What follows belongs to an exercise in optimizing a design on an open flow for small area; a production flow would make more cautious choices. Where RTL was checked, it was by simulation tests only, not by an equivalence proof against the original. Not every run is shown, and edits may drop behaviour that the tests do not exercise. Only the layout flow was run in run 2; the RTL was not checked for function there.

==> run_1/flops_by_reg.png <==
Other sequential cells in the stronger gray, the rest of the logic in the fainter gray.
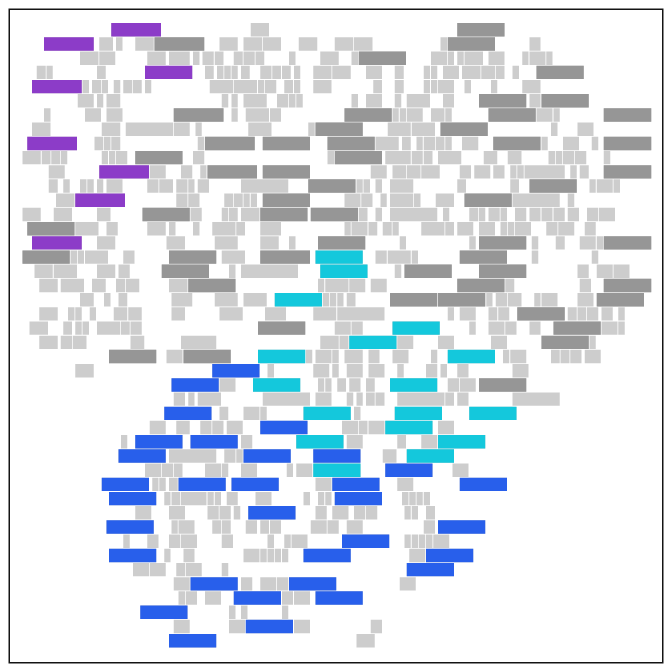
==> run_1/io_fan.png <==
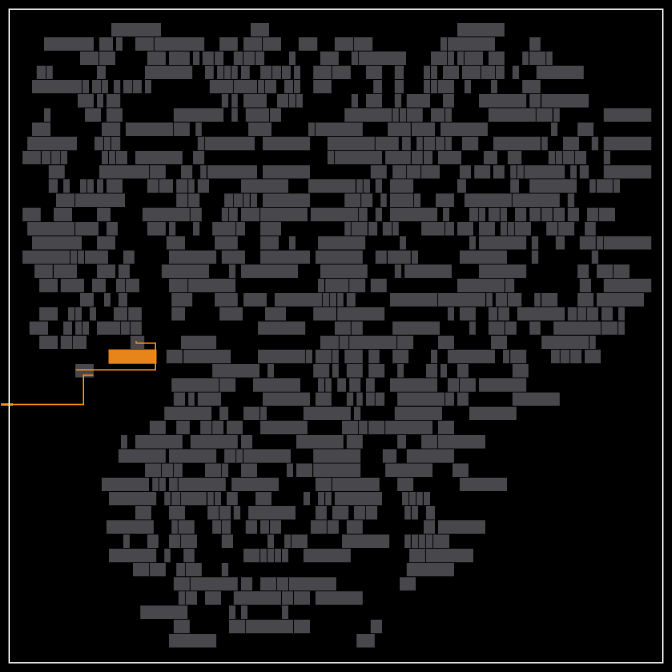
==> run_1/clocks.png <==
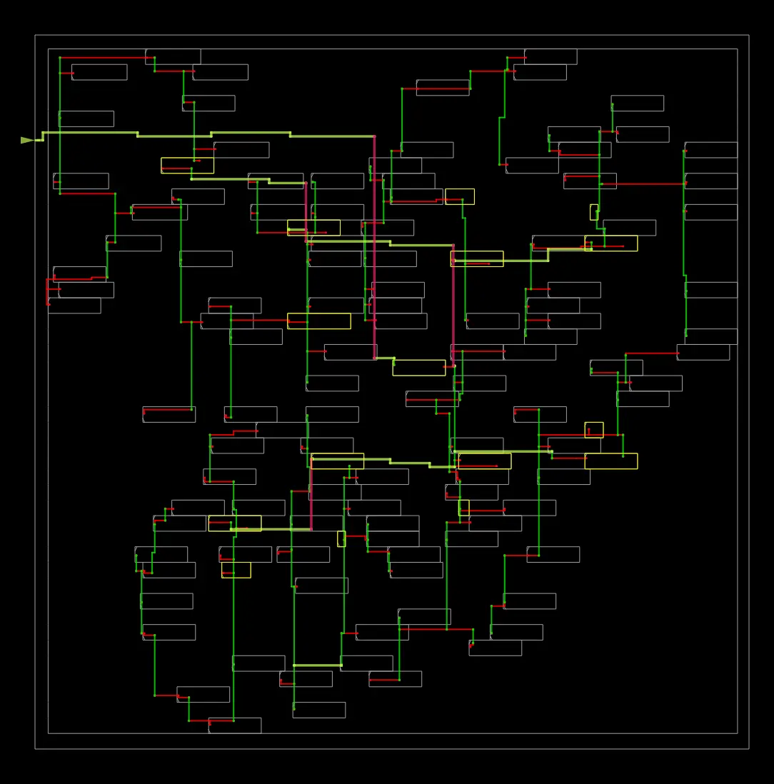
==> design.v <==
`timescale 1ns / 1ps
module seven_seg_display (
input [3:0] bcd,  
output reg [6:0] seg  
);
always @(*) begin
case (bcd)
    4'b0000: seg = 7'b0000001;  
    4'b0001: seg = 7'b1001111;  
    4'b0010: seg = 7'b0010010;  
    4'b0011: seg = 7'b0000110;  
    4'b0100: seg = 7'b1001100;  
    4'b0101: seg = 7'b0100100;  
    4'b0110: seg = 7'b0100000;  
    4'b0111: seg = 7'b0001111;  
    4'b1000: seg = 7'b0000000;  
    4'b1001: seg = 7'b0000100;  
    default: seg = 7'b1111111;  
    endcase
end
endmodule
`timescale 1ns / 1ps
module clock_divider #(parameter DIVISOR = 50000000) (  
input clk_in,
input reset,
output reg clk_out,
output tick  
);
reg [31:0] counter;
assign tick = (counter == (DIVISOR - 1)) && !clk_out;
always @(posedge clk_in or posedge reset) begin
    if (reset) begin
        counter <= 0;
        clk_out <= 0;
    end else begin
        if (counter == (DIVISOR - 1)) begin
        counter <= 0;
        clk_out <= ~clk_out;  
    end else
        counter <= counter + 1;
    end
end
endmodule
`timescale 1ns / 1ps
module FSM(emerg_in, g_f,f_f,s_f,emerg_out,reset,clk,tick,Disp_1,Disp_2);
input emerg_in, g_f,f_f,s_f,reset,clk;
input tick;  
output reg emerg_out;
output reg [3:0] Disp_1;  
output reg [3:0] Disp_2;  
reg [1:0] state;
parameter[1:0] GROUND=2'b00, FIRST=2'b01, SECOND=2'b10, EMERGENCY=2'b11;
parameter[3:0] D_ZERO = 4'b0000, D_ONE=4'b0001,D_TWO=4'b0010,D_THREE=4'b0011;
always@(posedge clk or posedge reset) begin
if (reset) begin  
    emerg_out <= 0;
    state <= GROUND;
    Disp_1 <= D_ZERO; 
    Disp_2 <= D_ZERO;
end
else if (!tick) begin
end
else if (emerg_in) begin
    state <= EMERGENCY;
    emerg_out <= 1;
    Disp_1 <= 4'b0000;
    Disp_2 <= 4'b0000;
end
else
    case(state)
    GROUND: begin
        Disp_1 <= D_ZERO;  
        if (f_f) begin
        state <= FIRST;
        Disp_2 <= D_ONE;
        end
        else if (s_f) begin
        state <= SECOND;
        Disp_2 <= D_TWO;
        end
        else begin
        state <= GROUND;
        Disp_2 <= D_ZERO;
        end
        end
    FIRST: begin
        Disp_1 <= D_ONE;
        if (g_f) begin
        state <= GROUND;
        Disp_2 <= D_ZERO;
        end
        else if (s_f) begin
        state <= SECOND;
        Disp_2 <= D_TWO;
        end
        else begin
        state <= FIRST;
        Disp_2 <= D_ONE;
        end
        end
    SECOND: begin
        Disp_1 <= D_TWO;
        if (g_f) begin
        state <= GROUND;
        Disp_2 <= D_ZERO;
        end
        else if (f_f) begin
        state <= FIRST; 
        Disp_2 <= D_ONE;
        end
        else begin
        state <= SECOND;
        Disp_2 <= D_TWO;
        end
        end
    EMERGENCY: begin  
        emerg_out <= 1;
        Disp_2 <= Disp_1;  
        end
    endcase
end
endmodule
`timescale 1ns / 1ps
module LED(
    input  [3:0] Disp_2,        
    input clk,
    input reset,
    input new_clock,  
    output reg [2:0] next_LED
    );
    always@(posedge clk or posedge reset) begin
        if (reset)
        next_LED <= 3'b001;
        else if (new_clock)
        case (Disp_2)
        4'b0000 : next_LED <= 3'b001;
        4'b0001 : next_LED <= 3'b010;
        4'b0010 : next_LED <= 3'b100;
    endcase
end
endmodule
`timescale 1ns / 1ps
module display_multiplexing(clk,reset,Disp_1,Disp_2, seg,an);
input clk;
input reset;
input [3:0] Disp_1;
input [3:0] Disp_2;
output [6:0] seg;
output reg [7:0] an;
reg clk_usable;
wire clk_usable_rise;  
parameter DIVISOR = 50000; 
reg [16:0] count;
assign clk_usable_rise = (count == DIVISOR - 1) && !clk_usable;
    always @(posedge clk or posedge reset) 
    begin
        if (reset)
        begin
            count <= 0;
            clk_usable <= 0;
        end
        else if (count == DIVISOR - 1)
        begin
            count <= 0;
            clk_usable <= ~clk_usable;
        end 
        else 
        begin
            count <= count + 1;
        end
    end
reg [3:0] Disp_Current;
seven_seg_display ss_disp (.bcd(Disp_Current),.seg(seg));
always @(posedge clk or posedge reset) begin
if (reset) begin
    an <= 8'b0111_1111;
    Disp_Current <= 4'b1111;
end
else if (clk_usable_rise)
case (an)
        8'b1111_1110: begin  
            an <= 8'b1111_1101;
            Disp_Current <= Disp_2;  
        end
        8'b1111_1101: begin  
            an <= 8'b1111_1011;
            Disp_Current <= 4'b1111; 
        end
        8'b1111_1011: begin  
            an <= 8'b1111_0111;
            Disp_Current <= 4'b1111; 
        end
        8'b1111_0111: begin  
            an <= 8'b1110_1111;
            Disp_Current <= 4'b1111; 
        end
        8'b1110_1111: begin  
            an <= 8'b1101_1111;
            Disp_Current <= 4'b1111; 
        end
        8'b1101_1111: begin  
            an <= 8'b1011_1111;
            Disp_Current <= 4'b1111;
        end
        8'b1011_1111: begin  
            an <= 8'b0111_1111;
            Disp_Current <= 4'b1111; 
        end
        8'b0111_1111: begin  
            an <= 8'b1111_1110; 
            Disp_Current <= Disp_1;  
        end
        default: begin  
            an <= 8'b1111_1110; 
            Disp_Current <= 4'b1001;  
        end
    endcase
end
endmodule
`timescale 1ns / 1ps
module motor_driver(
    input clk,           
    input reset,
    input [1:0] c_f,  
    input [1:0] n_f,  
    output [2:0] motor
);
    reg [2:0] control;  
    localparam integer periodLength = 1000;  
    localparam integer fastPulse = 700;  
    localparam integer slowPulse = 400;
    integer pulseLength;  
    integer counter;
    always@(posedge clk or posedge reset) begin
        if (reset) begin
            counter <= 0;
            control <= 3'b000;
            pulseLength <= 0;
        end
        else begin
        if(counter<periodLength) 
            counter <= counter + 1;
        else
            counter <= 0;
        case({c_f, n_f})   
            4'b0001: control <= 3'b001;
            4'b0010: control <= 3'b101;
            4'b0100: control <= 3'b010;
            4'b0110: control <= 3'b001;            
            4'b1000: control <= 3'b110;
            4'b1001: control <= 3'b010;
            default: control <= 3'b000;  
         endcase
         pulseLength <= (control[2])? fastPulse : slowPulse;
        end
    end
    assign motor[0] = control[0];
    assign motor[1] = control[1];
    assign motor[2] = (pulseLength>counter)? 1'b1: 1'b0;
endmodule
`timescale 1ns / 1ps
module FSM_top(emerg_in, g_f,f_f,s_f,emerg_out,motor, reset,clk,seg,next_LED, an);
input emerg_in, g_f,f_f,s_f,reset,clk;
output [6:0] seg;
output [7:0] an;
output wire emerg_out;
output wire [2:0] motor;
output wire [2:0] next_LED;  
wire [3:0] Disp_1;  
wire [3:0] Disp_2;  
wire new_clock;  
wire new_clock_tick;  
clock_divider #(.DIVISOR(5000)) d (.clk_in(clk), .reset(reset), .clk_out(new_clock), .tick(new_clock_tick));
FSM f (.emerg_in(emerg_in), .g_f(g_f),.f_f(f_f),.s_f(s_f),.emerg_out(emerg_out),.reset(reset),.clk(clk),.tick(new_clock_tick),.Disp_1(Disp_1),.Disp_2(Disp_2));
LED l (.Disp_2(Disp_2),.clk(clk),.reset(reset),.new_clock(new_clock_tick), .next_LED(next_LED));
display_multiplexing #(.DIVISOR(50)) d2 (.clk(clk),.reset(reset),.Disp_1(Disp_1),.Disp_2(Disp_2), .seg(seg),.an(an));
motor_driver mdrv (
    .clk(clk),
    .reset(reset),
    .c_f(Disp_1[1:0]),
    .n_f(Disp_2[1:0]),
    .motor(motor)
);
endmodule
==> run.sh <==
#!/bin/bash
# synth_recipe.tcl (not shown) runs the flow's synth.tcl, then flattens the netlist and writes it again
# the make line also repeats each setting of config.mk as NAME=value (left out here)
make -C /OpenROAD-flow-scripts/flow DESIGN_CONFIG=/design/flow/config.mk WORK_HOME=/design/flow/orfs CLKGATE_MAP_FILE= SYNTH_SCRIPT=/design/flow/synth_recipe.tcl finish
==> config.mk <==
export PLATFORM = sky130hd
export DESIGN_NAME = FSM_top
export DESIGN_NICKNAME = FSM_top
export VERILOG_FILES = /design/flow/design.v
export SDC_FILE = /design/flow/constraint.sdc
export NUM_CORES = 4
export LEC_CHECK = 0
export CAP_MARGIN = 20
export CORE_MARGIN = 2
export CORE_UTILIZATION = 40
export SLEW_MARGIN = 20
==> constraint.sdc <==
create_clock -name core_clock -period 10.0 [get_ports {clk}]
set_input_delay 2.0000 -clock core_clock [delete_from_list [all_inputs] [get_ports {clk}]]
set_output_delay 2.0000 -clock core_clock [all_outputs]
set_load 0.01 [all_outputs]
==> tab_implementation.tex, run 1 <==
\begin{tabular}{lr}
\hline
Metric & Value \\
\hline
\multicolumn{2}{l}{\textbf{Global routing}} \\
Via count of the first global-routing pass & 4,176 \\
Total GRT Usage & 15.2\% \\
\multicolumn{2}{l}{\textbf{Placement}} \\
Post-placement worst setup slack & 5.84 ns \\
Half-perimeter wire length after placement & 7880 um \\
Number of input and output port buffers inserted & 27 \\
\multicolumn{2}{l}{\textbf{Yosys}} \\
Number of instances in the synthesized netlist & 597 \\
Top flip-flop cell by instance count after synthesis & sky130\_fd\_sc\_hd\_\_dfrtp\_1 \\
Syn. warnings & 6 \\
Post-Synthesis Mean Instance Area & 9.78 um2 \\
Net Count, Synth & 630 \\
Sequential element share of the synthesized area & 47.8\% \\
Number of synthesized register bits & 111 \\
\multicolumn{2}{l}{\textbf{Route}} \\
Average via count per standard cell & 5.19 \\
Routed WL per cell & 13.9 um \\
Count of antenna-violating nets left after detailed routing & 0 \\
First-pass iteration count of the detailed router & 4 \\
DR iter-0 viols & 248 \\
Final wirelength & 11,300 um \\
\multicolumn{2}{l}{\textbf{Floorplanning}} \\
Area enclosed by the die boundary & 15,600 um2 \\
Floorplan Core Area & 14,400 um2 \\
Effective utilization at floorplan & 40.5\% \\
Count of boundary I/O pins & 28 \\
Horizontal extent of the die & 125 um \\
\multicolumn{2}{l}{\textbf{Finish}} \\
Proportion of layout cells with a drive suffix above 1 & 7.97\% \\
Diode count & 0 \\
End-of-flow core utilization & 45.7\% \\
Multi-input gate area & 2870 um2 \\
Leading cell type in the layout, fill and taps excluded & sky130\_fd\_sc\_hd\_\_dfrtp\_1 \\
Area growth from synthesis to layout & 13.0\% \\
Total Nets Final & 655 \\
\multicolumn{2}{l}{\textbf{Clock tree}} \\
Number of levels in the clock H-tree & 3 \\
Clock tree root driver cell & sky130\_fd\_sc\_hd\_\_clkbuf\_16 \\
Number of buffers inserted during clock tree synthesis & 9 \\
Post\_cts resized & 0 \\
CTS tree & done \\
Maximum number of buffers from clock root to sink & 2 \\
Clock transition at the register clock pins on the worst setup and hold paths after CTS & 0.07 ns \\
Post-CTS repair timing setup buffer count & 0 \\
\multicolumn{2}{l}{\textbf{STA}} \\
Max-slew violation count & 0 \\
Highest attainable clock frequency & 220 MHz \\
Worst setup margin & 5.46 ns \\
Post-route setup TNS & 0 ns \\
Count of endpoints failing hold in the final timing report & 0 \\
Final number of setup-violating endpoints & 0 \\
\multicolumn{2}{l}{\textbf{Worst setup path}} \\
Arrival time of data at the critical path endpoint & 2.54 ns \\
Capturing point of the worst reg2reg path & l.next\_LED[2]\$\_DFFE\_PP0P\_ \\
Critical path data required time & 8.00 ns \\
Highest fanout seen on the critical path & 5 \\
Startpoint-to-endpoint class of the critical path & reg -> out \\
Kind of end point of the critical path & output port \\
\multicolumn{2}{l}{\textbf{Hold path}} \\
Worst Min Path Start & mdrv.control[2]\$\_DFF\_PP0\_ \\
Path category of the worst min-delay check & reg -> reg \\
\multicolumn{2}{l}{\textbf{Run status}} \\
Run status & complete, no violations \\
\hline
\end{tabular}
Back to the opening pictures, flops_by_reg.png:
`d2.count` -> cyan  # placed flops 17, where center
`d.counter` -> blue  # placed flops 32
`d2.an` -> purple  # placed flops 8, where upper left

Back to the opening pictures, io_fan.png:
`emerg_out` -> orange  # direction output, edge left, end cells 1, buffers 1, wire 45.3 um

Back to the opening pictures, clocks.png:
worst clock skew: 0.0116 ns
clock buf count: 13
Seq cells: 111
clock net sink count: 111
clock latency of the later-clocked register in the worst-skew pair: 0.35 ns

==> run 1: cells in the mapped netlist, types with 2 or more instances <==
master	n	share of area [%]
sky130_fd_sc_hd__mux2_2	4	0.77
sky130_fd_sc_hd__a21oi_1	16	1.4
sky130_fd_sc_hd__or3_1	2	0.21
sky130_fd_sc_hd__nand2_1	52	3.3
sky130_fd_sc_hd__nand4b_1	3	0.45
sky130_fd_sc_hd__nor4b_1	3	0.45
sky130_fd_sc_hd__and2_1	2	0.21
sky130_fd_sc_hd__clkbuf_1	9	0.58
sky130_fd_sc_hd__xor2_1	34	5.1
sky130_fd_sc_hd__inv_1	27	1.7
sky130_fd_sc_hd__nor3_1	14	1.2
sky130_fd_sc_hd__and2b_1	2	0.26
sky130_fd_sc_hd__or2_2	5	0.54
sky130_fd_sc_hd__nand3_1	26	2.2
sky130_fd_sc_hd__o22ai_1	2	0.21
sky130_fd_sc_hd__buf_2	4	0.34
sky130_fd_sc_hd__nand3_2	2	0.34
sky130_fd_sc_hd__and4_1	5	0.75
sky130_fd_sc_hd__nor2_1	86	5.5
sky130_fd_sc_hd__ha_1	27	5.8
sky130_fd_sc_hd__nor4_1	18	1.9
sky130_fd_sc_hd__xnor2_1	41	6.1
sky130_fd_sc_hd__dfstp_2	12	5.4
sky130_fd_sc_hd__dfrtp_1	99	42
sky130_fd_sc_hd__buf_4	3	0.39
sky130_fd_sc_hd__a211o_1	2	0.30
sky130_fd_sc_hd__mux2i_1	7	1.2
sky130_fd_sc_hd__a21o_1	4	0.51
sky130_fd_sc_hd__a31oi_1	3	0.32
sky130_fd_sc_hd__nor2b_1	4	0.43
sky130_fd_sc_hd__and3_1	11	1.2
sky130_fd_sc_hd__nand2b_1	9	0.96
sky130_fd_sc_hd__o21ai_0	10	0.86
sky130_fd_sc_hd__a211oi_1	5	0.64
sky130_fd_sc_hd__nand4_1	23	2.5
==> run 1: sequential cells by signal, summed over array words and instances, names as in the netlist <==
register          cells
d2.clk_usable         1
d2.count             17
mdrv.counter         32
f.Disp_1              2
f.Disp_2              2
mdrv.control          3
d2.an                 8
d2.Disp_Current       4
l.next_LED            3
f.state               2
f.emerg_out           1
mdrv.pulseLength      3
d.clk_out             1
d.counter            32
==> run 1: cell families after synthesis <==
group                      synth area share [%]
and+or+nand+nor                            24.7
AOI/OAI and AO/OA                          5.40
adders and majority gates                  5.79
muxes                                      1.97
xor gates and xnor gates                   11.2
other                                    0.0642
buffers and inverters                      3.04
DFF                                        47.8
==> run 1: area by class of cell <==
type	instances	area share, %
Tap cell	184	3.49
Multi-Input combinational cell	443	43.6
Timing Repair Buffer	30	4.44
Sequential cell	111	42.3
Clock inverter	3	0.664
Inverter	27	1.57
Clock buffer	13	3.95
==> run 1: per-layer routing <==
layer  wire, um  vias up  track usage, %
met5          0        -               0
met2       5410       70            25.7
li1           -     2091               -
met1       5410     2031            19.9
met3        373       16            3.82
met4        108        0            3.40
==> run 1: worst max-delay path, cell delays in order (launching register included) <==
cell	delay, ns
sky130_fd_sc_hd__dfrtp_1	0.44
sky130_fd_sc_hd__nor4_1	0.36
sky130_fd_sc_hd__nand4_1	0.13
sky130_fd_sc_hd__nor4_1	0.48
sky130_fd_sc_hd__a31o_2	0.25
sky130_fd_sc_hd__clkdlybuf4s50_1	0.53
==> run 1: how the worst max path moves through the flow <==
stage / startpoint / to / slack [ns] / cells past startpoint
after floorplan: reset / d.clk_out$_DFFE_PP0N_ / 5.09 / 1
after global placement: mdrv.counter[10]$_DFF_PP0_ / motor[2] / 5.84 / 5
after detailed placement: mdrv.counter[10]$_DFF_PP0_ / motor[2] / 5.84 / 5
after CTS: mdrv.counter[10]$_DFF_PP0_ / motor[2] / 5.44 / 5
after global routing: mdrv.counter[2]$_DFF_PP0_ / motor[2] / 5.31 / 8
final: mdrv.counter[10]$_DFF_PP0_ / motor[2] / 5.46 / 5
==> run 1: stage by stage <==
step                hold slack, ns  instances  area (um2)
finish                       0.372        811        6600
global route                 0.400        811        6600
CTS                          0.376        811        6600
detailed placement           0.368        795        6290
global placement             0.366        795        6290
floorplan                    0.354        597        5840
==> run_1/logic_types.png <==
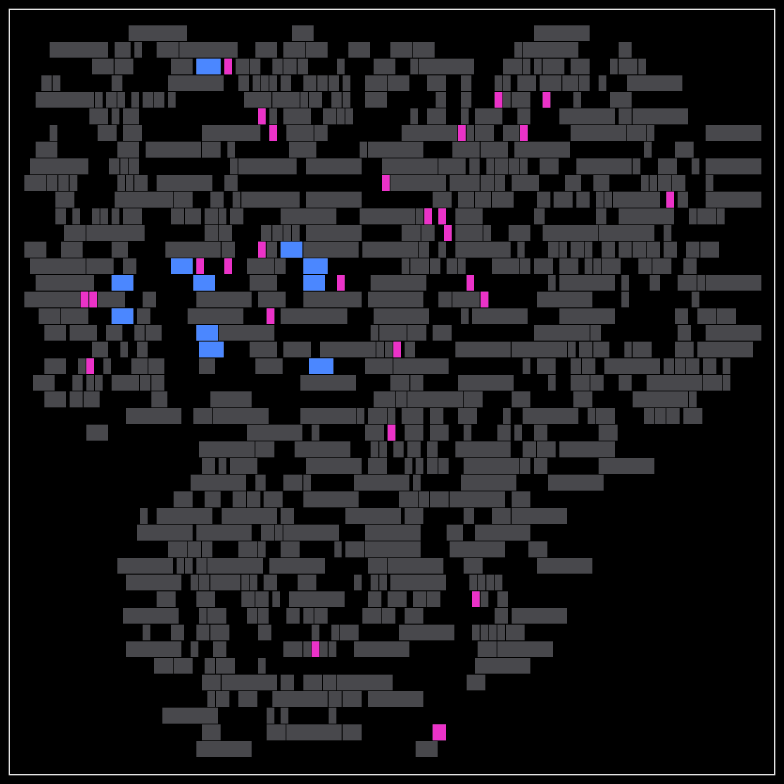

==> inputs of run 2 (changes only) <==
==> design.v (replaced) <==
`timescale 1ns / 1ps
module FSM_top(emerg_in, g_f, f_f, s_f, emerg_out, motor, reset, clk, seg, next_LED, an);
input emerg_in, g_f, f_f, s_f, reset, clk;
output [6:0] seg;
output [7:0] an;
output emerg_out;
output [2:0] motor;
output [2:0] next_LED;
reg [5:0] a;      
reg h;            
reg [2:0] r;      
reg [4:0] q;      
reg [1:0] d2;
reg [1:0] lf;
reg [9:0] pc;     
reg [2:0] ctl;    
reg m2;           
wire alast = (a[4:0] == 5'b01110);
wire scan = alast & ~h;
wire step = alast & h & (q == 5'd0) & (r[1:0] == 2'd2);
wire emerg = (d2 == 2'd3);
wire [1:0] disp1 = emerg ? 2'd0 : lf;
wire [1:0] disp2 = emerg ? 2'd0 : d2;
reg [1:0] nf;
always @(*) begin
    case (d2)
    2'd0: nf = f_f ? 2'd1 : s_f ? 2'd2 : 2'd0;
    2'd1: nf = g_f ? 2'd0 : s_f ? 2'd2 : 2'd1;
    default: nf = g_f ? 2'd0 : f_f ? 2'd1 : 2'd2;
    endcase
end
reg [2:0] ctl_n;
always @(*) begin
    case ({disp1, disp2})
    4'b0001: ctl_n = 3'b001;
    4'b0010: ctl_n = 3'b101;
    4'b0100: ctl_n = 3'b010;
    4'b0110: ctl_n = 3'b001;
    4'b1000: ctl_n = 3'b110;
    4'b1001: ctl_n = 3'b010;
    default: ctl_n = 3'b000;
    endcase
end
wire [9:0] pc_n = (pc == 10'd1000) ? 10'd0 : pc + 10'd1;
always @(posedge clk or posedge reset) begin
    if (reset) begin
        a <= 6'b011100;
        h <= 1'b0;
        r <= 3'd0;
        q <= 5'd0;
        d2 <= 2'd0;
        lf <= 2'd0;
        pc <= 10'd0;
        ctl <= 3'd0;
        m2 <= 1'b0;
    end else begin
        a <= {a[4:0], a[5] ^ a[0] ^ alast};
        h <= h ^ alast;
        if (scan) begin
            r <= r + 3'd1;
            q <= (q == 5'd24) ? 5'd0 : q + 5'd1;
        end
        if (step) begin
            lf <= disp2;
            d2 <= (emerg_in | emerg) ? 2'd3 : nf;
        end
        pc <= pc_n;
        ctl <= ctl_n;
        m2 <= ctl[2] ? (pc_n < 10'd700) : (pc_n < 10'd400);
    end
end
assign emerg_out = emerg;
assign next_LED = {lf == 2'd2, lf == 2'd1, lf == 2'd0};
assign motor = {m2, ctl[1:0]};
assign an = ~{r == 3'd0, r == 3'd7, r == 3'd6, r == 3'd5, r == 3'd4, r == 3'd3, r == 3'd2, r == 3'd1};
wire [1:0] dv2 = ((q == 5'd0) & ~h) ? lf : disp2;
wire [1:0] dv = (r == 3'd1) ? disp1 : dv2;
wire blank = (r != 3'd1) & (r != 3'd2);
assign seg = blank ? 7'b1111111 :
             (dv == 2'd0) ? 7'b0000001 :
             (dv == 2'd1) ? 7'b1001111 : 7'b0010010;
endmodule
==> run_2/logic_types.png <==
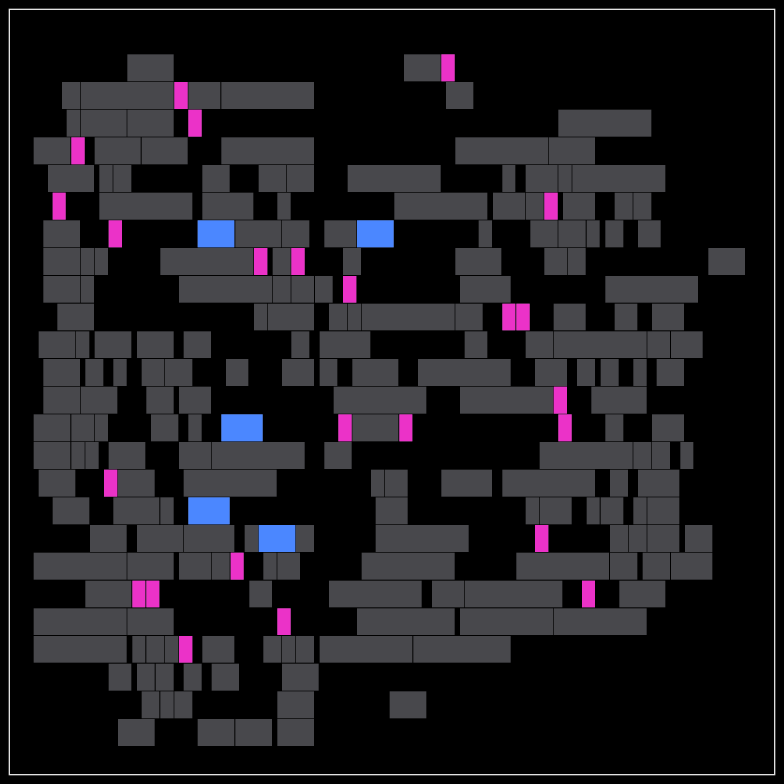
mux cells -> blue  # cells 5
inv cells -> magenta  # cells 24

==> run 2 against run 1 <==
Against the previous run:
- core utilization grew 3.8 points
- design area shrank 64%
- critical path depth grew 3
- sequential share of layout area shrank 7.3 points
- still clean on timing, DRC and antenna
- non-clock buffer count shrank 2
==> tab_implementation.tex, run 2 <==
\begin{tabular}{lr}
\hline
Metric & Value \\
\hline
\multicolumn{2}{l}{\textbf{Global routing}} \\
Total GRT Usage & 15.4\% \\
\multicolumn{2}{l}{\textbf{Worst setup path}} \\
Critical Path, Cell by Cell & inv\_1, ha\_1, nor4b\_1, nand2\_1, a32oi\_1, nor2\_1, nor2\_1, clkdlybuf4s50\_1 \\
Library cell contributing the largest single delay on the critical path & sky130\_fd\_sc\_hd\_\_clkdlybuf4s50\_1 \\
Kind of cell with the highest combined delay on the critical path & simple AND/OR/NAND/NOR gates \\
Critical path data required time & 8.00 ns \\
Longest individual stage delay on the worst path & 0.57 ns \\
\multicolumn{2}{l}{\textbf{Yosys}} \\
Most frequently used cell type in the post-synthesis netlist & sky130\_fd\_sc\_hd\_\_dfrtp\_1 \\
Post-synthesis share of cell area spent on and, or, nand and nor gates & 18.8\% \\
Area share of the largest cell type after synthesis & 37.2\% \\
Main area contributors after synthesis & sky130\_fd\_sc\_hd\_\_dfrtp\_1, sky130\_fd\_sc\_hd\_\_ha\_1, sky130\_fd\_sc\_hd\_\_inv\_1 \\
Syn. warnings & 1 \\
Fraction of synthesized cell area in xor and xnor cells & 3.04\% \\
Net Count, Synth & 234 \\
Number of instances in the synthesized netlist & 211 \\
Post-Synthesis Mean Instance Area & 9.56 um2 \\
\multicolumn{2}{l}{\textbf{Clock tree}} \\
Number of buffers inserted during clock tree synthesis & 5 \\
CTS tree & done \\
Post-CTS repair timing setup buffer count & 0 \\
Clock latency of the later-clocked register in the worst-skew pair & 0.28 ns \\
Clock transition at the register clock pins on the worst setup and hold paths after CTS & 0.07 ns \\
Number of levels in the clock H-tree & 2 \\
\multicolumn{2}{l}{\textbf{Hold path}} \\
Path category of the worst min-delay check & reg -> reg \\
\multicolumn{2}{l}{\textbf{Floorplanning}} \\
Count of boundary I/O pins & 28 \\
Floorplan Core Area & 4790 um2 \\
\multicolumn{2}{l}{\textbf{STA}} \\
Worst clock skew & 0.00240 ns \\
Worst Hold Margin & 0.367 ns \\
Final number of setup-violating endpoints & 0 \\
\multicolumn{2}{l}{\textbf{Finish}} \\
Number of standard cells in the final layout excluding fillers & 300 \\
Reg with most FFs & pc \\
Proportion of layout cells with a drive suffix above 1 & 10.7\% \\
Flip-flop count of the largest register, all copies and words added & 10 \\
Total Nets Final & 255 \\
Biggest registers after layout & pc x10, a x6, q x5 \\
\multicolumn{2}{l}{\textbf{Run status}} \\
Run status & complete, no violations \\
\multicolumn{2}{l}{\textbf{Placement}} \\
Total placed cells including tap cells & 292 \\
\multicolumn{2}{l}{\textbf{Route}} \\
First-pass iteration count of the detailed router & 4 \\
\hline
\end{tabular}
==> run_2/io_fan.png <==
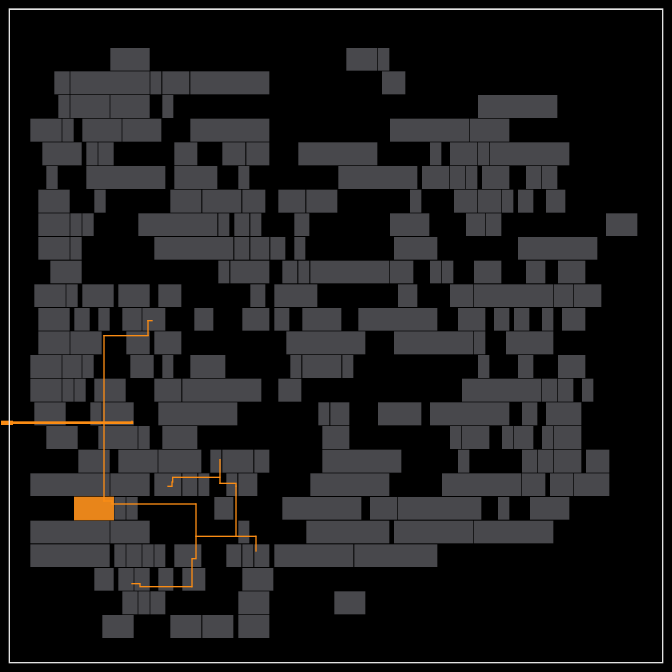
`emerg_out` -> orange  # direction output, edge left, end cells 1, buffers 1, wire 94.4 um

[run 2: worst paths after layout]
kind,start,end,slack [ns],cells past startpoint
setup / recovery,q[0]$_DFFE_PP0P_,seg[3],5.28,8
hold / removal,a[2]$_DFF_PP1_,a[3]$_DFF_PP1_,0.37,0
setup reg to reg,q[0]$_DFFE_PP0P_,lf[1]$_DFFE_PP0P_,8.02,5
hold reg to reg,a[2]$_DFF_PP1_,a[3]$_DFF_PP1_,0.37,0
max in group asynchronous,reset,a[4]$_DFF_PP1_,7.57,3
min in group asynchronous,reset,pc[3]$_DFF_PP0_,2.10,3
[run 2: cells by family (layout without fill, tap and decap cells)]
logic type,after synthesis,count (layout)
xor+xnor,7,7
compound gates,43,43
buf+inv,38,60
flops,33,33
fa+ha+maj,17,17
simple gates,68,68
mux,5,5
[run 2: final cells by class]
cell class,count,area (um2)
well taps,67,83.8
clock inverters,3,22.5
inverters,24,90.1
clock buffers,5,68.8
fillers,445,2420
repair buffers,28,278
multi-input cells,140,997
flip-flops and latches,33,830
[run 2: layer usage]
layer / part of all wire [%] / GRT usage, % / up-vias
li1: - / - / 752
met4: 0.50 / 5.95 / 0
met5: 0 / 0 / -
met2: 46 / 24.8 / 34
met3: 5.3 / 3.88 / 2
met1: 48 / 20.0 / 696
[run 2: through the flow]
stage	instance area (um2)	setup WS (ns)	utilization, %
global placement	2280	5.69	47.6
finish	2370	5.28	49.5
global route	2370	5.07	49.5
floorplan	2020	6.12	-
detailed placement	2280	5.61	47.6
CTS	2370	5.26	49.5
==> run_2/clocks.png <==
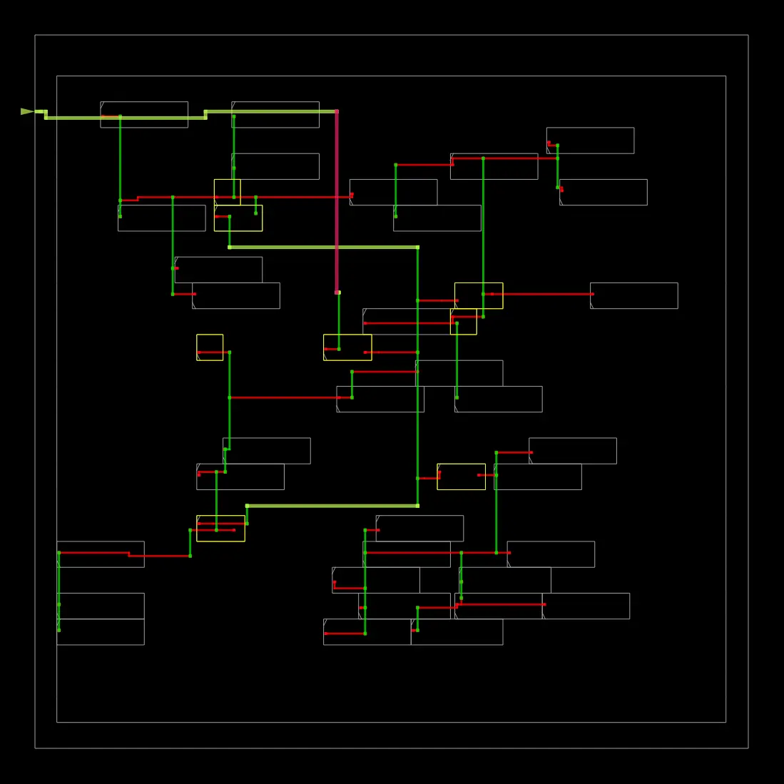

==> inputs of run 3 (changes only) <==
--- a/design.v
+++ b/design.v
@@ -14,3 +14,4 @@
 reg [1:0] lf;
-reg [9:0] pc;     
+reg [8:0] ps;     
+reg [1:0] pg;     
 reg [2:0] ctl;    
@@ -43,3 +44,6 @@
 end
-wire [9:0] pc_n = (pc == 10'd1000) ? 10'd0 : pc + 10'd1;
+wire pend = (pg == 2'b00) ? ((ps & 9'b111101111) == 9'b000100111) :
+            (pg == 2'b01) ? ((ps & 9'b110110101) == 9'b100100101) :
+                            ((ps & 9'b111110101) == 9'b100000100);
+wire [1:0] pg_n = pend ? {pg[0] & ~pg[1], ~pg[1]} : pg;
 always @(posedge clk or posedge reset) begin
@@ -52,3 +56,4 @@
         lf <= 2'd0;
-        pc <= 10'd0;
+        ps <= 9'b000001100;
+        pg <= 2'b00;
         ctl <= 3'd0;
@@ -66,5 +71,6 @@
         end
-        pc <= pc_n;
+        ps <= {ps[7:0], ps[8] ^ ps[4] ^ pend};
+        pg <= pg_n;
         ctl <= ctl_n;
-        m2 <= ctl[2] ? (pc_n < 10'd700) : (pc_n < 10'd400);
+        m2 <= ctl[2] ? ~pg_n[1] : ~pg_n[0];
     end
==> run_3/clocks.png <==
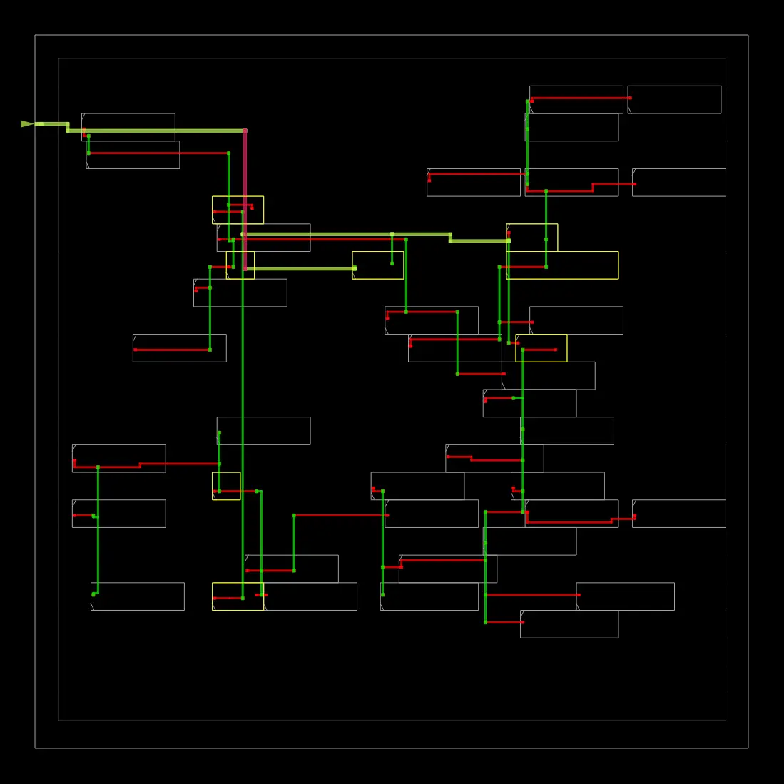
number of buffers inserted during clock tree synthesis: 5
Seq cells: 34

==> run_3/layer_met3.png <==
Bar = 20 um.
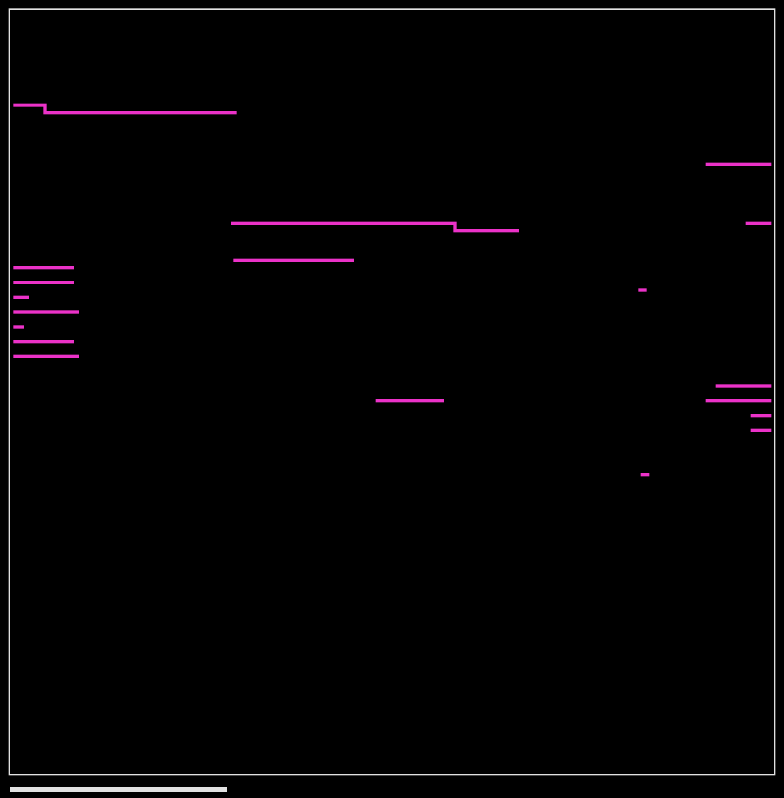
main direction = horizontal
longest straight run = 20.5 um
share of all routed wire = 3.3%
wire length on this layer = 116 um
nets with wire on the layer = 17

==> run 3 against run 2 <==
Against the previous run:
- still clean
- non-clock buffer count unchanged
- worst hold slack gained 0.0025 ns
- first-iteration DRC count increased by 140%
- area after synthesis down 13%
- critical endpoint is now seg[2]
==> tab_implementation.tex, run 3 <==
\begin{tabular}{lr}
\hline
Metric & Value \\
\hline
\multicolumn{2}{l}{\textbf{Run status}} \\
Run status & complete, no violations \\
\multicolumn{2}{l}{\textbf{Worst setup path}} \\
Startpoint-to-endpoint class of the critical path & reg -> out \\
Buffer and inverter count on the worst path & 2 \\
Critical Path, Cell by Cell & inv\_1, ha\_1, or4b\_4, o31ai\_4, nand2\_1, a22oi\_1, clkdlybuf4s50\_1 \\
Critical path data required time & 8.00 ns \\
Longest individual stage delay on the worst path & 0.61 ns \\
Library cell contributing the largest single delay on the critical path & sky130\_fd\_sc\_hd\_\_clkdlybuf4s50\_1 \\
Arrival time of data at the critical path endpoint & 2.77 ns \\
Highest fanout seen on the critical path & 4 \\
Kind of cell with the highest combined delay on the critical path & buffers and inverters \\
Kind of end point of the critical path & output port \\
\multicolumn{2}{l}{\textbf{Yosys}} \\
Sequential element share of the synthesized area & 48.8\% \\
Commonest cells in the netlist & sky130\_fd\_sc\_hd\_\_dfrtp\_1, sky130\_fd\_sc\_hd\_\_nand2\_1, sky130\_fd\_sc\_hd\_\_inv\_1 \\
Number of synthesized register bits & 34 \\
Most frequently used cell type in the post-synthesis netlist & sky130\_fd\_sc\_hd\_\_dfrtp\_1 \\
Net Count, Synth & 186 \\
Syn. warnings & 1 \\
Main area contributors after synthesis & sky130\_fd\_sc\_hd\_\_dfrtp\_1, sky130\_fd\_sc\_hd\_\_ha\_1, sky130\_fd\_sc\_hd\_\_dfstp\_2 \\
Number of instances in the synthesized netlist & 166 \\
Post-Synthesis Mean Instance Area & 10.6 um2 \\
Area share of the largest cell type after synthesis & 41.3\% \\
\multicolumn{2}{l}{\textbf{STA}} \\
Post-route setup TNS & 0 ns \\
Worst setup margin & 5.23 ns \\
Highest attainable clock frequency & 210 MHz \\
Count of endpoints failing hold in the final timing report & 0 \\
Final number of setup-violating endpoints & 0 \\
Max-slew violation count & 0 \\
Worst clock skew & 0.00349 ns \\
\multicolumn{2}{l}{\textbf{Hold path}} \\
Path category of the worst min-delay check & reg -> reg \\
\multicolumn{2}{l}{\textbf{Finish}} \\
Number of standard cells in the final layout excluding fillers & 247 \\
Total Nets Final & 214 \\
Leading cell type in the layout, fill and taps excluded & sky130\_fd\_sc\_hd\_\_dfrtp\_1 \\
Diode count & 0 \\
Fillers & 389 \\
Area growth from synthesis to layout & 23.2\% \\
Reg with most FFs & ps \\
\multicolumn{2}{l}{\textbf{Clock tree}} \\
Post-CTS repair timing setup buffer count & 0 \\
Maximum number of buffers from clock root to sink & 2 \\
Clock transition at the register clock pins on the worst setup and hold paths after CTS & 0.07 ns \\
Clock latency of the later-clocked register in the worst-skew pair & 0.28 ns \\
Post\_cts resized & 0 \\
Clock tree root driver cell & sky130\_fd\_sc\_hd\_\_clkbuf\_8 \\
Clock net sink count & 34 \\
\multicolumn{2}{l}{\textbf{Global routing}} \\
Total GRT Usage & 15.6\% \\
Via count of the first global-routing pass & 1,296 \\
\multicolumn{2}{l}{\textbf{Route}} \\
Average via count per standard cell & 5.11 \\
Count of antenna-violating nets left after detailed routing & 0 \\
DR iter-0 viols & 62 \\
Routed WL per cell & 14.2 um \\
First-pass iteration count of the detailed router & 4 \\
Final wirelength & 3510 um \\
\multicolumn{2}{l}{\textbf{Floorplanning}} \\
Effective utilization at floorplan & 40.9\% \\
Floorplan Core Area & 4290 um2 \\
\multicolumn{2}{l}{\textbf{Placement}} \\
Total placed cells including tap cells & 239 \\
Post-placement worst setup slack & 5.51 ns \\
\hline
\end{tabular}
## run 3: changes by cell type after synthesis, sizes merged, moves of 3 or more
cell	delta
a31o	-3
a211oi	-3
ha	-3
buf	-7
inv	-7
o21ai	-5
nand3	-6
## run 3: worst paths after layout
| check | startpoint | to | slack, ns | cells past startpoint |
|---|---|---|---|---|
| setup / recovery | q[0]$_DFFE_PP0P_ | seg[2] | 5.23 | 7 |
| max in group asynchronous | reset | a[4]$_DFF_PP1_ | 7.58 | 3 |
| min in group asynchronous | reset | a[0]$_DFF_PP0_ | 2.10 | 3 |
| hold / removal | a[2]$_DFF_PP1_ | a[3]$_DFF_PP1_ | 0.37 | 0 |
| setup reg to reg | a[2]$_DFF_PP1_ | q[4]$_DFFE_PP0P_ | 8.11 | 5 |
| hold reg to reg | a[2]$_DFF_PP1_ | a[3]$_DFF_PP1_ | 0.37 | 0 |
## run 3: worst register-to-register path, delay by kind of cell (launching register included)
kind,cells,cell delay [ns]
flops,1,0.53
fa+ha+maj,1,0.48
compound gates,2,0.44
simple gates,2,0.32
## run 3: per-stage QoR
stage | hold WS [ns] | area, um2
4_1_cts | 0.371 | 2170
6_report | 0.369 | 2170
2_1_floorplan | 0.347 | 1760
3_5_place_dp | 0.360 | 2050
5_1_grt | 0.375 | 2170
3_3_place_gp | 0.357 | 2050
## run 3: cell families (layout without fill, tap and decap cells)
kind of cell	Yosys count	in the layout	share of synthesized area [%]
compound gates	31	31	13.0
flops	34	34	48.8
xor+xnor	3	3	1.49
fa+ha+maj	14	14	9.96
buf+inv	24	53	6.41
mux	6	6	3.56
simple gates	54	54	16.9
## run 3: metal layers
layer	GRT usage [%]	vias up	routed length, um
li1	-	618	-
met3	5.19	4	115
met4	5.13	0	30
met2	27.0	21	1770
met1	18.0	618	1600
met5	0	-	0
## run 3: layout make-up
class | instances | area, um2 | share of cell area, %
Clock buffer | 5 | 68.8 | 3.18
Inverter | 17 | 63.8 | 2.95
Clock inverter | 3 | 45.0 | 2.08
Timing Repair Buffer | 28 | 278 | 12.8
Sequential cell | 34 | 857 | 39.6
Multi-Input combinational cell | 108 | 788 | 36.4
Tap cell | 52 | 65.1 | 3.00
==> run_3/io_fan.png <==
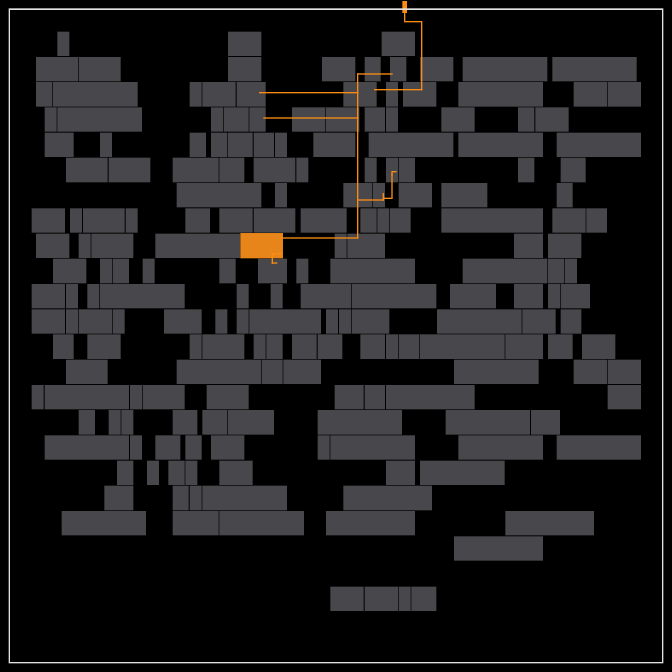

==> inputs of run 4 (changes only) <==
--- a/design.v
+++ b/design.v
@@ -8,4 +8,3 @@
 output [2:0] next_LED;
-reg [5:0] a;      
-reg h;            
+reg [6:0] a;      
 reg [2:0] r;      
@@ -14,9 +13,8 @@
 reg [1:0] lf;
-reg [8:0] ps;     
-reg [1:0] pg;     
+reg [9:0] pc;     
 reg [2:0] ctl;    
 reg m2;           
-wire alast = (a[4:0] == 5'b01110);
-wire scan = alast & ~h;
-wire step = alast & h & (q == 5'd0) & (r[1:0] == 2'd2);
+wire scan = (a == 7'd49);
+wire wrap = (a == 7'd99);
+wire step = wrap & (q == 5'd0) & (r[1:0] == 2'd2);
 wire emerg = (d2 == 2'd3);
@@ -44,10 +42,6 @@
 end
-wire pend = (pg == 2'b00) ? ((ps & 9'b111101111) == 9'b000100111) :
-            (pg == 2'b01) ? ((ps & 9'b110110101) == 9'b100100101) :
-                            ((ps & 9'b111110101) == 9'b100000100);
-wire [1:0] pg_n = pend ? {pg[0] & ~pg[1], ~pg[1]} : pg;
+wire [9:0] pc_n = (pc == 10'd1000) ? 10'd0 : pc + 10'd1;
 always @(posedge clk or posedge reset) begin
     if (reset) begin
-        a <= 6'b011100;
-        h <= 1'b0;
+        a <= 7'd0;
         r <= 3'd0;
@@ -56,4 +50,3 @@
         lf <= 2'd0;
-        ps <= 9'b000001100;
-        pg <= 2'b00;
+        pc <= 10'd0;
         ctl <= 3'd0;
@@ -61,4 +54,3 @@
     end else begin
-        a <= {a[4:0], a[5] ^ a[0] ^ alast};
-        h <= h ^ alast;
+        a <= wrap ? 7'd0 : a + 7'd1;
         if (scan) begin
@@ -71,6 +63,5 @@
         end
-        ps <= {ps[7:0], ps[8] ^ ps[4] ^ pend};
-        pg <= pg_n;
+        pc <= pc_n;
         ctl <= ctl_n;
-        m2 <= ctl[2] ? ~pg_n[1] : ~pg_n[0];
+        m2 <= ctl[2] ? (pc_n < 10'd700) : (pc_n < 10'd400);
     end
@@ -81,3 +72,3 @@
 assign an = ~{r == 3'd0, r == 3'd7, r == 3'd6, r == 3'd5, r == 3'd4, r == 3'd3, r == 3'd2, r == 3'd1};
-wire [1:0] dv2 = ((q == 5'd0) & ~h) ? lf : disp2;
+wire [1:0] dv2 = ((q == 5'd0) & (a < 7'd50)) ? lf : disp2;
 wire [1:0] dv = (r == 3'd1) ? disp1 : dv2;
==> run_4/io_fan.png <==
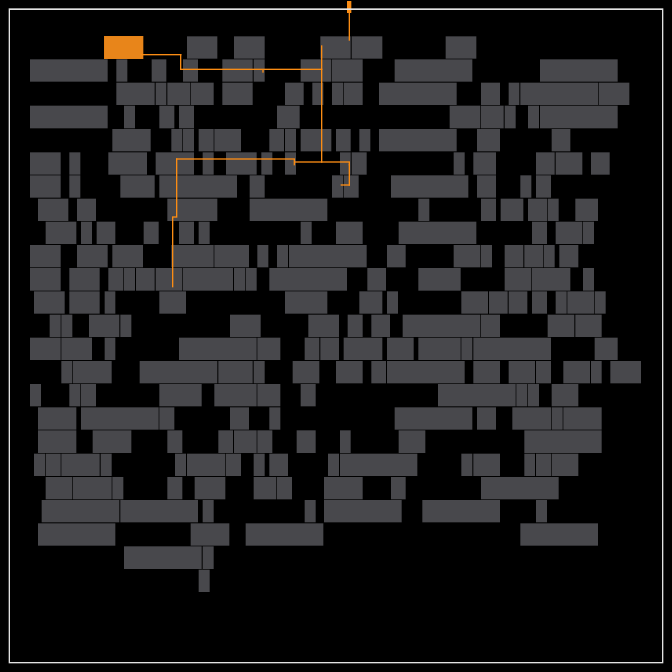
`emerg_out` -> orange  # direction output, edge top, end cells 1, buffers 1, wire 80.1 um

==> run_4/logic_types.png <==
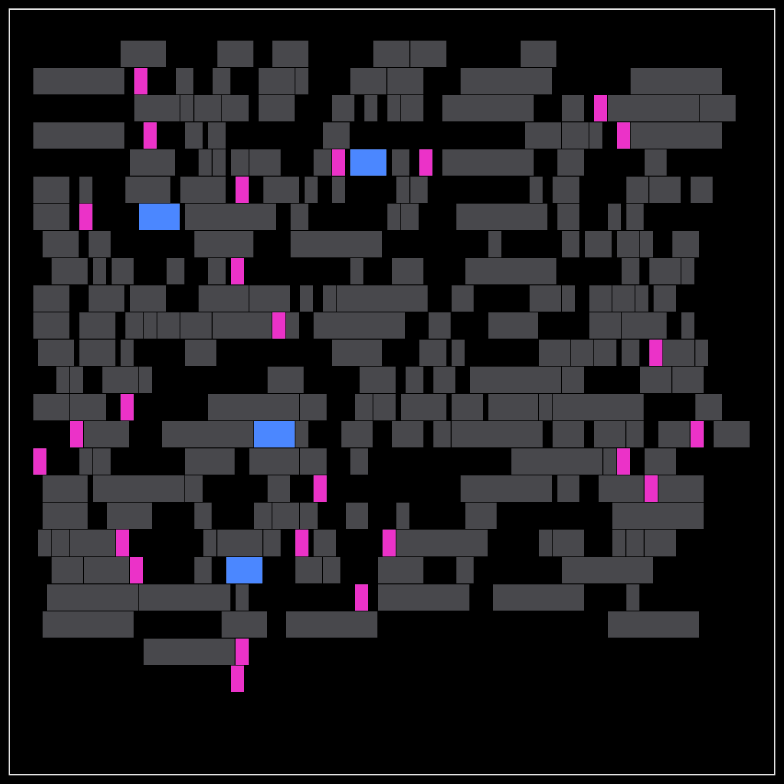
inv cells -> magenta  # cells 25
mux cells -> blue  # cells 4

==> run 4 against run 3 <==
Against the previous run:
- still clean
- final cell count up 32%
- global-route usage fell by 0.84 points
- core utilization down 1.5 points
- sequential share of layout area shrank 6.3 points
- setup slack worse by 0.19 ns
- critical path type unchanged
==> tab_implementation.tex, run 4 <==
\begin{tabular}{lr}
\hline
Metric & Value \\
\hline
\multicolumn{2}{l}{\textbf{Placement}} \\
Post-placement worst setup slack & 5.33 ns \\
Number of input and output port buffers inserted & 27 \\
Half-perimeter wire length after placement & 3020 um \\
\multicolumn{2}{l}{\textbf{Worst setup path}} \\
Critical path data required time & 8.00 ns \\
Startpoint-to-endpoint class of the critical path & reg -> out \\
Buffer and inverter count on the worst path & 2 \\
Critical Path, Cell by Cell & inv\_1, ha\_1, or4b\_4, or3\_4, a32oi\_2, nor2\_2, nor2\_1, clkdlybuf4s50\_1 \\
Arrival time of data at the critical path endpoint & 2.96 ns \\
Highest fanout seen on the critical path & 5 \\
Library cell contributing the largest single delay on the critical path & sky130\_fd\_sc\_hd\_\_clkdlybuf4s50\_1 \\
\multicolumn{2}{l}{\textbf{STA}} \\
Highest attainable clock frequency & 202 MHz \\
Worst clock skew & 0.00365 ns \\
Worst setup margin & 5.04 ns \\
Max-slew violation count & 0 \\
Post-route setup TNS & 0 ns \\
Slew at the pin closest to its max-slew limit & 0.677 ns \\
Count of endpoints failing hold in the final timing report & 0 \\
Final number of setup-violating endpoints & 0 \\
\multicolumn{2}{l}{\textbf{Finish}} \\
Area growth from synthesis to layout & 18.1\% \\
Diode count & 0 \\
Biggest registers after layout & pc x10, a x7, q x5 \\
Total Nets Final & 278 \\
Flip-flop count of the largest register, all copies and words added & 10 \\
Proportion of layout cells with a drive suffix above 1 & 7.81\% \\
Leading cell type in the layout, fill and taps excluded & sky130\_fd\_sc\_hd\_\_dfrtp\_1 \\
\multicolumn{2}{l}{\textbf{Yosys}} \\
Main area contributors after synthesis & sky130\_fd\_sc\_hd\_\_dfrtp\_1, sky130\_fd\_sc\_hd\_\_ha\_1, sky130\_fd\_sc\_hd\_\_inv\_1 \\
Area share of the largest cell type after synthesis & 39.3\% \\
Syn. warnings & 1 \\
Net Count, Synth & 255 \\
Number of synthesized register bits & 33 \\
Sequential element share of the synthesized area & 39.3\% \\
Library cell with the largest summed area after synthesis & sky130\_fd\_sc\_hd\_\_dfrtp\_1 \\
Number of instances in the synthesized netlist & 232 \\
Top flip-flop cell by instance count after synthesis & sky130\_fd\_sc\_hd\_\_dfrtp\_1 \\
Most frequently used cell type in the post-synthesis netlist & sky130\_fd\_sc\_hd\_\_dfrtp\_1 \\
Post-Synthesis Mean Instance Area & 9.06 um2 \\
\multicolumn{2}{l}{\textbf{Clock tree}} \\
Post-CTS repair timing setup buffer count & 0 \\
Number of levels in the clock H-tree & 2 \\
Clock net sink count & 33 \\
CTS tree & done \\
Clock latency of the later-clocked register in the worst-skew pair & 0.27 ns \\
Maximum number of buffers from clock root to sink & 2 \\
Post\_cts resized & 0 \\
Clock transition at the register clock pins on the worst setup and hold paths after CTS & 0.06 ns \\
Clock tree root driver cell & sky130\_fd\_sc\_hd\_\_clkbuf\_8 \\
\multicolumn{2}{l}{\textbf{Global routing}} \\
Antenna violations before repair & 0 \\
Total GRT Usage & 14.8\% \\
\multicolumn{2}{l}{\textbf{Route}} \\
Routed WL per cell & 12.9 um \\
First-pass iteration count of the detailed router & 4 \\
Average via count per standard cell & 5.13 \\
DR iter-0 viols & 31 \\
Count of antenna-violating nets left after detailed routing & 0 \\
\multicolumn{2}{l}{\textbf{Floorplanning}} \\
Floorplan Core Area & 5070 um2 \\
Area enclosed by the die boundary & 5850 um2 \\
Count of boundary I/O pins & 28 \\
\multicolumn{2}{l}{\textbf{Run status}} \\
Run status & complete, no violations \\
\multicolumn{2}{l}{\textbf{Hold path}} \\
Path category of the worst min-delay check & reg -> reg \\
\hline
\end{tabular}
-- run 4: changes by cell type in the layout (fill, tap and decap cells not counted), sizes merged, moves of 3 or more --
cell   before  now
nor3        5    2
nand4       0    3
a21o        3    0
dfrtp      29   33
ha         14   17
nor2       12   23
dfstp       5    0
nor4        0    4
inv        17   25
a21oi       6   10
nand3       1   10
xnor2       1    8
a31oi       1    5
-- run 4: final cells by class --
cell class	count	area (um2)
fillers	502	2590
multi-input cells	161	1110
flip-flops and latches	33	826
repair buffers	29	283
inverters	25	93.8
well taps	70	87.6
clock buffers	6	72.6
clock inverters	2	10.0
-- run 4: cells by family after synthesis --
kind of cell / after synthesis / share of synthesized area [%]
DFF: 33 / 39.3
buffers and inverters: 38 / 7.92
and+or+nand+nor: 83 / 20.5
xor gates and xnor gates: 11 / 4.59
adders and majority gates: 17 / 10.1
AOI/OAI and AO/OA: 46 / 15.5
muxes: 4 / 2.02
-- run 4: per-layer routing --
| metal | vias to the layer above | track usage [%] | share of wire, % |
|---|---|---|---|
| met2 | 24 | 25.1 | 47 |
| met4 | 0 | 3.45 | 0.85 |
| met3 | 4 | 3.08 | 3.0 |
| met1 | 801 | 19.2 | 49 |
| li1 | 842 | - | - |
| met5 | - | 0 | 0 |
-- run 4: final timing paths --
| kind | from | endpoint | slack (ns) | depth (start not counted) |
|---|---|---|---|---|
| max | q[0]$_DFFE_PP0N_ | seg[3] | 5.04 | 8 |
| min | pc[0]$_DFF_PP0_ | pc[0]$_DFF_PP0_ | 0.53 | 1 |
| max reg2reg | a[0]$_DFF_PP0_ | lf[1]$_DFFE_PP0P_ | 7.90 | 5 |
| min reg2reg | pc[0]$_DFF_PP0_ | pc[0]$_DFF_PP0_ | 0.53 | 1 |
| max in group asynchronous | reset | q[2]$_DFFE_PP0N_ | 7.57 | 3 |
| min in group asynchronous | reset | pc[4]$_DFF_PP0_ | 2.12 | 3 |
-- run 4: stage by stage --
| stage | hold WS (ns) | std cells | area [um2] | utilization [%] |
|---|---|---|---|---|
| finish | 0.527 | 326 | 2480 | 48.9 |
| global route | 0.564 | 326 | 2480 | 48.9 |
| CTS | 0.539 | 326 | 2480 | 48.9 |
| detailed placement | 0.523 | 318 | 2400 | 47.3 |
| global placement | 0.519 | 317 | 2390 | 47.2 |
| floorplan | 0.480 | 232 | 2100 | - |
==> run_4/clocks.png <==
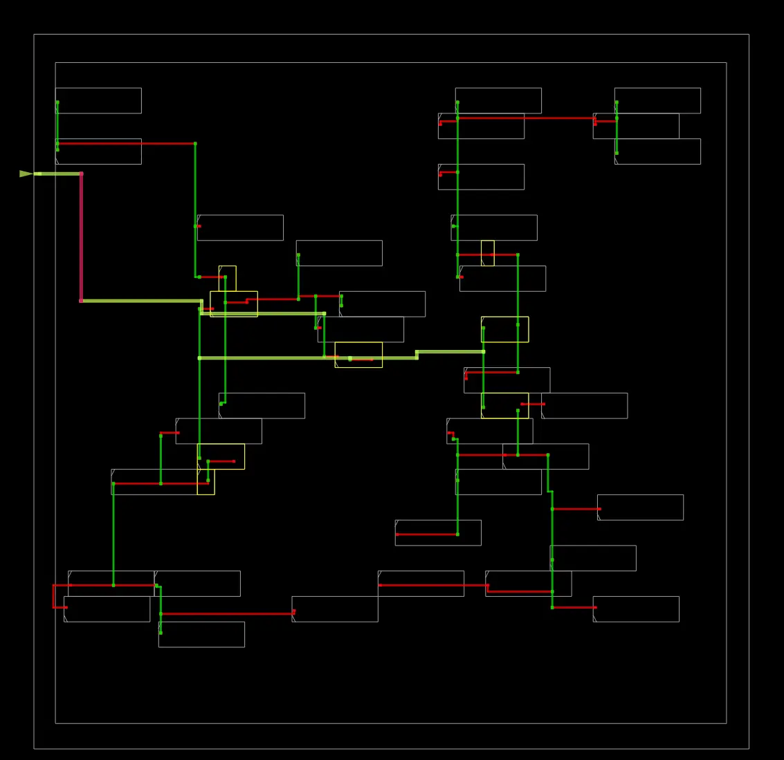

==> inputs of run 5 (changes only) <==
--- a/design.v
+++ b/design.v
@@ -8,3 +8,4 @@
 output [2:0] next_LED;
-reg [6:0] a;      
+reg [5:0] a;      
+reg h;            
 reg [2:0] r;      
@@ -13,8 +14,9 @@
 reg [1:0] lf;
-reg [9:0] pc;     
+reg [8:0] ps;     
+reg [1:0] pg;     
 reg [2:0] ctl;    
 reg m2;           
-wire scan = (a == 7'd49);
-wire wrap = (a == 7'd99);
-wire step = wrap & (q == 5'd0) & (r[1:0] == 2'd2);
+wire alast = (a[4:0] == 5'b01110);
+wire scan = alast & ~h;
+wire step = alast & h & (q == 5'd0) & (r[1:0] == 2'd2);
 wire emerg = (d2 == 2'd3);
@@ -42,6 +44,10 @@
 end
-wire [9:0] pc_n = (pc == 10'd1000) ? 10'd0 : pc + 10'd1;
+wire pend = (pg == 2'b00) ? ((ps & 9'b111101111) == 9'b000100111) :
+            (pg == 2'b01) ? ((ps & 9'b110110101) == 9'b100100101) :
+                            ((ps & 9'b111110101) == 9'b100000100);
+wire [1:0] pg_n = pend ? {pg[0] & ~pg[1], ~pg[1]} : pg;
 always @(posedge clk or posedge reset) begin
     if (reset) begin
-        a <= 7'd0;
+        a <= 6'b011100;
+        h <= 1'b0;
         r <= 3'd0;
@@ -50,3 +56,4 @@
         lf <= 2'd0;
-        pc <= 10'd0;
+        ps <= 9'b000001100;
+        pg <= 2'b00;
         ctl <= 3'd0;
@@ -54,3 +61,4 @@
     end else begin
-        a <= wrap ? 7'd0 : a + 7'd1;
+        a <= {a[4:0], a[5] ^ a[0] ^ alast};
+        h <= h ^ alast;
         if (scan) begin
@@ -63,5 +71,6 @@
         end
-        pc <= pc_n;
+        ps <= {ps[7:0], ps[8] ^ ps[4] ^ pend};
+        pg <= pg_n;
         ctl <= ctl_n;
-        m2 <= ctl[2] ? (pc_n < 10'd700) : (pc_n < 10'd400);
+        m2 <= ctl[2] ? ~pg_n[1] : ~pg_n[0];
     end
@@ -72,3 +81,3 @@
 assign an = ~{r == 3'd0, r == 3'd7, r == 3'd6, r == 3'd5, r == 3'd4, r == 3'd3, r == 3'd2, r == 3'd1};
-wire [1:0] dv2 = ((q == 5'd0) & (a < 7'd50)) ? lf : disp2;
+wire [1:0] dv2 = ((q == 5'd0) & ~h) ? lf : disp2;
 wire [1:0] dv = (r == 3'd1) ? disp1 : dv2;
==> flow/run.sh (new file) <==
#!/bin/bash
# Own layout flow: the standard ORFS flow (standard.sh) with
#  - synthesis: the standard script, but no adder extraction (ADDER_MAP_FILE empty) and an
#    area-oriented ABC script for the final mapping (flow/synth_wrap.tcl, flow/abc_area.script);
#  - port buffers: buf_1 instead of the default choice;
#  - CTS: small clock buffers and no dummy loads.
# Each tool's output goes to logs in the work folder (ORFS's own logs are under orfs/logs).
set -euo pipefail
W=$(cd "$(dirname "${BASH_SOURCE[0]}")/.." && pwd)
cd "$W"
export AREA_ABC_SCRIPT="$W/flow/abc_area.script"
export FLOW_SYNTH_TCL="$W/synth_recipe.tcl"
bash standard.sh \
  SYNTH_SCRIPT="$W/flow/synth_wrap.tcl" \
  ADDER_MAP_FILE= \
  BUFFER_PORTS_ARGS="-buffer_cell sky130_fd_sc_hd__buf_1" \
  CTS_ARGS="-repair_clock_nets -dont_use_dummy_load -buf_list sky130_fd_sc_hd__clkbuf_8 -root_buf sky130_fd_sc_hd__clkbuf_16 -distance_between_buffers 500 -branching_point_buffers_distance 500" \
  finish > "$W/flow_standard.log" 2>&1
==> flow/abc_area.script (new file) <==
&get -n
&st
&dch
&nf -R 1000
&st
&syn2
&dch
&nf -R 1000
&st
&dch -f
&nf -R 1000
&put
==> flow/synth_wrap.tcl (new file) <==
# Standard synthesis (the work folder's synth_recipe.tcl), with the final ABC mapping run
# with an area-oriented script instead of ORFS's speed script.
proc abc {args} {
  set i [lsearch -exact $args -script]
  if { $i >= 0 } {
    set args [lreplace $args [expr {$i + 1}] [expr {$i + 1}] $::env(AREA_ABC_SCRIPT)]
  }
  puts "abc (area script): $args"
  yosys abc {*}$args
}
source $::env(FLOW_SYNTH_TCL)
==> standard.sh (new file) <==
#!/bin/bash
# synth_recipe.tcl (not shown) runs the flow's synth.tcl, then flattens the netlist and writes it again
# the make line also repeats each setting of config.mk as NAME=value (left out here)
make -C /OpenROAD-flow-scripts/flow DESIGN_CONFIG=/design/flow/config.mk WORK_HOME=/design/flow/orfs CLKGATE_MAP_FILE= SYNTH_SCRIPT=/design/flow/synth_recipe.tcl "${@:-finish}"
removed: run.sh
==> run_5/clocks.png <==
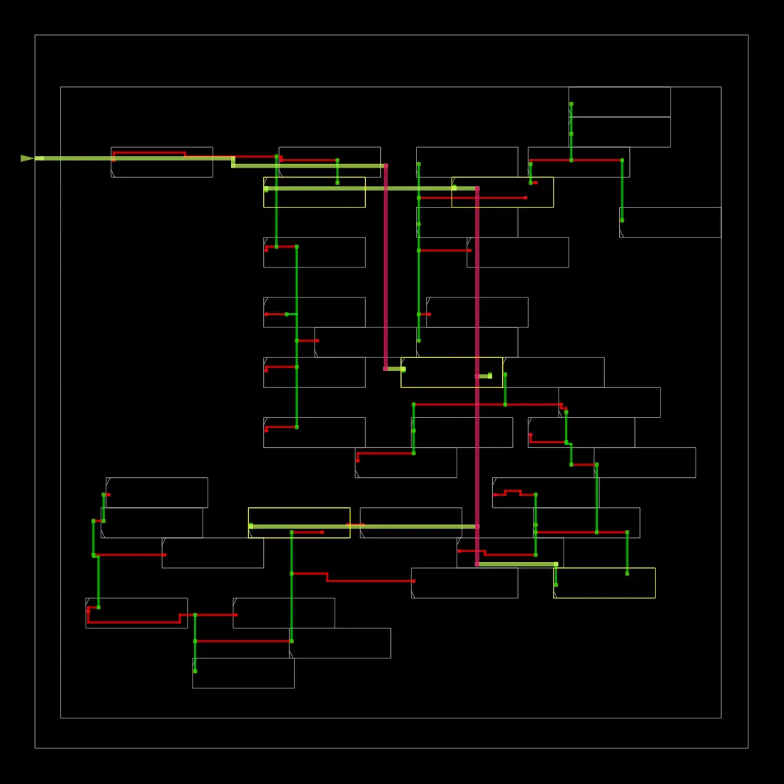
clock buf count: 5
worst clock skew: 0.00588 ns
clock net sink count: 34

==> run 5 against run 4 <==
Against the previous run:
- die area is 29% lower
- sequential cell count is 1 higher
- clock skew increased by 0.0022 ns
- synthesized cell count shrank 40%
- area after synthesis decreased by 30%
- critical path type unchanged
- critical path depth is 2 lower
- first-iteration DRC count up 81%
- core utilization rose by 1.3 points
- largest cell class is now sequential cells
- worst hold slack worse by 0.17 ns
- global-route usage down 0.95 points
- setup slack gained 0.86 ns
- via count shrank 35%
==> tab_implementation.tex, run 5 <==
\begin{tabular}{lr}
\hline
Metric & Value \\
\hline
\multicolumn{2}{l}{\textbf{Floorplanning}} \\
Floorplan Core Area & 3420 um2 \\
Area enclosed by the die boundary & 4170 um2 \\
Effective utilization at floorplan & 42.9\% \\
Count of boundary I/O pins & 28 \\
Horizontal extent of the die & 64.5 um \\
\multicolumn{2}{l}{\textbf{Yosys}} \\
Sequential element share of the synthesized area & 58.4\% \\
Number of instances in the synthesized netlist & 140 \\
Area share of the largest cell type after synthesis & 49.5\% \\
Number of synthesized register bits & 34 \\
Most frequently used cell type in the post-synthesis netlist & sky130\_fd\_sc\_hd\_\_dfrtp\_1 \\
Net Count, Synth & 146 \\
Top flip-flop cell by instance count after synthesis & sky130\_fd\_sc\_hd\_\_dfrtp\_1 \\
Syn. warnings & 1 \\
Commonest cells in the netlist & sky130\_fd\_sc\_hd\_\_dfrtp\_1, sky130\_fd\_sc\_hd\_\_a21oi\_1, sky130\_fd\_sc\_hd\_\_nor2\_1 \\
Library cell with the largest summed area after synthesis & sky130\_fd\_sc\_hd\_\_dfrtp\_1 \\
\multicolumn{2}{l}{\textbf{Route}} \\
Routed WL per cell & 12.0 um \\
Final wirelength & 2550 um \\
Count of antenna-violating nets left after detailed routing & 0 \\
First-pass iteration count of the detailed router & 4 \\
\multicolumn{2}{l}{\textbf{STA}} \\
Highest attainable clock frequency & 244 MHz \\
Final number of setup-violating endpoints & 0 \\
Slew at the pin closest to its max-slew limit & 0.817 ns \\
Count of endpoints failing hold in the final timing report & 0 \\
Worst Hold Margin & 0.359 ns \\
\multicolumn{2}{l}{\textbf{Worst setup path}} \\
Arrival time of data at the critical path endpoint & 2.10 ns \\
Highest fanout seen on the critical path & 11 \\
Beginning of the worst register-to-register path & a[2]\$\_DFF\_PP1\_ \\
Startpoint-to-endpoint class of the critical path & reg -> out \\
Number of cells on the worst reg-to-reg path & 7 \\
Start point of the critical path & r[0]\$\_DFFE\_PP0P\_ \\
Kind of end point of the critical path & output port \\
\multicolumn{2}{l}{\textbf{Hold path}} \\
Cell count of the worst hold path & 0 \\
Path category of the worst min-delay check & reg -> reg \\
Worst Min Path Start & ps[7]\$\_DFF\_PP0\_ \\
\multicolumn{2}{l}{\textbf{Finish}} \\
Biggest registers after layout & ps x9, a x6, q x5 \\
End-of-flow core utilization & 50.1\% \\
Diode count & 0 \\
Reg with most FFs & ps \\
Area growth from synthesis to layout & 16.8\% \\
Fillers & 317 \\
\multicolumn{2}{l}{\textbf{Run status}} \\
Run status & complete, no violations \\
\multicolumn{2}{l}{\textbf{Clock tree}} \\
Clock tree root driver cell & sky130\_fd\_sc\_hd\_\_clkbuf\_16 \\
Clock transition at the register clock pins on the worst setup and hold paths after CTS & 0.05 ns \\
Number of buffers inserted during clock tree synthesis & 5 \\
Maximum number of buffers from clock root to sink & 2 \\
CTS tree & done \\
Number of levels in the clock H-tree & 2 \\
Post-CTS repair timing setup buffer count & 0 \\
\multicolumn{2}{l}{\textbf{Placement}} \\
Half-perimeter wire length after placement & 1770 um \\
Number of input and output port buffers inserted & 27 \\
DP Area & 1590 um2 \\
\multicolumn{2}{l}{\textbf{Global routing}} \\
Total GRT Usage & 13.8\% \\
\hline
\end{tabular}
==> run_5/flops_by_reg.png <==
Other sequential cells in the stronger gray, the rest of the logic in the fainter gray.
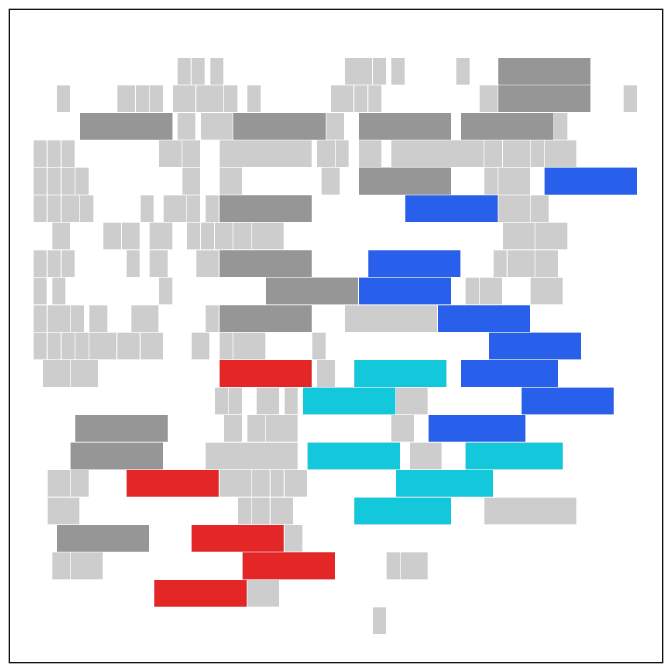
`ps` -> blue  # placed flops 9, where middle right
`q` -> red  # placed flops 5
`a` -> cyan  # placed flops 6

## run 5: cell count changes after synthesis, moves of 5 or more
cell,change
sky130_fd_sc_hd__clkinv_1,+6
sky130_fd_sc_hd__xnor2_1,-5
sky130_fd_sc_hd__clkbuf_1,-6
sky130_fd_sc_hd__nor2_1,-8
sky130_fd_sc_hd__nand2b_1,+5
sky130_fd_sc_hd__nand2_1,-9
sky130_fd_sc_hd__nand3_1,-5
sky130_fd_sc_hd__inv_1,-25
sky130_fd_sc_hd__a21oi_1,+5
sky130_fd_sc_hd__dfstp_2,+5
sky130_fd_sc_hd__ha_1,-17
## run 5: logic make-up after synthesis
| kind of cell | share of synthesized area (%) |
|---|---|
| xor+xnor | 4.78 |
| buf+inv | 4.61 |
| compound gates | 11.3 |
| flops | 58.4 |
| simple gates | 20.9 |
## run 5: layout make-up
type | instances | area, um2 | area share, %
Timing Repair Buffer | 28 | 109 | 6.35
Clock buffer | 5 | 125 | 7.30
Inverter | 6 | 22.5 | 1.31
Tap cell | 46 | 57.6 | 3.36
Multi-Input combinational cell | 94 | 542 | 31.6
Sequential cell | 34 | 857 | 50.0
## run 5: stage by stage
stage          cells  worst slack (ns)
6_report         213              5.90
3_5_place_dp     208              6.20
5_1_grt          213              5.60
2_1_floorplan    140              6.21
3_3_place_gp     208              6.22
4_1_cts          213              5.88
## run 5: worst max path at each step
stage                   to  cells after the start
finish              seg[2]                      6
global route        seg[6]                      6
detailed placement  seg[3]                      6
floorplan           seg[3]                      8
CTS                 seg[3]                      6
global placement    seg[6]                      6
## run 5: per-layer routing
layer,track usage [%],part of all wire (%)
met1,17.3,46
met2,21.1,45
met3,5.21,6.3
met4,6.65,2.0
met5,0,0
## run 5: critical path, stage by stage (launching register included)
cell	delay, ns
sky130_fd_sc_hd__dfrtp_1	0.51
sky130_fd_sc_hd__nor3b_1	0.44
sky130_fd_sc_hd__nor2_1	0.16
sky130_fd_sc_hd__a21oi_1	0.15
sky130_fd_sc_hd__o22ai_1	0.12
sky130_fd_sc_hd__o21ai_0	0.27
sky130_fd_sc_hd__buf_1	0.19
==> run_5/logic_types.png <==
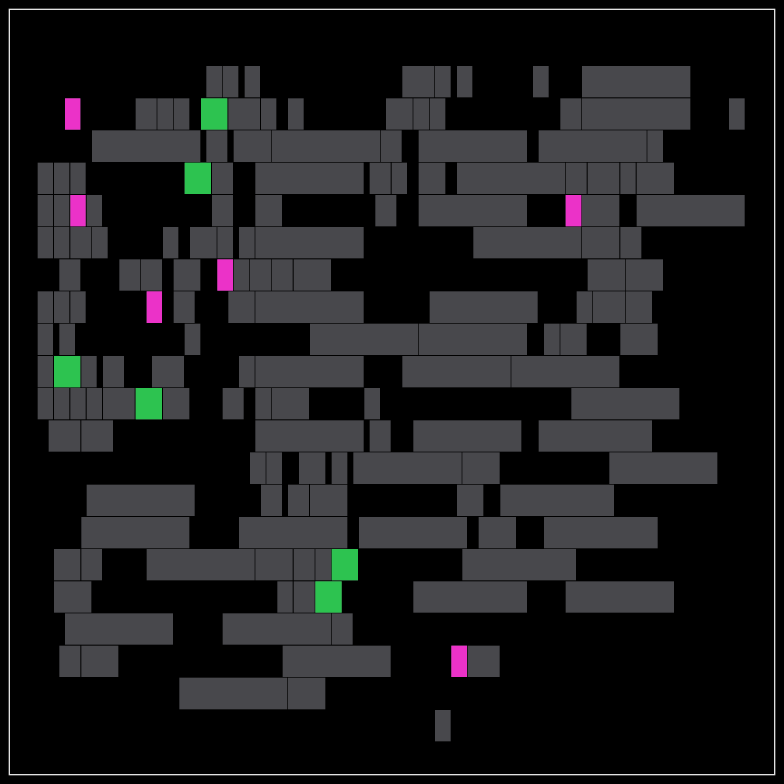

==> inputs of run 6 (changes only) <==
--- a/flow/run.sh
+++ b/flow/run.sh
@@ -16,3 +16,3 @@
   BUFFER_PORTS_ARGS="-buffer_cell sky130_fd_sc_hd__buf_1" \
-  CTS_ARGS="-repair_clock_nets -dont_use_dummy_load -buf_list sky130_fd_sc_hd__clkbuf_8 -root_buf sky130_fd_sc_hd__clkbuf_16 -distance_between_buffers 500 -branching_point_buffers_distance 500" \
+  CTS_ARGS="-sink_clustering_enable -repair_clock_nets -dont_use_dummy_load -buf_list sky130_fd_sc_hd__clkbuf_8 -root_buf sky130_fd_sc_hd__clkbuf_8 -sink_clustering_size 50 -sink_clustering_max_diameter 1000 -sink_clustering_levels 1" \
   finish > "$W/flow_standard.log" 2>&1
==> run_6/logic_types.png <==
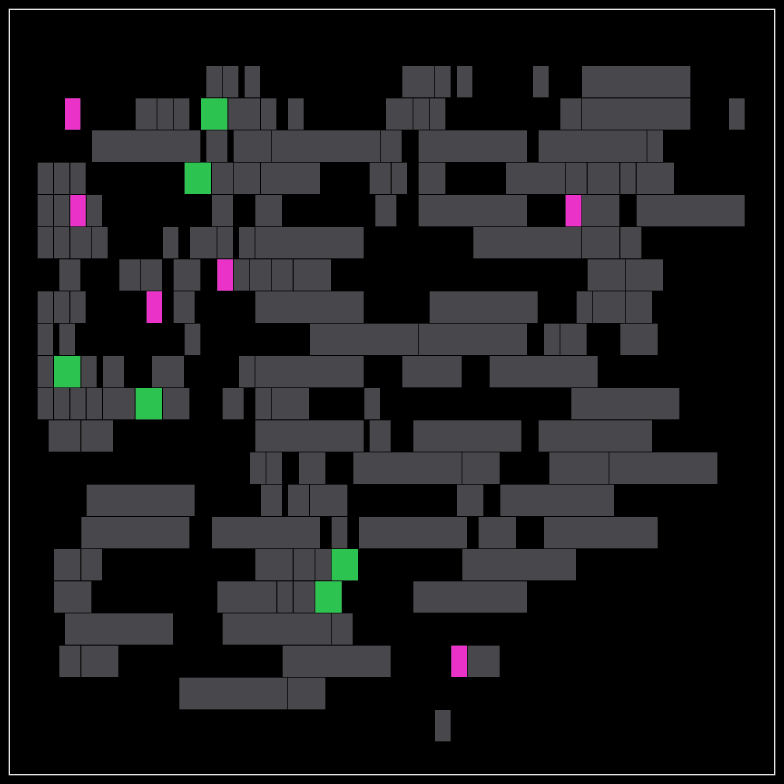
and/or cells -> green  # cells 6
inv cells -> magenta  # cells 6

==> run_6/flops_by_reg.png <==
Other sequential cells in the stronger gray, the rest of the logic in the fainter gray.
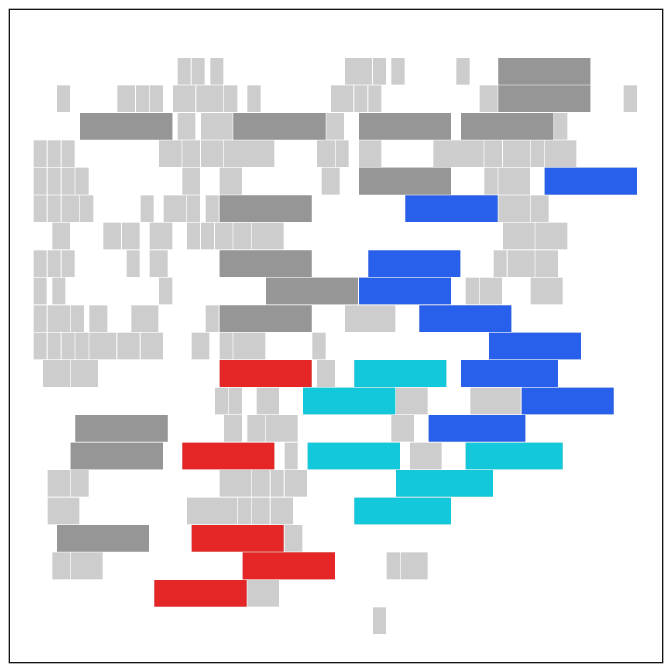
`a` -> cyan  # placed flops 6
`q` -> red  # placed flops 5
`ps` -> blue  # placed flops 9

==> run 6 against run 5 <==
Against the previous run:
- setup slack got worse by 0.014 ns
- sequential share of layout area up 1.7 points
- largest cell class unchanged
==> tab_implementation.tex, run 6 <==
\begin{tabular}{lr}
\hline
Metric & Value \\
\hline
\multicolumn{2}{l}{\textbf{Route}} \\
Count of antenna-violating nets left after detailed routing & 0 \\
Routed WL per cell & 11.8 um \\
\multicolumn{2}{l}{\textbf{Yosys}} \\
Syn. warnings & 1 \\
Library cell with the largest summed area after synthesis & sky130\_fd\_sc\_hd\_\_dfrtp\_1 \\
Number of synthesized register bits & 34 \\
Commonest cells in the netlist & sky130\_fd\_sc\_hd\_\_dfrtp\_1, sky130\_fd\_sc\_hd\_\_a21oi\_1, sky130\_fd\_sc\_hd\_\_nor2\_1 \\
Sequential element share of the synthesized area & 58.4\% \\
Main area contributors after synthesis & sky130\_fd\_sc\_hd\_\_dfrtp\_1, sky130\_fd\_sc\_hd\_\_dfstp\_2, sky130\_fd\_sc\_hd\_\_a21oi\_1 \\
\multicolumn{2}{l}{\textbf{Finish}} \\
Area growth from synthesis to layout & 13.0\% \\
Proportion of layout cells with a drive suffix above 1 & 6.59\% \\
Diode count & 0 \\
Reg with most FFs & ps \\
Number of standard cells in the final layout excluding fillers & 213 \\
\multicolumn{2}{l}{\textbf{Worst setup path}} \\
Flop2flop setup slack & 7.60 ns \\
Buffer and inverter count on the worst path & 1 \\
Highest fanout seen on the critical path & 11 \\
Critical path data required time & 8.00 ns \\
Beginning of the worst register-to-register path & a[2]\$\_DFF\_PP1\_ \\
Capturing point of the worst reg2reg path & q[4]\$\_DFFE\_PP0P\_ \\
Library cell contributing the largest single delay on the critical path & sky130\_fd\_sc\_hd\_\_dfrtp\_1 \\
Number of cells on the worst reg-to-reg path & 7 \\
Kind of end point of the critical path & output port \\
Longest individual stage delay on the worst path & 0.52 ns \\
Arrival time of data at the critical path endpoint & 2.11 ns \\
\multicolumn{2}{l}{\textbf{Floorplanning}} \\
Floorplan Core Area & 3420 um2 \\
\multicolumn{2}{l}{\textbf{Hold path}} \\
Cell count of the worst hold path & 0 \\
Path category of the worst min-delay check & reg -> reg \\
Worst Min Path Start & ps[7]\$\_DFF\_PP0\_ \\
\multicolumn{2}{l}{\textbf{Clock tree}} \\
Clock tree root driver cell & sky130\_fd\_sc\_hd\_\_clkbuf\_8 \\
Maximum number of buffers from clock root to sink & 2 \\
\multicolumn{2}{l}{\textbf{STA}} \\
Post-route setup TNS & 0 ns \\
Final number of setup-violating endpoints & 0 \\
Slew at the pin closest to its max-slew limit & 0.819 ns \\
\multicolumn{2}{l}{\textbf{Placement}} \\
Half-perimeter wire length after placement & 1770 um \\
\multicolumn{2}{l}{\textbf{Global routing}} \\
Antenna violations before repair & 0 \\
Via count of the first global-routing pass & 995 \\
\multicolumn{2}{l}{\textbf{Run status}} \\
Run status & complete, no violations \\
\hline
\end{tabular}
run 6: cells by family after synthesis:
logic type,count (synthesis),synth area share (%)
XOR/XNOR,8,4.78
flip-flops,34,58.4
buffers and inverters,12,4.61
AO/OA/AOI/OAI,28,11.3
AND/OR/NAND/NOR,58,20.9
run 6: final cells by class:
type / instances / area share [%]
Sequential cell: 34 / 51.7
Multi-Input combinational cell: 94 / 32.7
Timing Repair Buffer: 28 / 6.57
Clock buffer: 5 / 4.15
Tap cell: 46 / 3.47
Inverter: 6 / 1.36
run 6: worst max path at each step:
stage / startpoint / endpoint / slack [ns] / depth (start not counted)
after floorplan: q[1]$_DFFE_PP0P_ / seg[3] / 6.21 / 8
after global placement: r[0]$_DFFE_PP0P_ / seg[6] / 6.22 / 6
after detailed placement: r[0]$_DFFE_PP0P_ / seg[3] / 6.20 / 6
after CTS: r[0]$_DFFE_PP0P_ / seg[3] / 5.86 / 6
after global routing: r[0]$_DFFE_PP0P_ / seg[6] / 5.58 / 6
final: r[0]$_DFFE_PP0P_ / seg[2] / 5.89 / 6
run 6: per-stage QoR:
| step | utilization (%) | hold WS [ns] | instance area, um2 |
|---|---|---|---|
| after floorplan | - | 0.346 | 1470 |
| final | 48.5 | 0.364 | 1660 |
| after detailed placement | 46.5 | 0.356 | 1590 |
| after global placement | 46.5 | 0.354 | 1590 |
| after global routing | 48.5 | 0.370 | 1660 |
| after CTS | 48.5 | 0.367 | 1660 |
run 6: worst reg2reg max path, cell delays in order, from the launching register on:
cell and delay (ns):
sky130_fd_sc_hd__dfstp_2 0.53, sky130_fd_sc_hd__nand4b_1 0.16, sky130_fd_sc_hd__nor3_1 0.67, sky130_fd_sc_hd__and2_0 0.33, sky130_fd_sc_hd__and3_1 0.26, sky130_fd_sc_hd__nand2_1 0.08, sky130_fd_sc_hd__xor2_1 0.14, sky130_fd_sc_hd__a31oi_1 0.14
run 6: routing by layer:
layer	part of all wire (%)	vias to the layer above	GRT usage [%]
li1	-	534	-
met1	48	496	16.3
met2	44	31	21.2
met3	5.8	8	5.73
met4	2.1	0	6.38
met5	0	-	0
==> run_6/io_fan.png <==
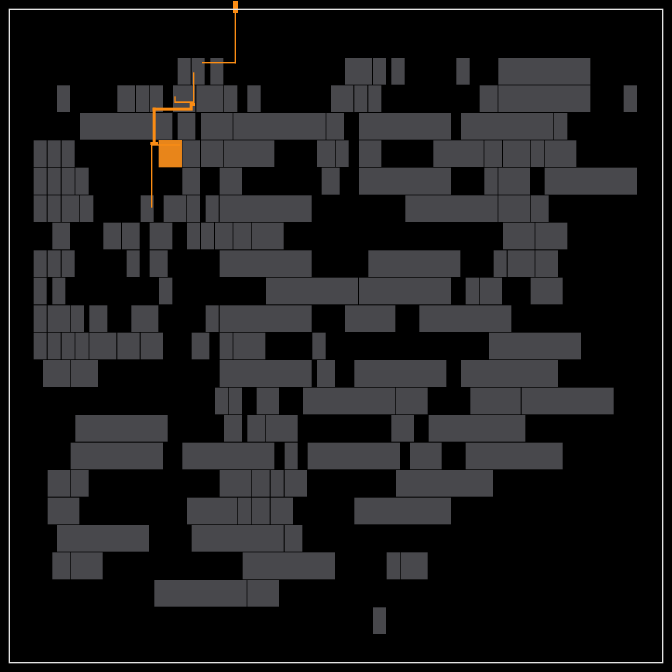

==> inputs of run 7 (changes only) <==
--- a/flow/run.sh
+++ b/flow/run.sh
@@ -16,3 +16,3 @@
   BUFFER_PORTS_ARGS="-buffer_cell sky130_fd_sc_hd__buf_1" \
-  CTS_ARGS="-sink_clustering_enable -repair_clock_nets -dont_use_dummy_load -buf_list sky130_fd_sc_hd__clkbuf_8 -root_buf sky130_fd_sc_hd__clkbuf_8 -sink_clustering_size 50 -sink_clustering_max_diameter 1000 -sink_clustering_levels 1" \
+  CTS_ARGS="-sink_clustering_enable -repair_clock_nets -dont_use_dummy_load -buf_list sky130_fd_sc_hd__clkbuf_4 -sink_clustering_size 40 -sink_clustering_max_diameter 100" \
   finish > "$W/flow_standard.log" 2>&1
==> run_7/io_fan.png <==
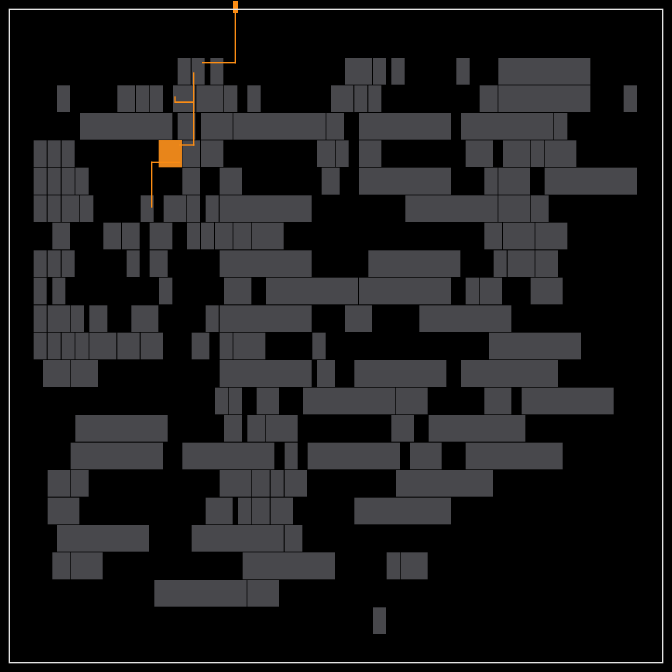
`emerg_out` -> orange  # direction output, edge top, end cells 1, buffers 1, wire 26.2 um

==> run_7/clocks.png <==
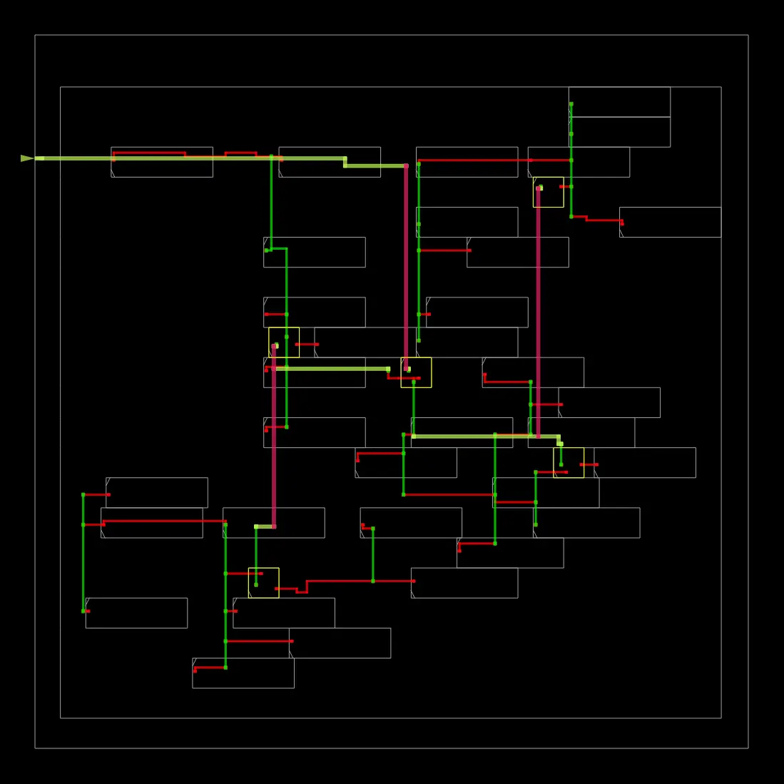
clock latency of the later-clocked register in the worst-skew pair: 0.32 ns

==> run 7 against run 6 <==
Against the previous run:
- non-clock buffer count did not move
- core utilization fell by 0.92 points
- setup slack got worse by 0.053 ns
- sequential share of layout area rose by 1.0 points
- highest routed layer unchanged
- die area did not move
- fmax fell by 1.3%
==> tab_implementation.tex, run 7 <==
\begin{tabular}{lr}
\hline
Metric & Value \\
\hline
\multicolumn{2}{l}{\textbf{Run status}} \\
Run status & complete, no violations \\
\multicolumn{2}{l}{\textbf{Finish}} \\
Total Nets Final & 175 \\
Reg with most FFs & ps \\
Area of all placed cells without fillers & 1630 um2 \\
Leading cell type in the layout, fill and taps excluded & sky130\_fd\_sc\_hd\_\_dfrtp\_1 \\
\multicolumn{2}{l}{\textbf{Worst setup path}} \\
Cell count along the critical path & 6 \\
Buffer and inverter count on the worst path & 1 \\
Start point of the critical path & r[0]\$\_DFFE\_PP0P\_ \\
Startpoint-to-endpoint class of the critical path & reg -> out \\
\multicolumn{2}{l}{\textbf{Yosys}} \\
Main area contributors after synthesis & sky130\_fd\_sc\_hd\_\_dfrtp\_1, sky130\_fd\_sc\_hd\_\_dfstp\_2, sky130\_fd\_sc\_hd\_\_a21oi\_1 \\
Post-Synthesis Mean Instance Area & 10.5 um2 \\
Most frequently used cell type in the post-synthesis netlist & sky130\_fd\_sc\_hd\_\_dfrtp\_1 \\
Net Count, Synth & 146 \\
\multicolumn{2}{l}{\textbf{STA}} \\
Final number of setup-violating endpoints & 0 \\
Slew at the pin closest to its max-slew limit & 0.809 ns \\
Worst Hold Margin & 0.368 ns \\
\multicolumn{2}{l}{\textbf{Clock tree}} \\
Number of buffers inserted during clock tree synthesis & 5 \\
Clock tree root driver cell & sky130\_fd\_sc\_hd\_\_clkbuf\_4 \\
Number of levels in the clock H-tree & 2 \\
\multicolumn{2}{l}{\textbf{Global routing}} \\
Via count of the first global-routing pass & 1,003 \\
\multicolumn{2}{l}{\textbf{Placement}} \\
Number of input and output port buffers inserted & 27 \\
\multicolumn{2}{l}{\textbf{Route}} \\
DR iter-0 viols & 52 \\
\hline
\end{tabular}
==> run 7: cells by family after synthesis <==
family | count (synthesis) | synth area share [%]
AO/OA/AOI/OAI | 28 | 11.3
XOR/XNOR | 8 | 4.78
buffers and inverters | 12 | 4.61
flip-flops | 34 | 58.4
AND/OR/NAND/NOR | 58 | 20.9
==> run 7: per-layer routing <==
layer	share of wire [%]	vias to the layer above	track usage, %
met1	48	501	16.2
met5	0	-	0
met4	2.3	0	7.98
met2	46	26	21.6
met3	4.6	7	4.17
li1	-	538	-
==> run 7: final cells by class <==
class | instances | area, um2
multi-input combinational | 94 | 542
clock buffer | 5 | 37.5
tap | 46 | 57.6
fill | 331 | 1790
timing repair buffer | 28 | 109
sequential | 34 | 857
inverter | 6 | 22.5
==> run 7: worst min-delay path by stage <==
stage	to	cells after the start
2_1_floorplan	ps[8]$_DFF_PP0_	0
3_3_place_gp	ps[8]$_DFF_PP0_	0
3_5_place_dp	ps[8]$_DFF_PP0_	0
4_1_cts	a[4]$_DFF_PP1_	0
5_1_grt	a[4]$_DFF_PP1_	0
6_report	ps[8]$_DFF_PP0_	0
==> run 7: worst reg2reg max path, stage by stage, from the launching register on <==
cell                       delay, ns
sky130_fd_sc_hd__dfstp_2        0.54
sky130_fd_sc_hd__nand4b_1       0.16
sky130_fd_sc_hd__nor3_1         0.66
sky130_fd_sc_hd__and2_0         0.33
sky130_fd_sc_hd__and3_1         0.26
sky130_fd_sc_hd__nand2_1        0.08
sky130_fd_sc_hd__xor2_1         0.14
sky130_fd_sc_hd__a31oi_1        0.14
==> run 7: stage by stage <==
stage          setup WS, ns  instances
6_report               5.83        213
5_1_grt                5.51        213
4_1_cts                5.80        213
3_5_place_dp           6.20        208
3_3_place_gp           6.22        208
2_1_floorplan          6.21        140
==> run_7/layer_met3.png <==
Bar = 20 um.
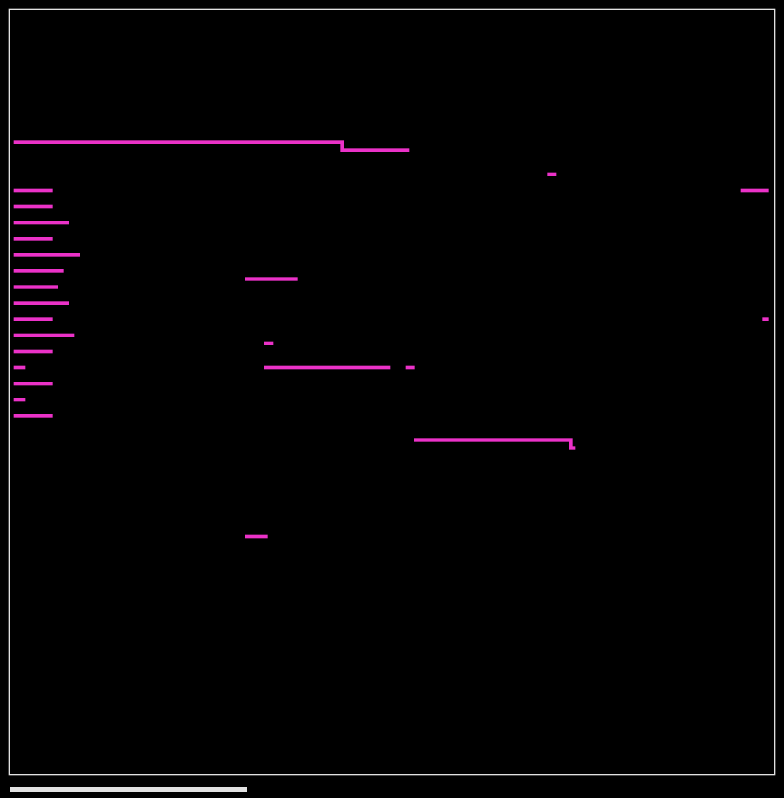

## Run 8: files that changed since run 7, shown whole
removed: flow/abc_area.script
==> design.v <==
`timescale 1ns / 1ps
module FSM_top(emerg_in, g_f, f_f, s_f, emerg_out, motor, reset, clk, seg, next_LED, an);
input emerg_in, g_f, f_f, s_f, reset, clk;
output [6:0] seg;
output [7:0] an;
output emerg_out;
output [2:0] motor;
output [2:0] next_LED;
reg [5:0] a;      
reg h;            
reg [2:0] r;      
reg [4:0] q;      
reg [1:0] d2;
reg [1:0] lf;
reg [8:0] ps;     
reg [1:0] pg;     
reg [2:0] ctl;    
reg m2;           
wire alast = (a[4:0] == 5'b01110);
wire scan = alast & ~h;
wire q0 = (q == 5'd0);
wire step = alast & h & q0 & r[1] & ~r[0];
wire emerg = d2[1] & d2[0];
wire c1 = lf[0] & ~emerg;
wire c2 = lf[1] & ~emerg;
wire n1 = d2[0] & ~d2[1];
wire n2 = d2[1] & ~d2[0];
wire c0 = ~c1 & ~c2;
wire n0 = ~d2[0] & ~d2[1];
wire [1:0] nf;
assign nf[0] = d2[1] ? (~g_f & f_f) : d2[0] ? (~g_f & ~s_f) : f_f;
assign nf[1] = d2[1] ? (~g_f & ~f_f) : d2[0] ? (~g_f & s_f) : (~f_f & s_f);
wire [2:0] ctl_n;
assign ctl_n[0] = (c0 & (n1 | n2)) | (c1 & n2);
assign ctl_n[1] = (c1 & n0) | (c2 & ~d2[1]);
assign ctl_n[2] = (c0 & n2) | (c2 & n0);
wire pend = ~pg[0] ? ((ps & 9'b111101111) == 9'b000100111) :
            ~pg[1] ? ((ps & 9'b110110101) == 9'b100100101) :
                     ((ps & 9'b111110101) == 9'b100000100);
wire [1:0] pg_n = pend ? {pg[0] & ~pg[1], ~pg[1]} : pg;
always @(posedge clk or posedge reset) begin
    if (reset) begin
        a <= 6'b011100;
        h <= 1'b0;
        r <= 3'd0;
        q <= 5'd0;
        d2 <= 2'd0;
        lf <= 2'd0;
        ps <= 9'b000001100;
        pg <= 2'b00;
        ctl <= 3'd0;
        m2 <= 1'b0;
    end else begin
        a <= {a[4:0], a[5] ^ a[0] ^ alast};
        h <= h ^ alast;
        if (scan) begin
            r <= r + 3'd1;
            q <= (q[4] & q[3]) ? 5'd0 : q + 5'd1;
        end
        if (step) begin
            lf <= {n2, n1};
            d2 <= (emerg_in | emerg) ? 2'd3 : nf;
        end
        ps <= {ps[7:0], ps[8] ^ ps[4] ^ pend};
        pg <= pg_n;
        ctl <= ctl_n;
        m2 <= ctl[2] ? ~pg_n[1] : ~pg_n[0];
    end
end
assign emerg_out = emerg;
assign next_LED = {lf[1], lf[0], ~(lf[1] | lf[0])};
assign motor = {m2, ctl[1:0]};
assign an = ~{r == 3'd0, r == 3'd7, r == 3'd6, r == 3'd5, r == 3'd4, r == 3'd3, r == 3'd2, r == 3'd1};
wire sel = q0 & ~h;
wire blank = r[2] | ~(r[1] ^ r[0]);
wire is1 = r[0] ? c1 : sel ? lf[0] : n1;
wire is2 = r[0] ? c2 : sel ? lf[1] : n2;
assign seg = {blank | is1, blank, blank | is2, blank | is1, blank | is1, blank | is1 | is2, blank | ~is2};
endmodule
==> flow/run.sh <==
#!/bin/bash
# Own layout flow: the standard ORFS flow (standard.sh) with
#  - synthesis: the standard script, but no adder extraction (ADDER_MAP_FILE empty) and an
#    area-oriented ABC script for the final mapping (flow/synth_wrap.tcl). Synthesis is run
#    once with each flow/abc_*.script and the script giving the smallest cell area is kept;
#  - port buffers: buf_1 instead of the default choice;
#  - CTS: clkbuf_4 clock buffers and no dummy loads.
# Each run's output goes to a log in the work folder (ORFS's own logs are under orfs/logs).
set -euo pipefail
W=$(cd "$(dirname "${BASH_SOURCE[0]}")/.." && pwd)
cd "$W"
export FLOW_SYNTH_TCL="$W/synth_recipe.tcl"
SYNTH_ARGS=(SYNTH_SCRIPT="$W/flow/synth_wrap.tcl" ADDER_MAP_FILE=)
STAT="$W/orfs/reports/${FLOW_PLATFORM:-sky130hd}/FSM_top/base/synth_stat.txt"

best=""
best_area=""
for s in "$W"/flow/abc_*.script; do
  name=$(basename "$s" .script)
  rm -rf "$W/orfs"
  if AREA_ABC_SCRIPT="$s" bash standard.sh "${SYNTH_ARGS[@]}" synth > "$W/synth_$name.log" 2>&1; then
    area=$(awk '/Chip area for module/ {print $NF}' "$STAT" | tail -1)
    echo "$name: $area" >> "$W/synth_choice.log"
    if [[ -n "$area" ]] && { [[ -z "$best" ]] || awk -v a="$area" -v b="$best_area" 'BEGIN { exit !(a < b) }'; }; then
      best="$s"
      best_area="$area"
    fi
  else
    echo "$name: failed" >> "$W/synth_choice.log"
  fi
done
[[ -n "$best" ]] || best="$W/flow/abc_a5.script"
echo "chosen: $(basename "$best") $best_area" >> "$W/synth_choice.log"

rm -rf "$W/orfs"
AREA_ABC_SCRIPT="$best" bash standard.sh "${SYNTH_ARGS[@]}" \
  BUFFER_PORTS_ARGS="-buffer_cell sky130_fd_sc_hd__buf_1" \
  CTS_ARGS="-sink_clustering_enable -repair_clock_nets -dont_use_dummy_load -buf_list sky130_fd_sc_hd__clkbuf_4 -sink_clustering_size 40 -sink_clustering_max_diameter 100" \
  finish > "$W/flow_standard.log" 2>&1
==> flow/abc_a11.script <==
strash
dc2
balance; rewrite; refactor; balance; rewrite; rewrite -z; balance; refactor -z; rewrite -z; balance
&get -n
&st
&dch -f
&nf -R 1000
&put
mfs2
strash
&get -n
&dch -f
&nf -R 1000
&put
==> flow/abc_a2.script <==
&get -n
&st
&dch
&nf -R 1000
&put
==> flow/abc_a5.script <==
&get -n
&st
&dch
&nf -R 1000
&st
&syn2
&dch
&nf -R 1000
&st
&dch -f
&nf -R 1000
&put
==> flow/abc_a6.script <==
strash
dc2
strash
dch -f
amap
topo
==> flow/abc_a9.script <==
&get -n
&st
&dch
&nf -R 1000
&st
&dc2
&dch -f
&nf -R 1000
&st
&dc2
&dch -f
&nf -R 1000
&st
&dc2
&dch -f
&nf -R 1000
&st
&dc2
&dch -f
&nf -R 1000
&st
&dc2
&dch -f
&nf -R 1000
&put
==> run_8/layer_met3.png <==
Bar = 20 um.
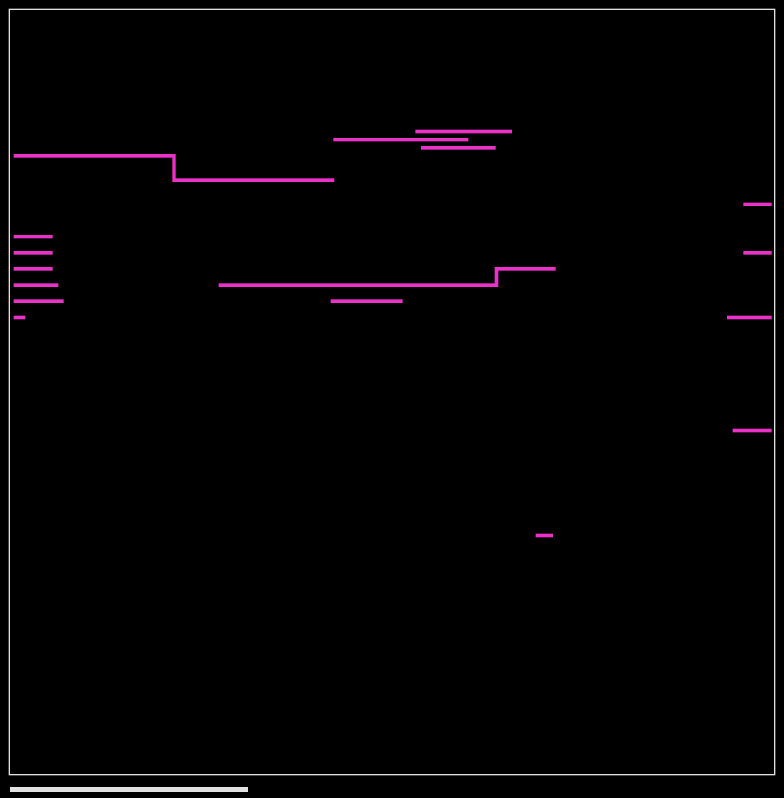
met3 Usage GRT: 4.75%
routed via count: 1,068
final wirelength: 2600 um

==> run 8 against run 7 <==
Against the previous run:
- largest cell class unchanged
- critical endpoint is now seg[1]
- global-route usage grew 0.13 points
- setup slack improved by 0.10 ns
- count of clock-buffer cells in the layout did not move
- first-iteration DRC count up 21%
==> tab_implementation.tex, run 8 <==
\begin{tabular}{lr}
\hline
Metric & Value \\
\hline
\multicolumn{2}{l}{\textbf{Yosys}} \\
Syn. warnings & 1 \\
Commonest cells in the netlist & sky130\_fd\_sc\_hd\_\_dfrtp\_1, sky130\_fd\_sc\_hd\_\_nand2\_1, sky130\_fd\_sc\_hd\_\_nor2\_1 \\
Area share of the largest cell type after synthesis & 49.9\% \\
Net Count, Synth & 143 \\
Number of synthesized register bits & 34 \\
Number of instances in the synthesized netlist & 137 \\
Main area contributors after synthesis & sky130\_fd\_sc\_hd\_\_dfrtp\_1, sky130\_fd\_sc\_hd\_\_dfstp\_2, sky130\_fd\_sc\_hd\_\_nand2\_1 \\
\multicolumn{2}{l}{\textbf{Clock tree}} \\
Clock net sink count & 34 \\
Post-CTS repair timing setup buffer count & 0 \\
Clock transition at the register clock pins on the worst setup and hold paths after CTS & 0.11 ns \\
Clock latency of the later-clocked register in the worst-skew pair & 0.33 ns \\
Number of levels in the clock H-tree & 2 \\
CTS tree & done \\
\multicolumn{2}{l}{\textbf{Finish}} \\
Multi-input gate area & 541 um2 \\
Fillers & 332 \\
Number of standard cells in the final layout excluding fillers & 210 \\
Area of all placed cells without fillers & 1610 um2 \\
Reg with most FFs & ps \\
End-of-flow core utilization & 47.2\% \\
Biggest registers after layout & ps x9, a x6, q x5 \\
\multicolumn{2}{l}{\textbf{STA}} \\
Count of endpoints failing hold in the final timing report & 0 \\
Max-slew violation count & 0 \\
Post-route setup TNS & 0 ns \\
\multicolumn{2}{l}{\textbf{Run status}} \\
Run status & complete, no violations \\
\multicolumn{2}{l}{\textbf{Floorplanning}} \\
Area enclosed by the die boundary & 4130 um2 \\
Effective utilization at floorplan & 42.6\% \\
\multicolumn{2}{l}{\textbf{Route}} \\
First-pass iteration count of the detailed router & 4 \\
DR iter-0 viols & 63 \\
Average via count per standard cell & 5.09 \\
\multicolumn{2}{l}{\textbf{Worst setup path}} \\
Critical path data required time & 8.00 ns \\
Buffer and inverter count on the worst path & 1 \\
Arrival time of data at the critical path endpoint & 2.06 ns \\
\multicolumn{2}{l}{\textbf{Global routing}} \\
Antenna violations before repair & 0 \\
Total GRT Usage & 13.7\% \\
\hline
\end{tabular}
==> run_8/logic_types.png <==
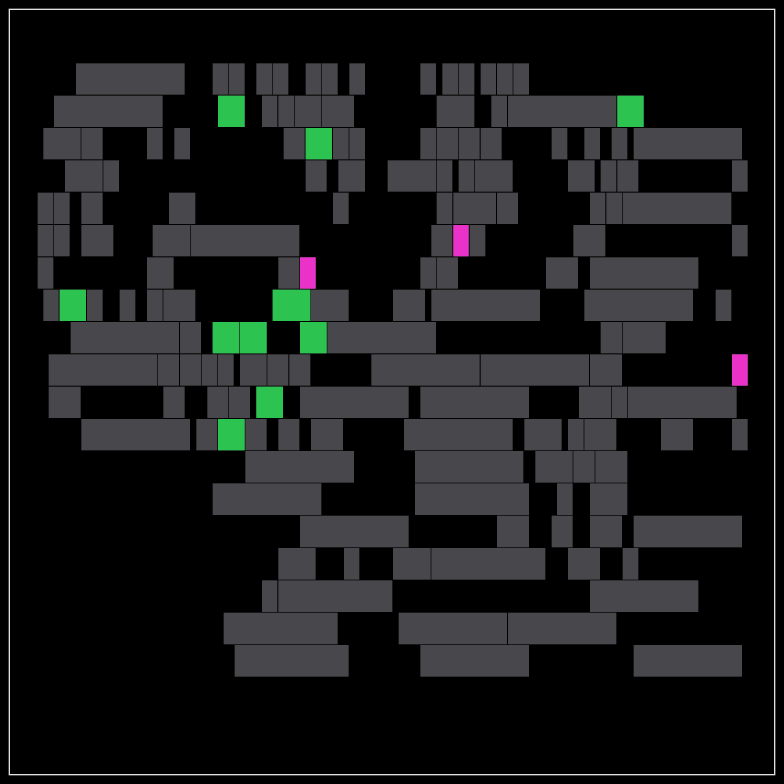
and/or cells -> green  # cells 10
inv cells -> magenta  # cells 3

## run 8: per-stage QoR
step	hold WS, ns	setup slack (ns)
after global placement	0.356	6.33
after detailed placement	0.358	6.26
after floorplan	0.347	6.35
after global routing	0.352	5.68
after CTS	0.357	5.91
final	0.352	5.94
## run 8: final timing paths
check | startpoint | endpoint | slack (ns) | cells after the start
hold / removal | a[1]$_DFF_PP0_ | a[2]$_DFF_PP1_ | 0.35 | 0
setup reg to reg | a[2]$_DFF_PP1_ | q[3]$_DFFE_PP0P_ | 7.63 | 6
min in group asynchronous | reset | ps[8]$_DFF_PP0_ | 1.59 | 2
max in group asynchronous | reset | r[1]$_DFFE_PP0P_ | 7.78 | 3
setup / recovery | q[3]$_DFFE_PP0P_ | seg[1] | 5.94 | 6
hold reg to reg | a[1]$_DFF_PP0_ | a[2]$_DFF_PP1_ | 0.35 | 0
## run 8: final cells by class
type                       count  area share (%)
sequential                    34            53.1
multi-input combinational     94            33.5
timing repair buffer          28            6.75
tap                           46            3.57
clock buffer                   5            2.33
inverter                       3           0.698
## run 8: layer usage
metal | track usage, % | up-vias | share of wire, %
met5 | 0 | - | 0
met4 | 6.38 | 0 | 1.2
met3 | 4.75 | 4 | 4.5
met2 | 21.2 | 22 | 48
met1 | 17.1 | 520 | 46
li1 | - | 522 | -
## run 8: logic make-up after synthesis
| logic type | share of synthesized area (%) |
|---|---|
| compound gates | 11.6 |
| xor+xnor | 4.22 |
| buf+inv | 3.87 |
| flops | 59.0 |
| mux | 1.46 |
| simple gates | 19.9 |
==> run_8/flops_by_reg.png <==
Other sequential cells in the stronger gray, the rest of the logic in the fainter gray.
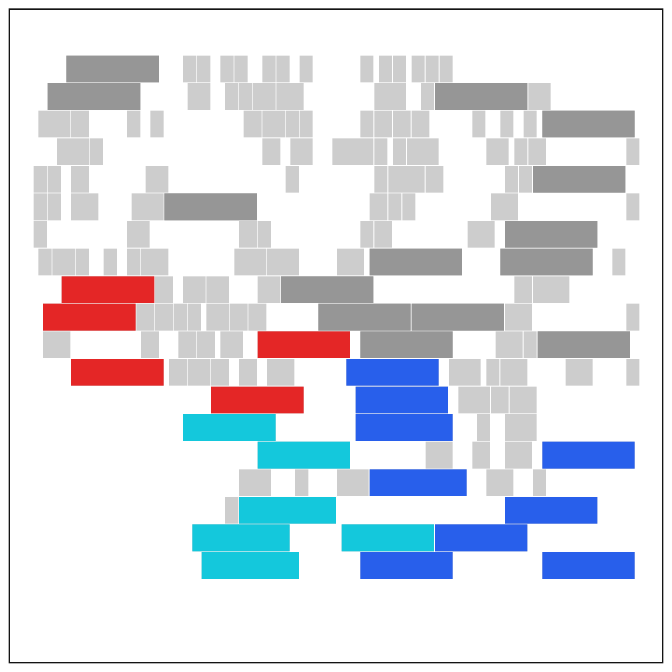

==> inputs of run 9 (changes only) <==
--- a/design.v
+++ b/design.v
@@ -20,3 +20,4 @@
 wire scan = alast & ~h;
-wire q0 = (q == 5'd0);
+wire q0 = q[4] & (q[2:0] == 3'b010);
+wire qlast = (q[3:0] == 4'b1001);
 wire step = alast & h & q0 & r[1] & ~r[0];
@@ -45,3 +46,3 @@
         r <= 3'd0;
-        q <= 5'd0;
+        q <= 5'b10010;
         d2 <= 2'd0;
@@ -57,3 +58,3 @@
             r <= r + 3'd1;
-            q <= (q[4] & q[3]) ? 5'd0 : q + 5'd1;
+            q <= {q[3:0], q[4] ^ q[1] ^ qlast};
         end
==> flow/abc_d3.script (new file) <==
&get -n
&st
&deepsyn -I 1 -J 50
&dch -f
&nf -R 1000
&put
==> flow/abc_d7.script (new file) <==
&get -n
&st
&deepsyn -I 1 -J 50
&dch
&nf -R 1000
&put
==> flow/abc_d8.script (new file) <==
&get -n
&st
&deepsyn -I 1 -J 50 -S 7
&dch -f
&nf -R 1000
&put
==> flow/abc_d9.script (new file) <==
&get -n
&st
&deepsyn -I 2 -J 100 -S 3
&dch -f
&nf -R 1000
&st
&dch -f
&nf -R 1000
&put
removed: flow/abc_a2.script
removed: flow/abc_a6.script
removed: flow/abc_a9.script
==> run_9/flops_by_reg.png <==
Other sequential cells in the stronger gray, the rest of the logic in the fainter gray.
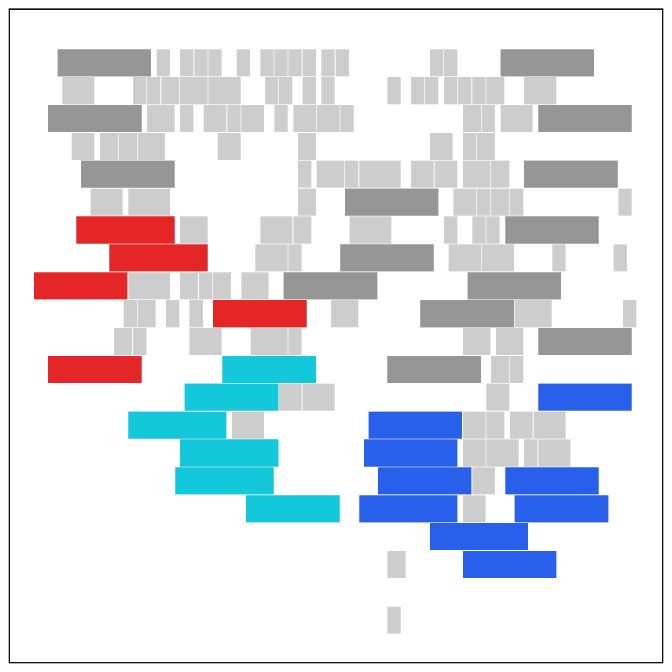
`q` -> red  # placed flops 5, where middle left
`a` -> cyan  # placed flops 6
`ps` -> blue  # placed flops 9, where lower right
not colored = 14

==> run_9/io_fan.png <==
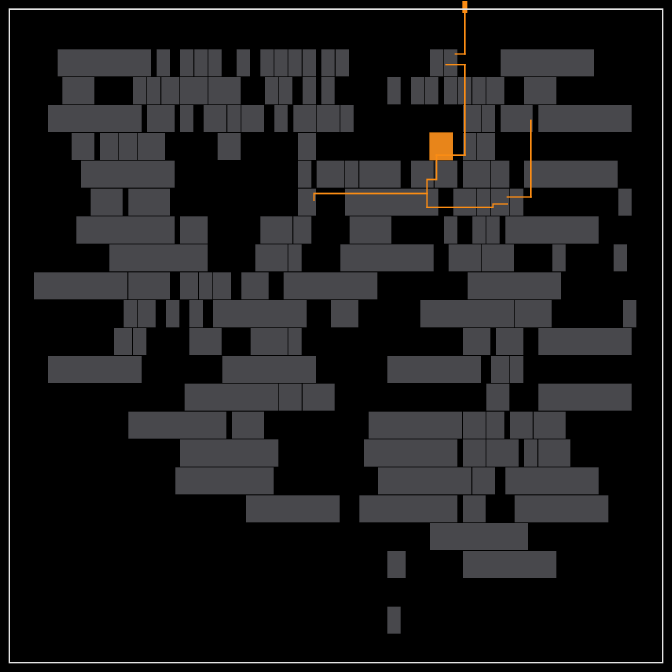
number of input and output port buffers inserted: 27
count of boundary I/O pins: 28

==> run 9 against run 8 <==
Against the previous run:
- still clean on timing, DRC and antenna
- core utilization shrank 0.23 points
- global-route usage shrank 0.99 points
- worst hold slack gained 0.016 ns
- fmax is 4.8% higher
- count of clock-buffer cells in the layout did not move
- critical endpoint is now seg[0]
- largest cell class unchanged
- highest routed layer unchanged
==> tab_implementation.tex, run 9 <==
\begin{tabular}{lr}
\hline
Metric & Value \\
\hline
\multicolumn{2}{l}{\textbf{Clock tree}} \\
Clock net sink count & 34 \\
Number of buffers inserted during clock tree synthesis & 5 \\
Clock tree root driver cell & sky130\_fd\_sc\_hd\_\_clkbuf\_4 \\
Post-CTS repair timing setup buffer count & 0 \\
Clock latency of the later-clocked register in the worst-skew pair & 0.33 ns \\
\multicolumn{2}{l}{\textbf{Global routing}} \\
Met1 demand-to-capacity share in global routing & 15.9\% \\
Global-route track usage on met2 & 18.9\% \\
Global routing's busiest layer & met2 \\
Via count of the first global-routing pass & 892 \\
\multicolumn{2}{l}{\textbf{Yosys}} \\
Most frequently used cell type in the post-synthesis netlist & sky130\_fd\_sc\_hd\_\_dfrtp\_1 \\
Sequential element share of the synthesized area & 60.4\% \\
Number of instances in the synthesized netlist & 126 \\
Library cell with the largest summed area after synthesis & sky130\_fd\_sc\_hd\_\_dfrtp\_1 \\
Main area contributors after synthesis & sky130\_fd\_sc\_hd\_\_dfrtp\_1, sky130\_fd\_sc\_hd\_\_dfstp\_2, sky130\_fd\_sc\_hd\_\_buf\_4 \\
Number of synthesized register bits & 34 \\
Net Count, Synth & 132 \\
Top flip-flop cell by instance count after synthesis & sky130\_fd\_sc\_hd\_\_dfrtp\_1 \\
\multicolumn{2}{l}{\textbf{Worst setup path}} \\
Kind of end point of the critical path & output port \\
Startpoint-to-endpoint class of the critical path & reg -> out \\
\multicolumn{2}{l}{\textbf{Run status}} \\
Run status & complete, no violations \\
\multicolumn{2}{l}{\textbf{Route}} \\
Routed via count & 981 \\
First-pass iteration count of the detailed router & 4 \\
DR iter-0 viols & 72 \\
\multicolumn{2}{l}{\textbf{Finish}} \\
Area growth from synthesis to layout & 11.1\% \\
\multicolumn{2}{l}{\textbf{STA}} \\
Max-slew violation count & 0 \\
\hline
\end{tabular}
==> run 9: layout make-up <==
cell class	count	area, um2	share of cell area (%)
tap	46	57.6	3.64
sequential	34	860	54.4
timing repair buffer	27	101	6.41
clock buffer	5	37.5	2.38
multi-input combinational	80	500	31.7
inverter	6	23.8	1.50
==> run 9: worst paths after layout <==
check                           slack, ns  cells after the start                 to              from
worst min register to register       0.37                      0     a[3]$_DFF_PP1_    a[2]$_DFF_PP1_
min in group asynchronous            1.67                      2  lf[1]$_DFFE_PP0P_             reset
worst max register to register       7.96                      7       m2$_DFF_PP0_   pg[1]$_DFF_PP0_
max in group asynchronous            7.94                      2     a[4]$_DFF_PP1_             reset
worst min-delay path                 0.37                      0     a[3]$_DFF_PP1_    a[2]$_DFF_PP1_
worst max-delay path                 6.12                      7             seg[0]  q[1]$_DFFE_PP1P_
==> run 9: logic make-up after synthesis <==
group | share of synthesized area, %
compound gates | 9.32
xor+xnor | 4.31
buf+inv | 4.75
flops | 60.4
mux | 3.87
simple gates | 17.3
==> run 9: critical path, cell delays in order (launching register included) <==
cell	delay (ns)
sky130_fd_sc_hd__dfstp_2	0.55
sky130_fd_sc_hd__nand2_1	0.05
sky130_fd_sc_hd__nor3_1	0.19
sky130_fd_sc_hd__a21oi_1	0.14
sky130_fd_sc_hd__a21oi_1	0.18
sky130_fd_sc_hd__a22oi_1	0.12
sky130_fd_sc_hd__or2_0	0.21
sky130_fd_sc_hd__buf_1	0.13
==> run 9: per-layer routing <==
metal	vias to the layer above	share of wire (%)
li1	487	-
met1	469	46
met2	19	48
met3	6	4.3
met4	0	2.0
met5	-	0
==> run 9: through the flow <==
step | instances | cell area, um2 | setup WS (ns)
after floorplan | 126 | 1420 | 6.61
after global placement | 193 | 1540 | 6.50
after detailed placement | 193 | 1540 | 6.46
after CTS | 198 | 1580 | 6.11
after global routing | 198 | 1580 | 5.91
final | 198 | 1580 | 6.12

-- static timing again, ports no longer ideal --
Ports are ideal in the flow. The routed layouts listed here were re-timed in OpenROAD. Step 1, drivers: a clkbuf_16 drives clk and a buf_2 each remaining input, both assumed. Step 2 moves the port delays by t, midway between the first and last clock arrival at a register: inputs arrive t later, outputs are due t later. That takes back most of the time a late clock gives input paths. Three values: ideal ports, drivers, drivers and shift; two values: the first two.
run	t (ns)	setup slack, ns	slew at the worst register clock pin (ns)
run 1	0.385	5.460 / 5.421 / 5.806	0.07 / 0.07
run 2	0.308	5.283 / 5.257 / 5.565	0.07 / 0.07
run 3	0.308	5.232 / 5.208 / 5.516	0.07 / 0.07
run 4	0.297	5.038 / 5.013 / 5.310	0.07 / 0.07
run 5	0.297	5.899 / 5.869 / 6.166	0.05 / 0.05
run 6	0.299	5.886 / 5.860 / 6.159	0.06 / 0.06
run 7	0.340	5.832 / 5.809 / 6.149	0.09 / 0.09
run 8	0.342	5.935 / 5.913 / 6.255	0.11 / 0.11
run 9	0.342	6.122 / 6.100 / 6.441	0.10 / 0.10
After both steps every run listed still meets setup and hold.
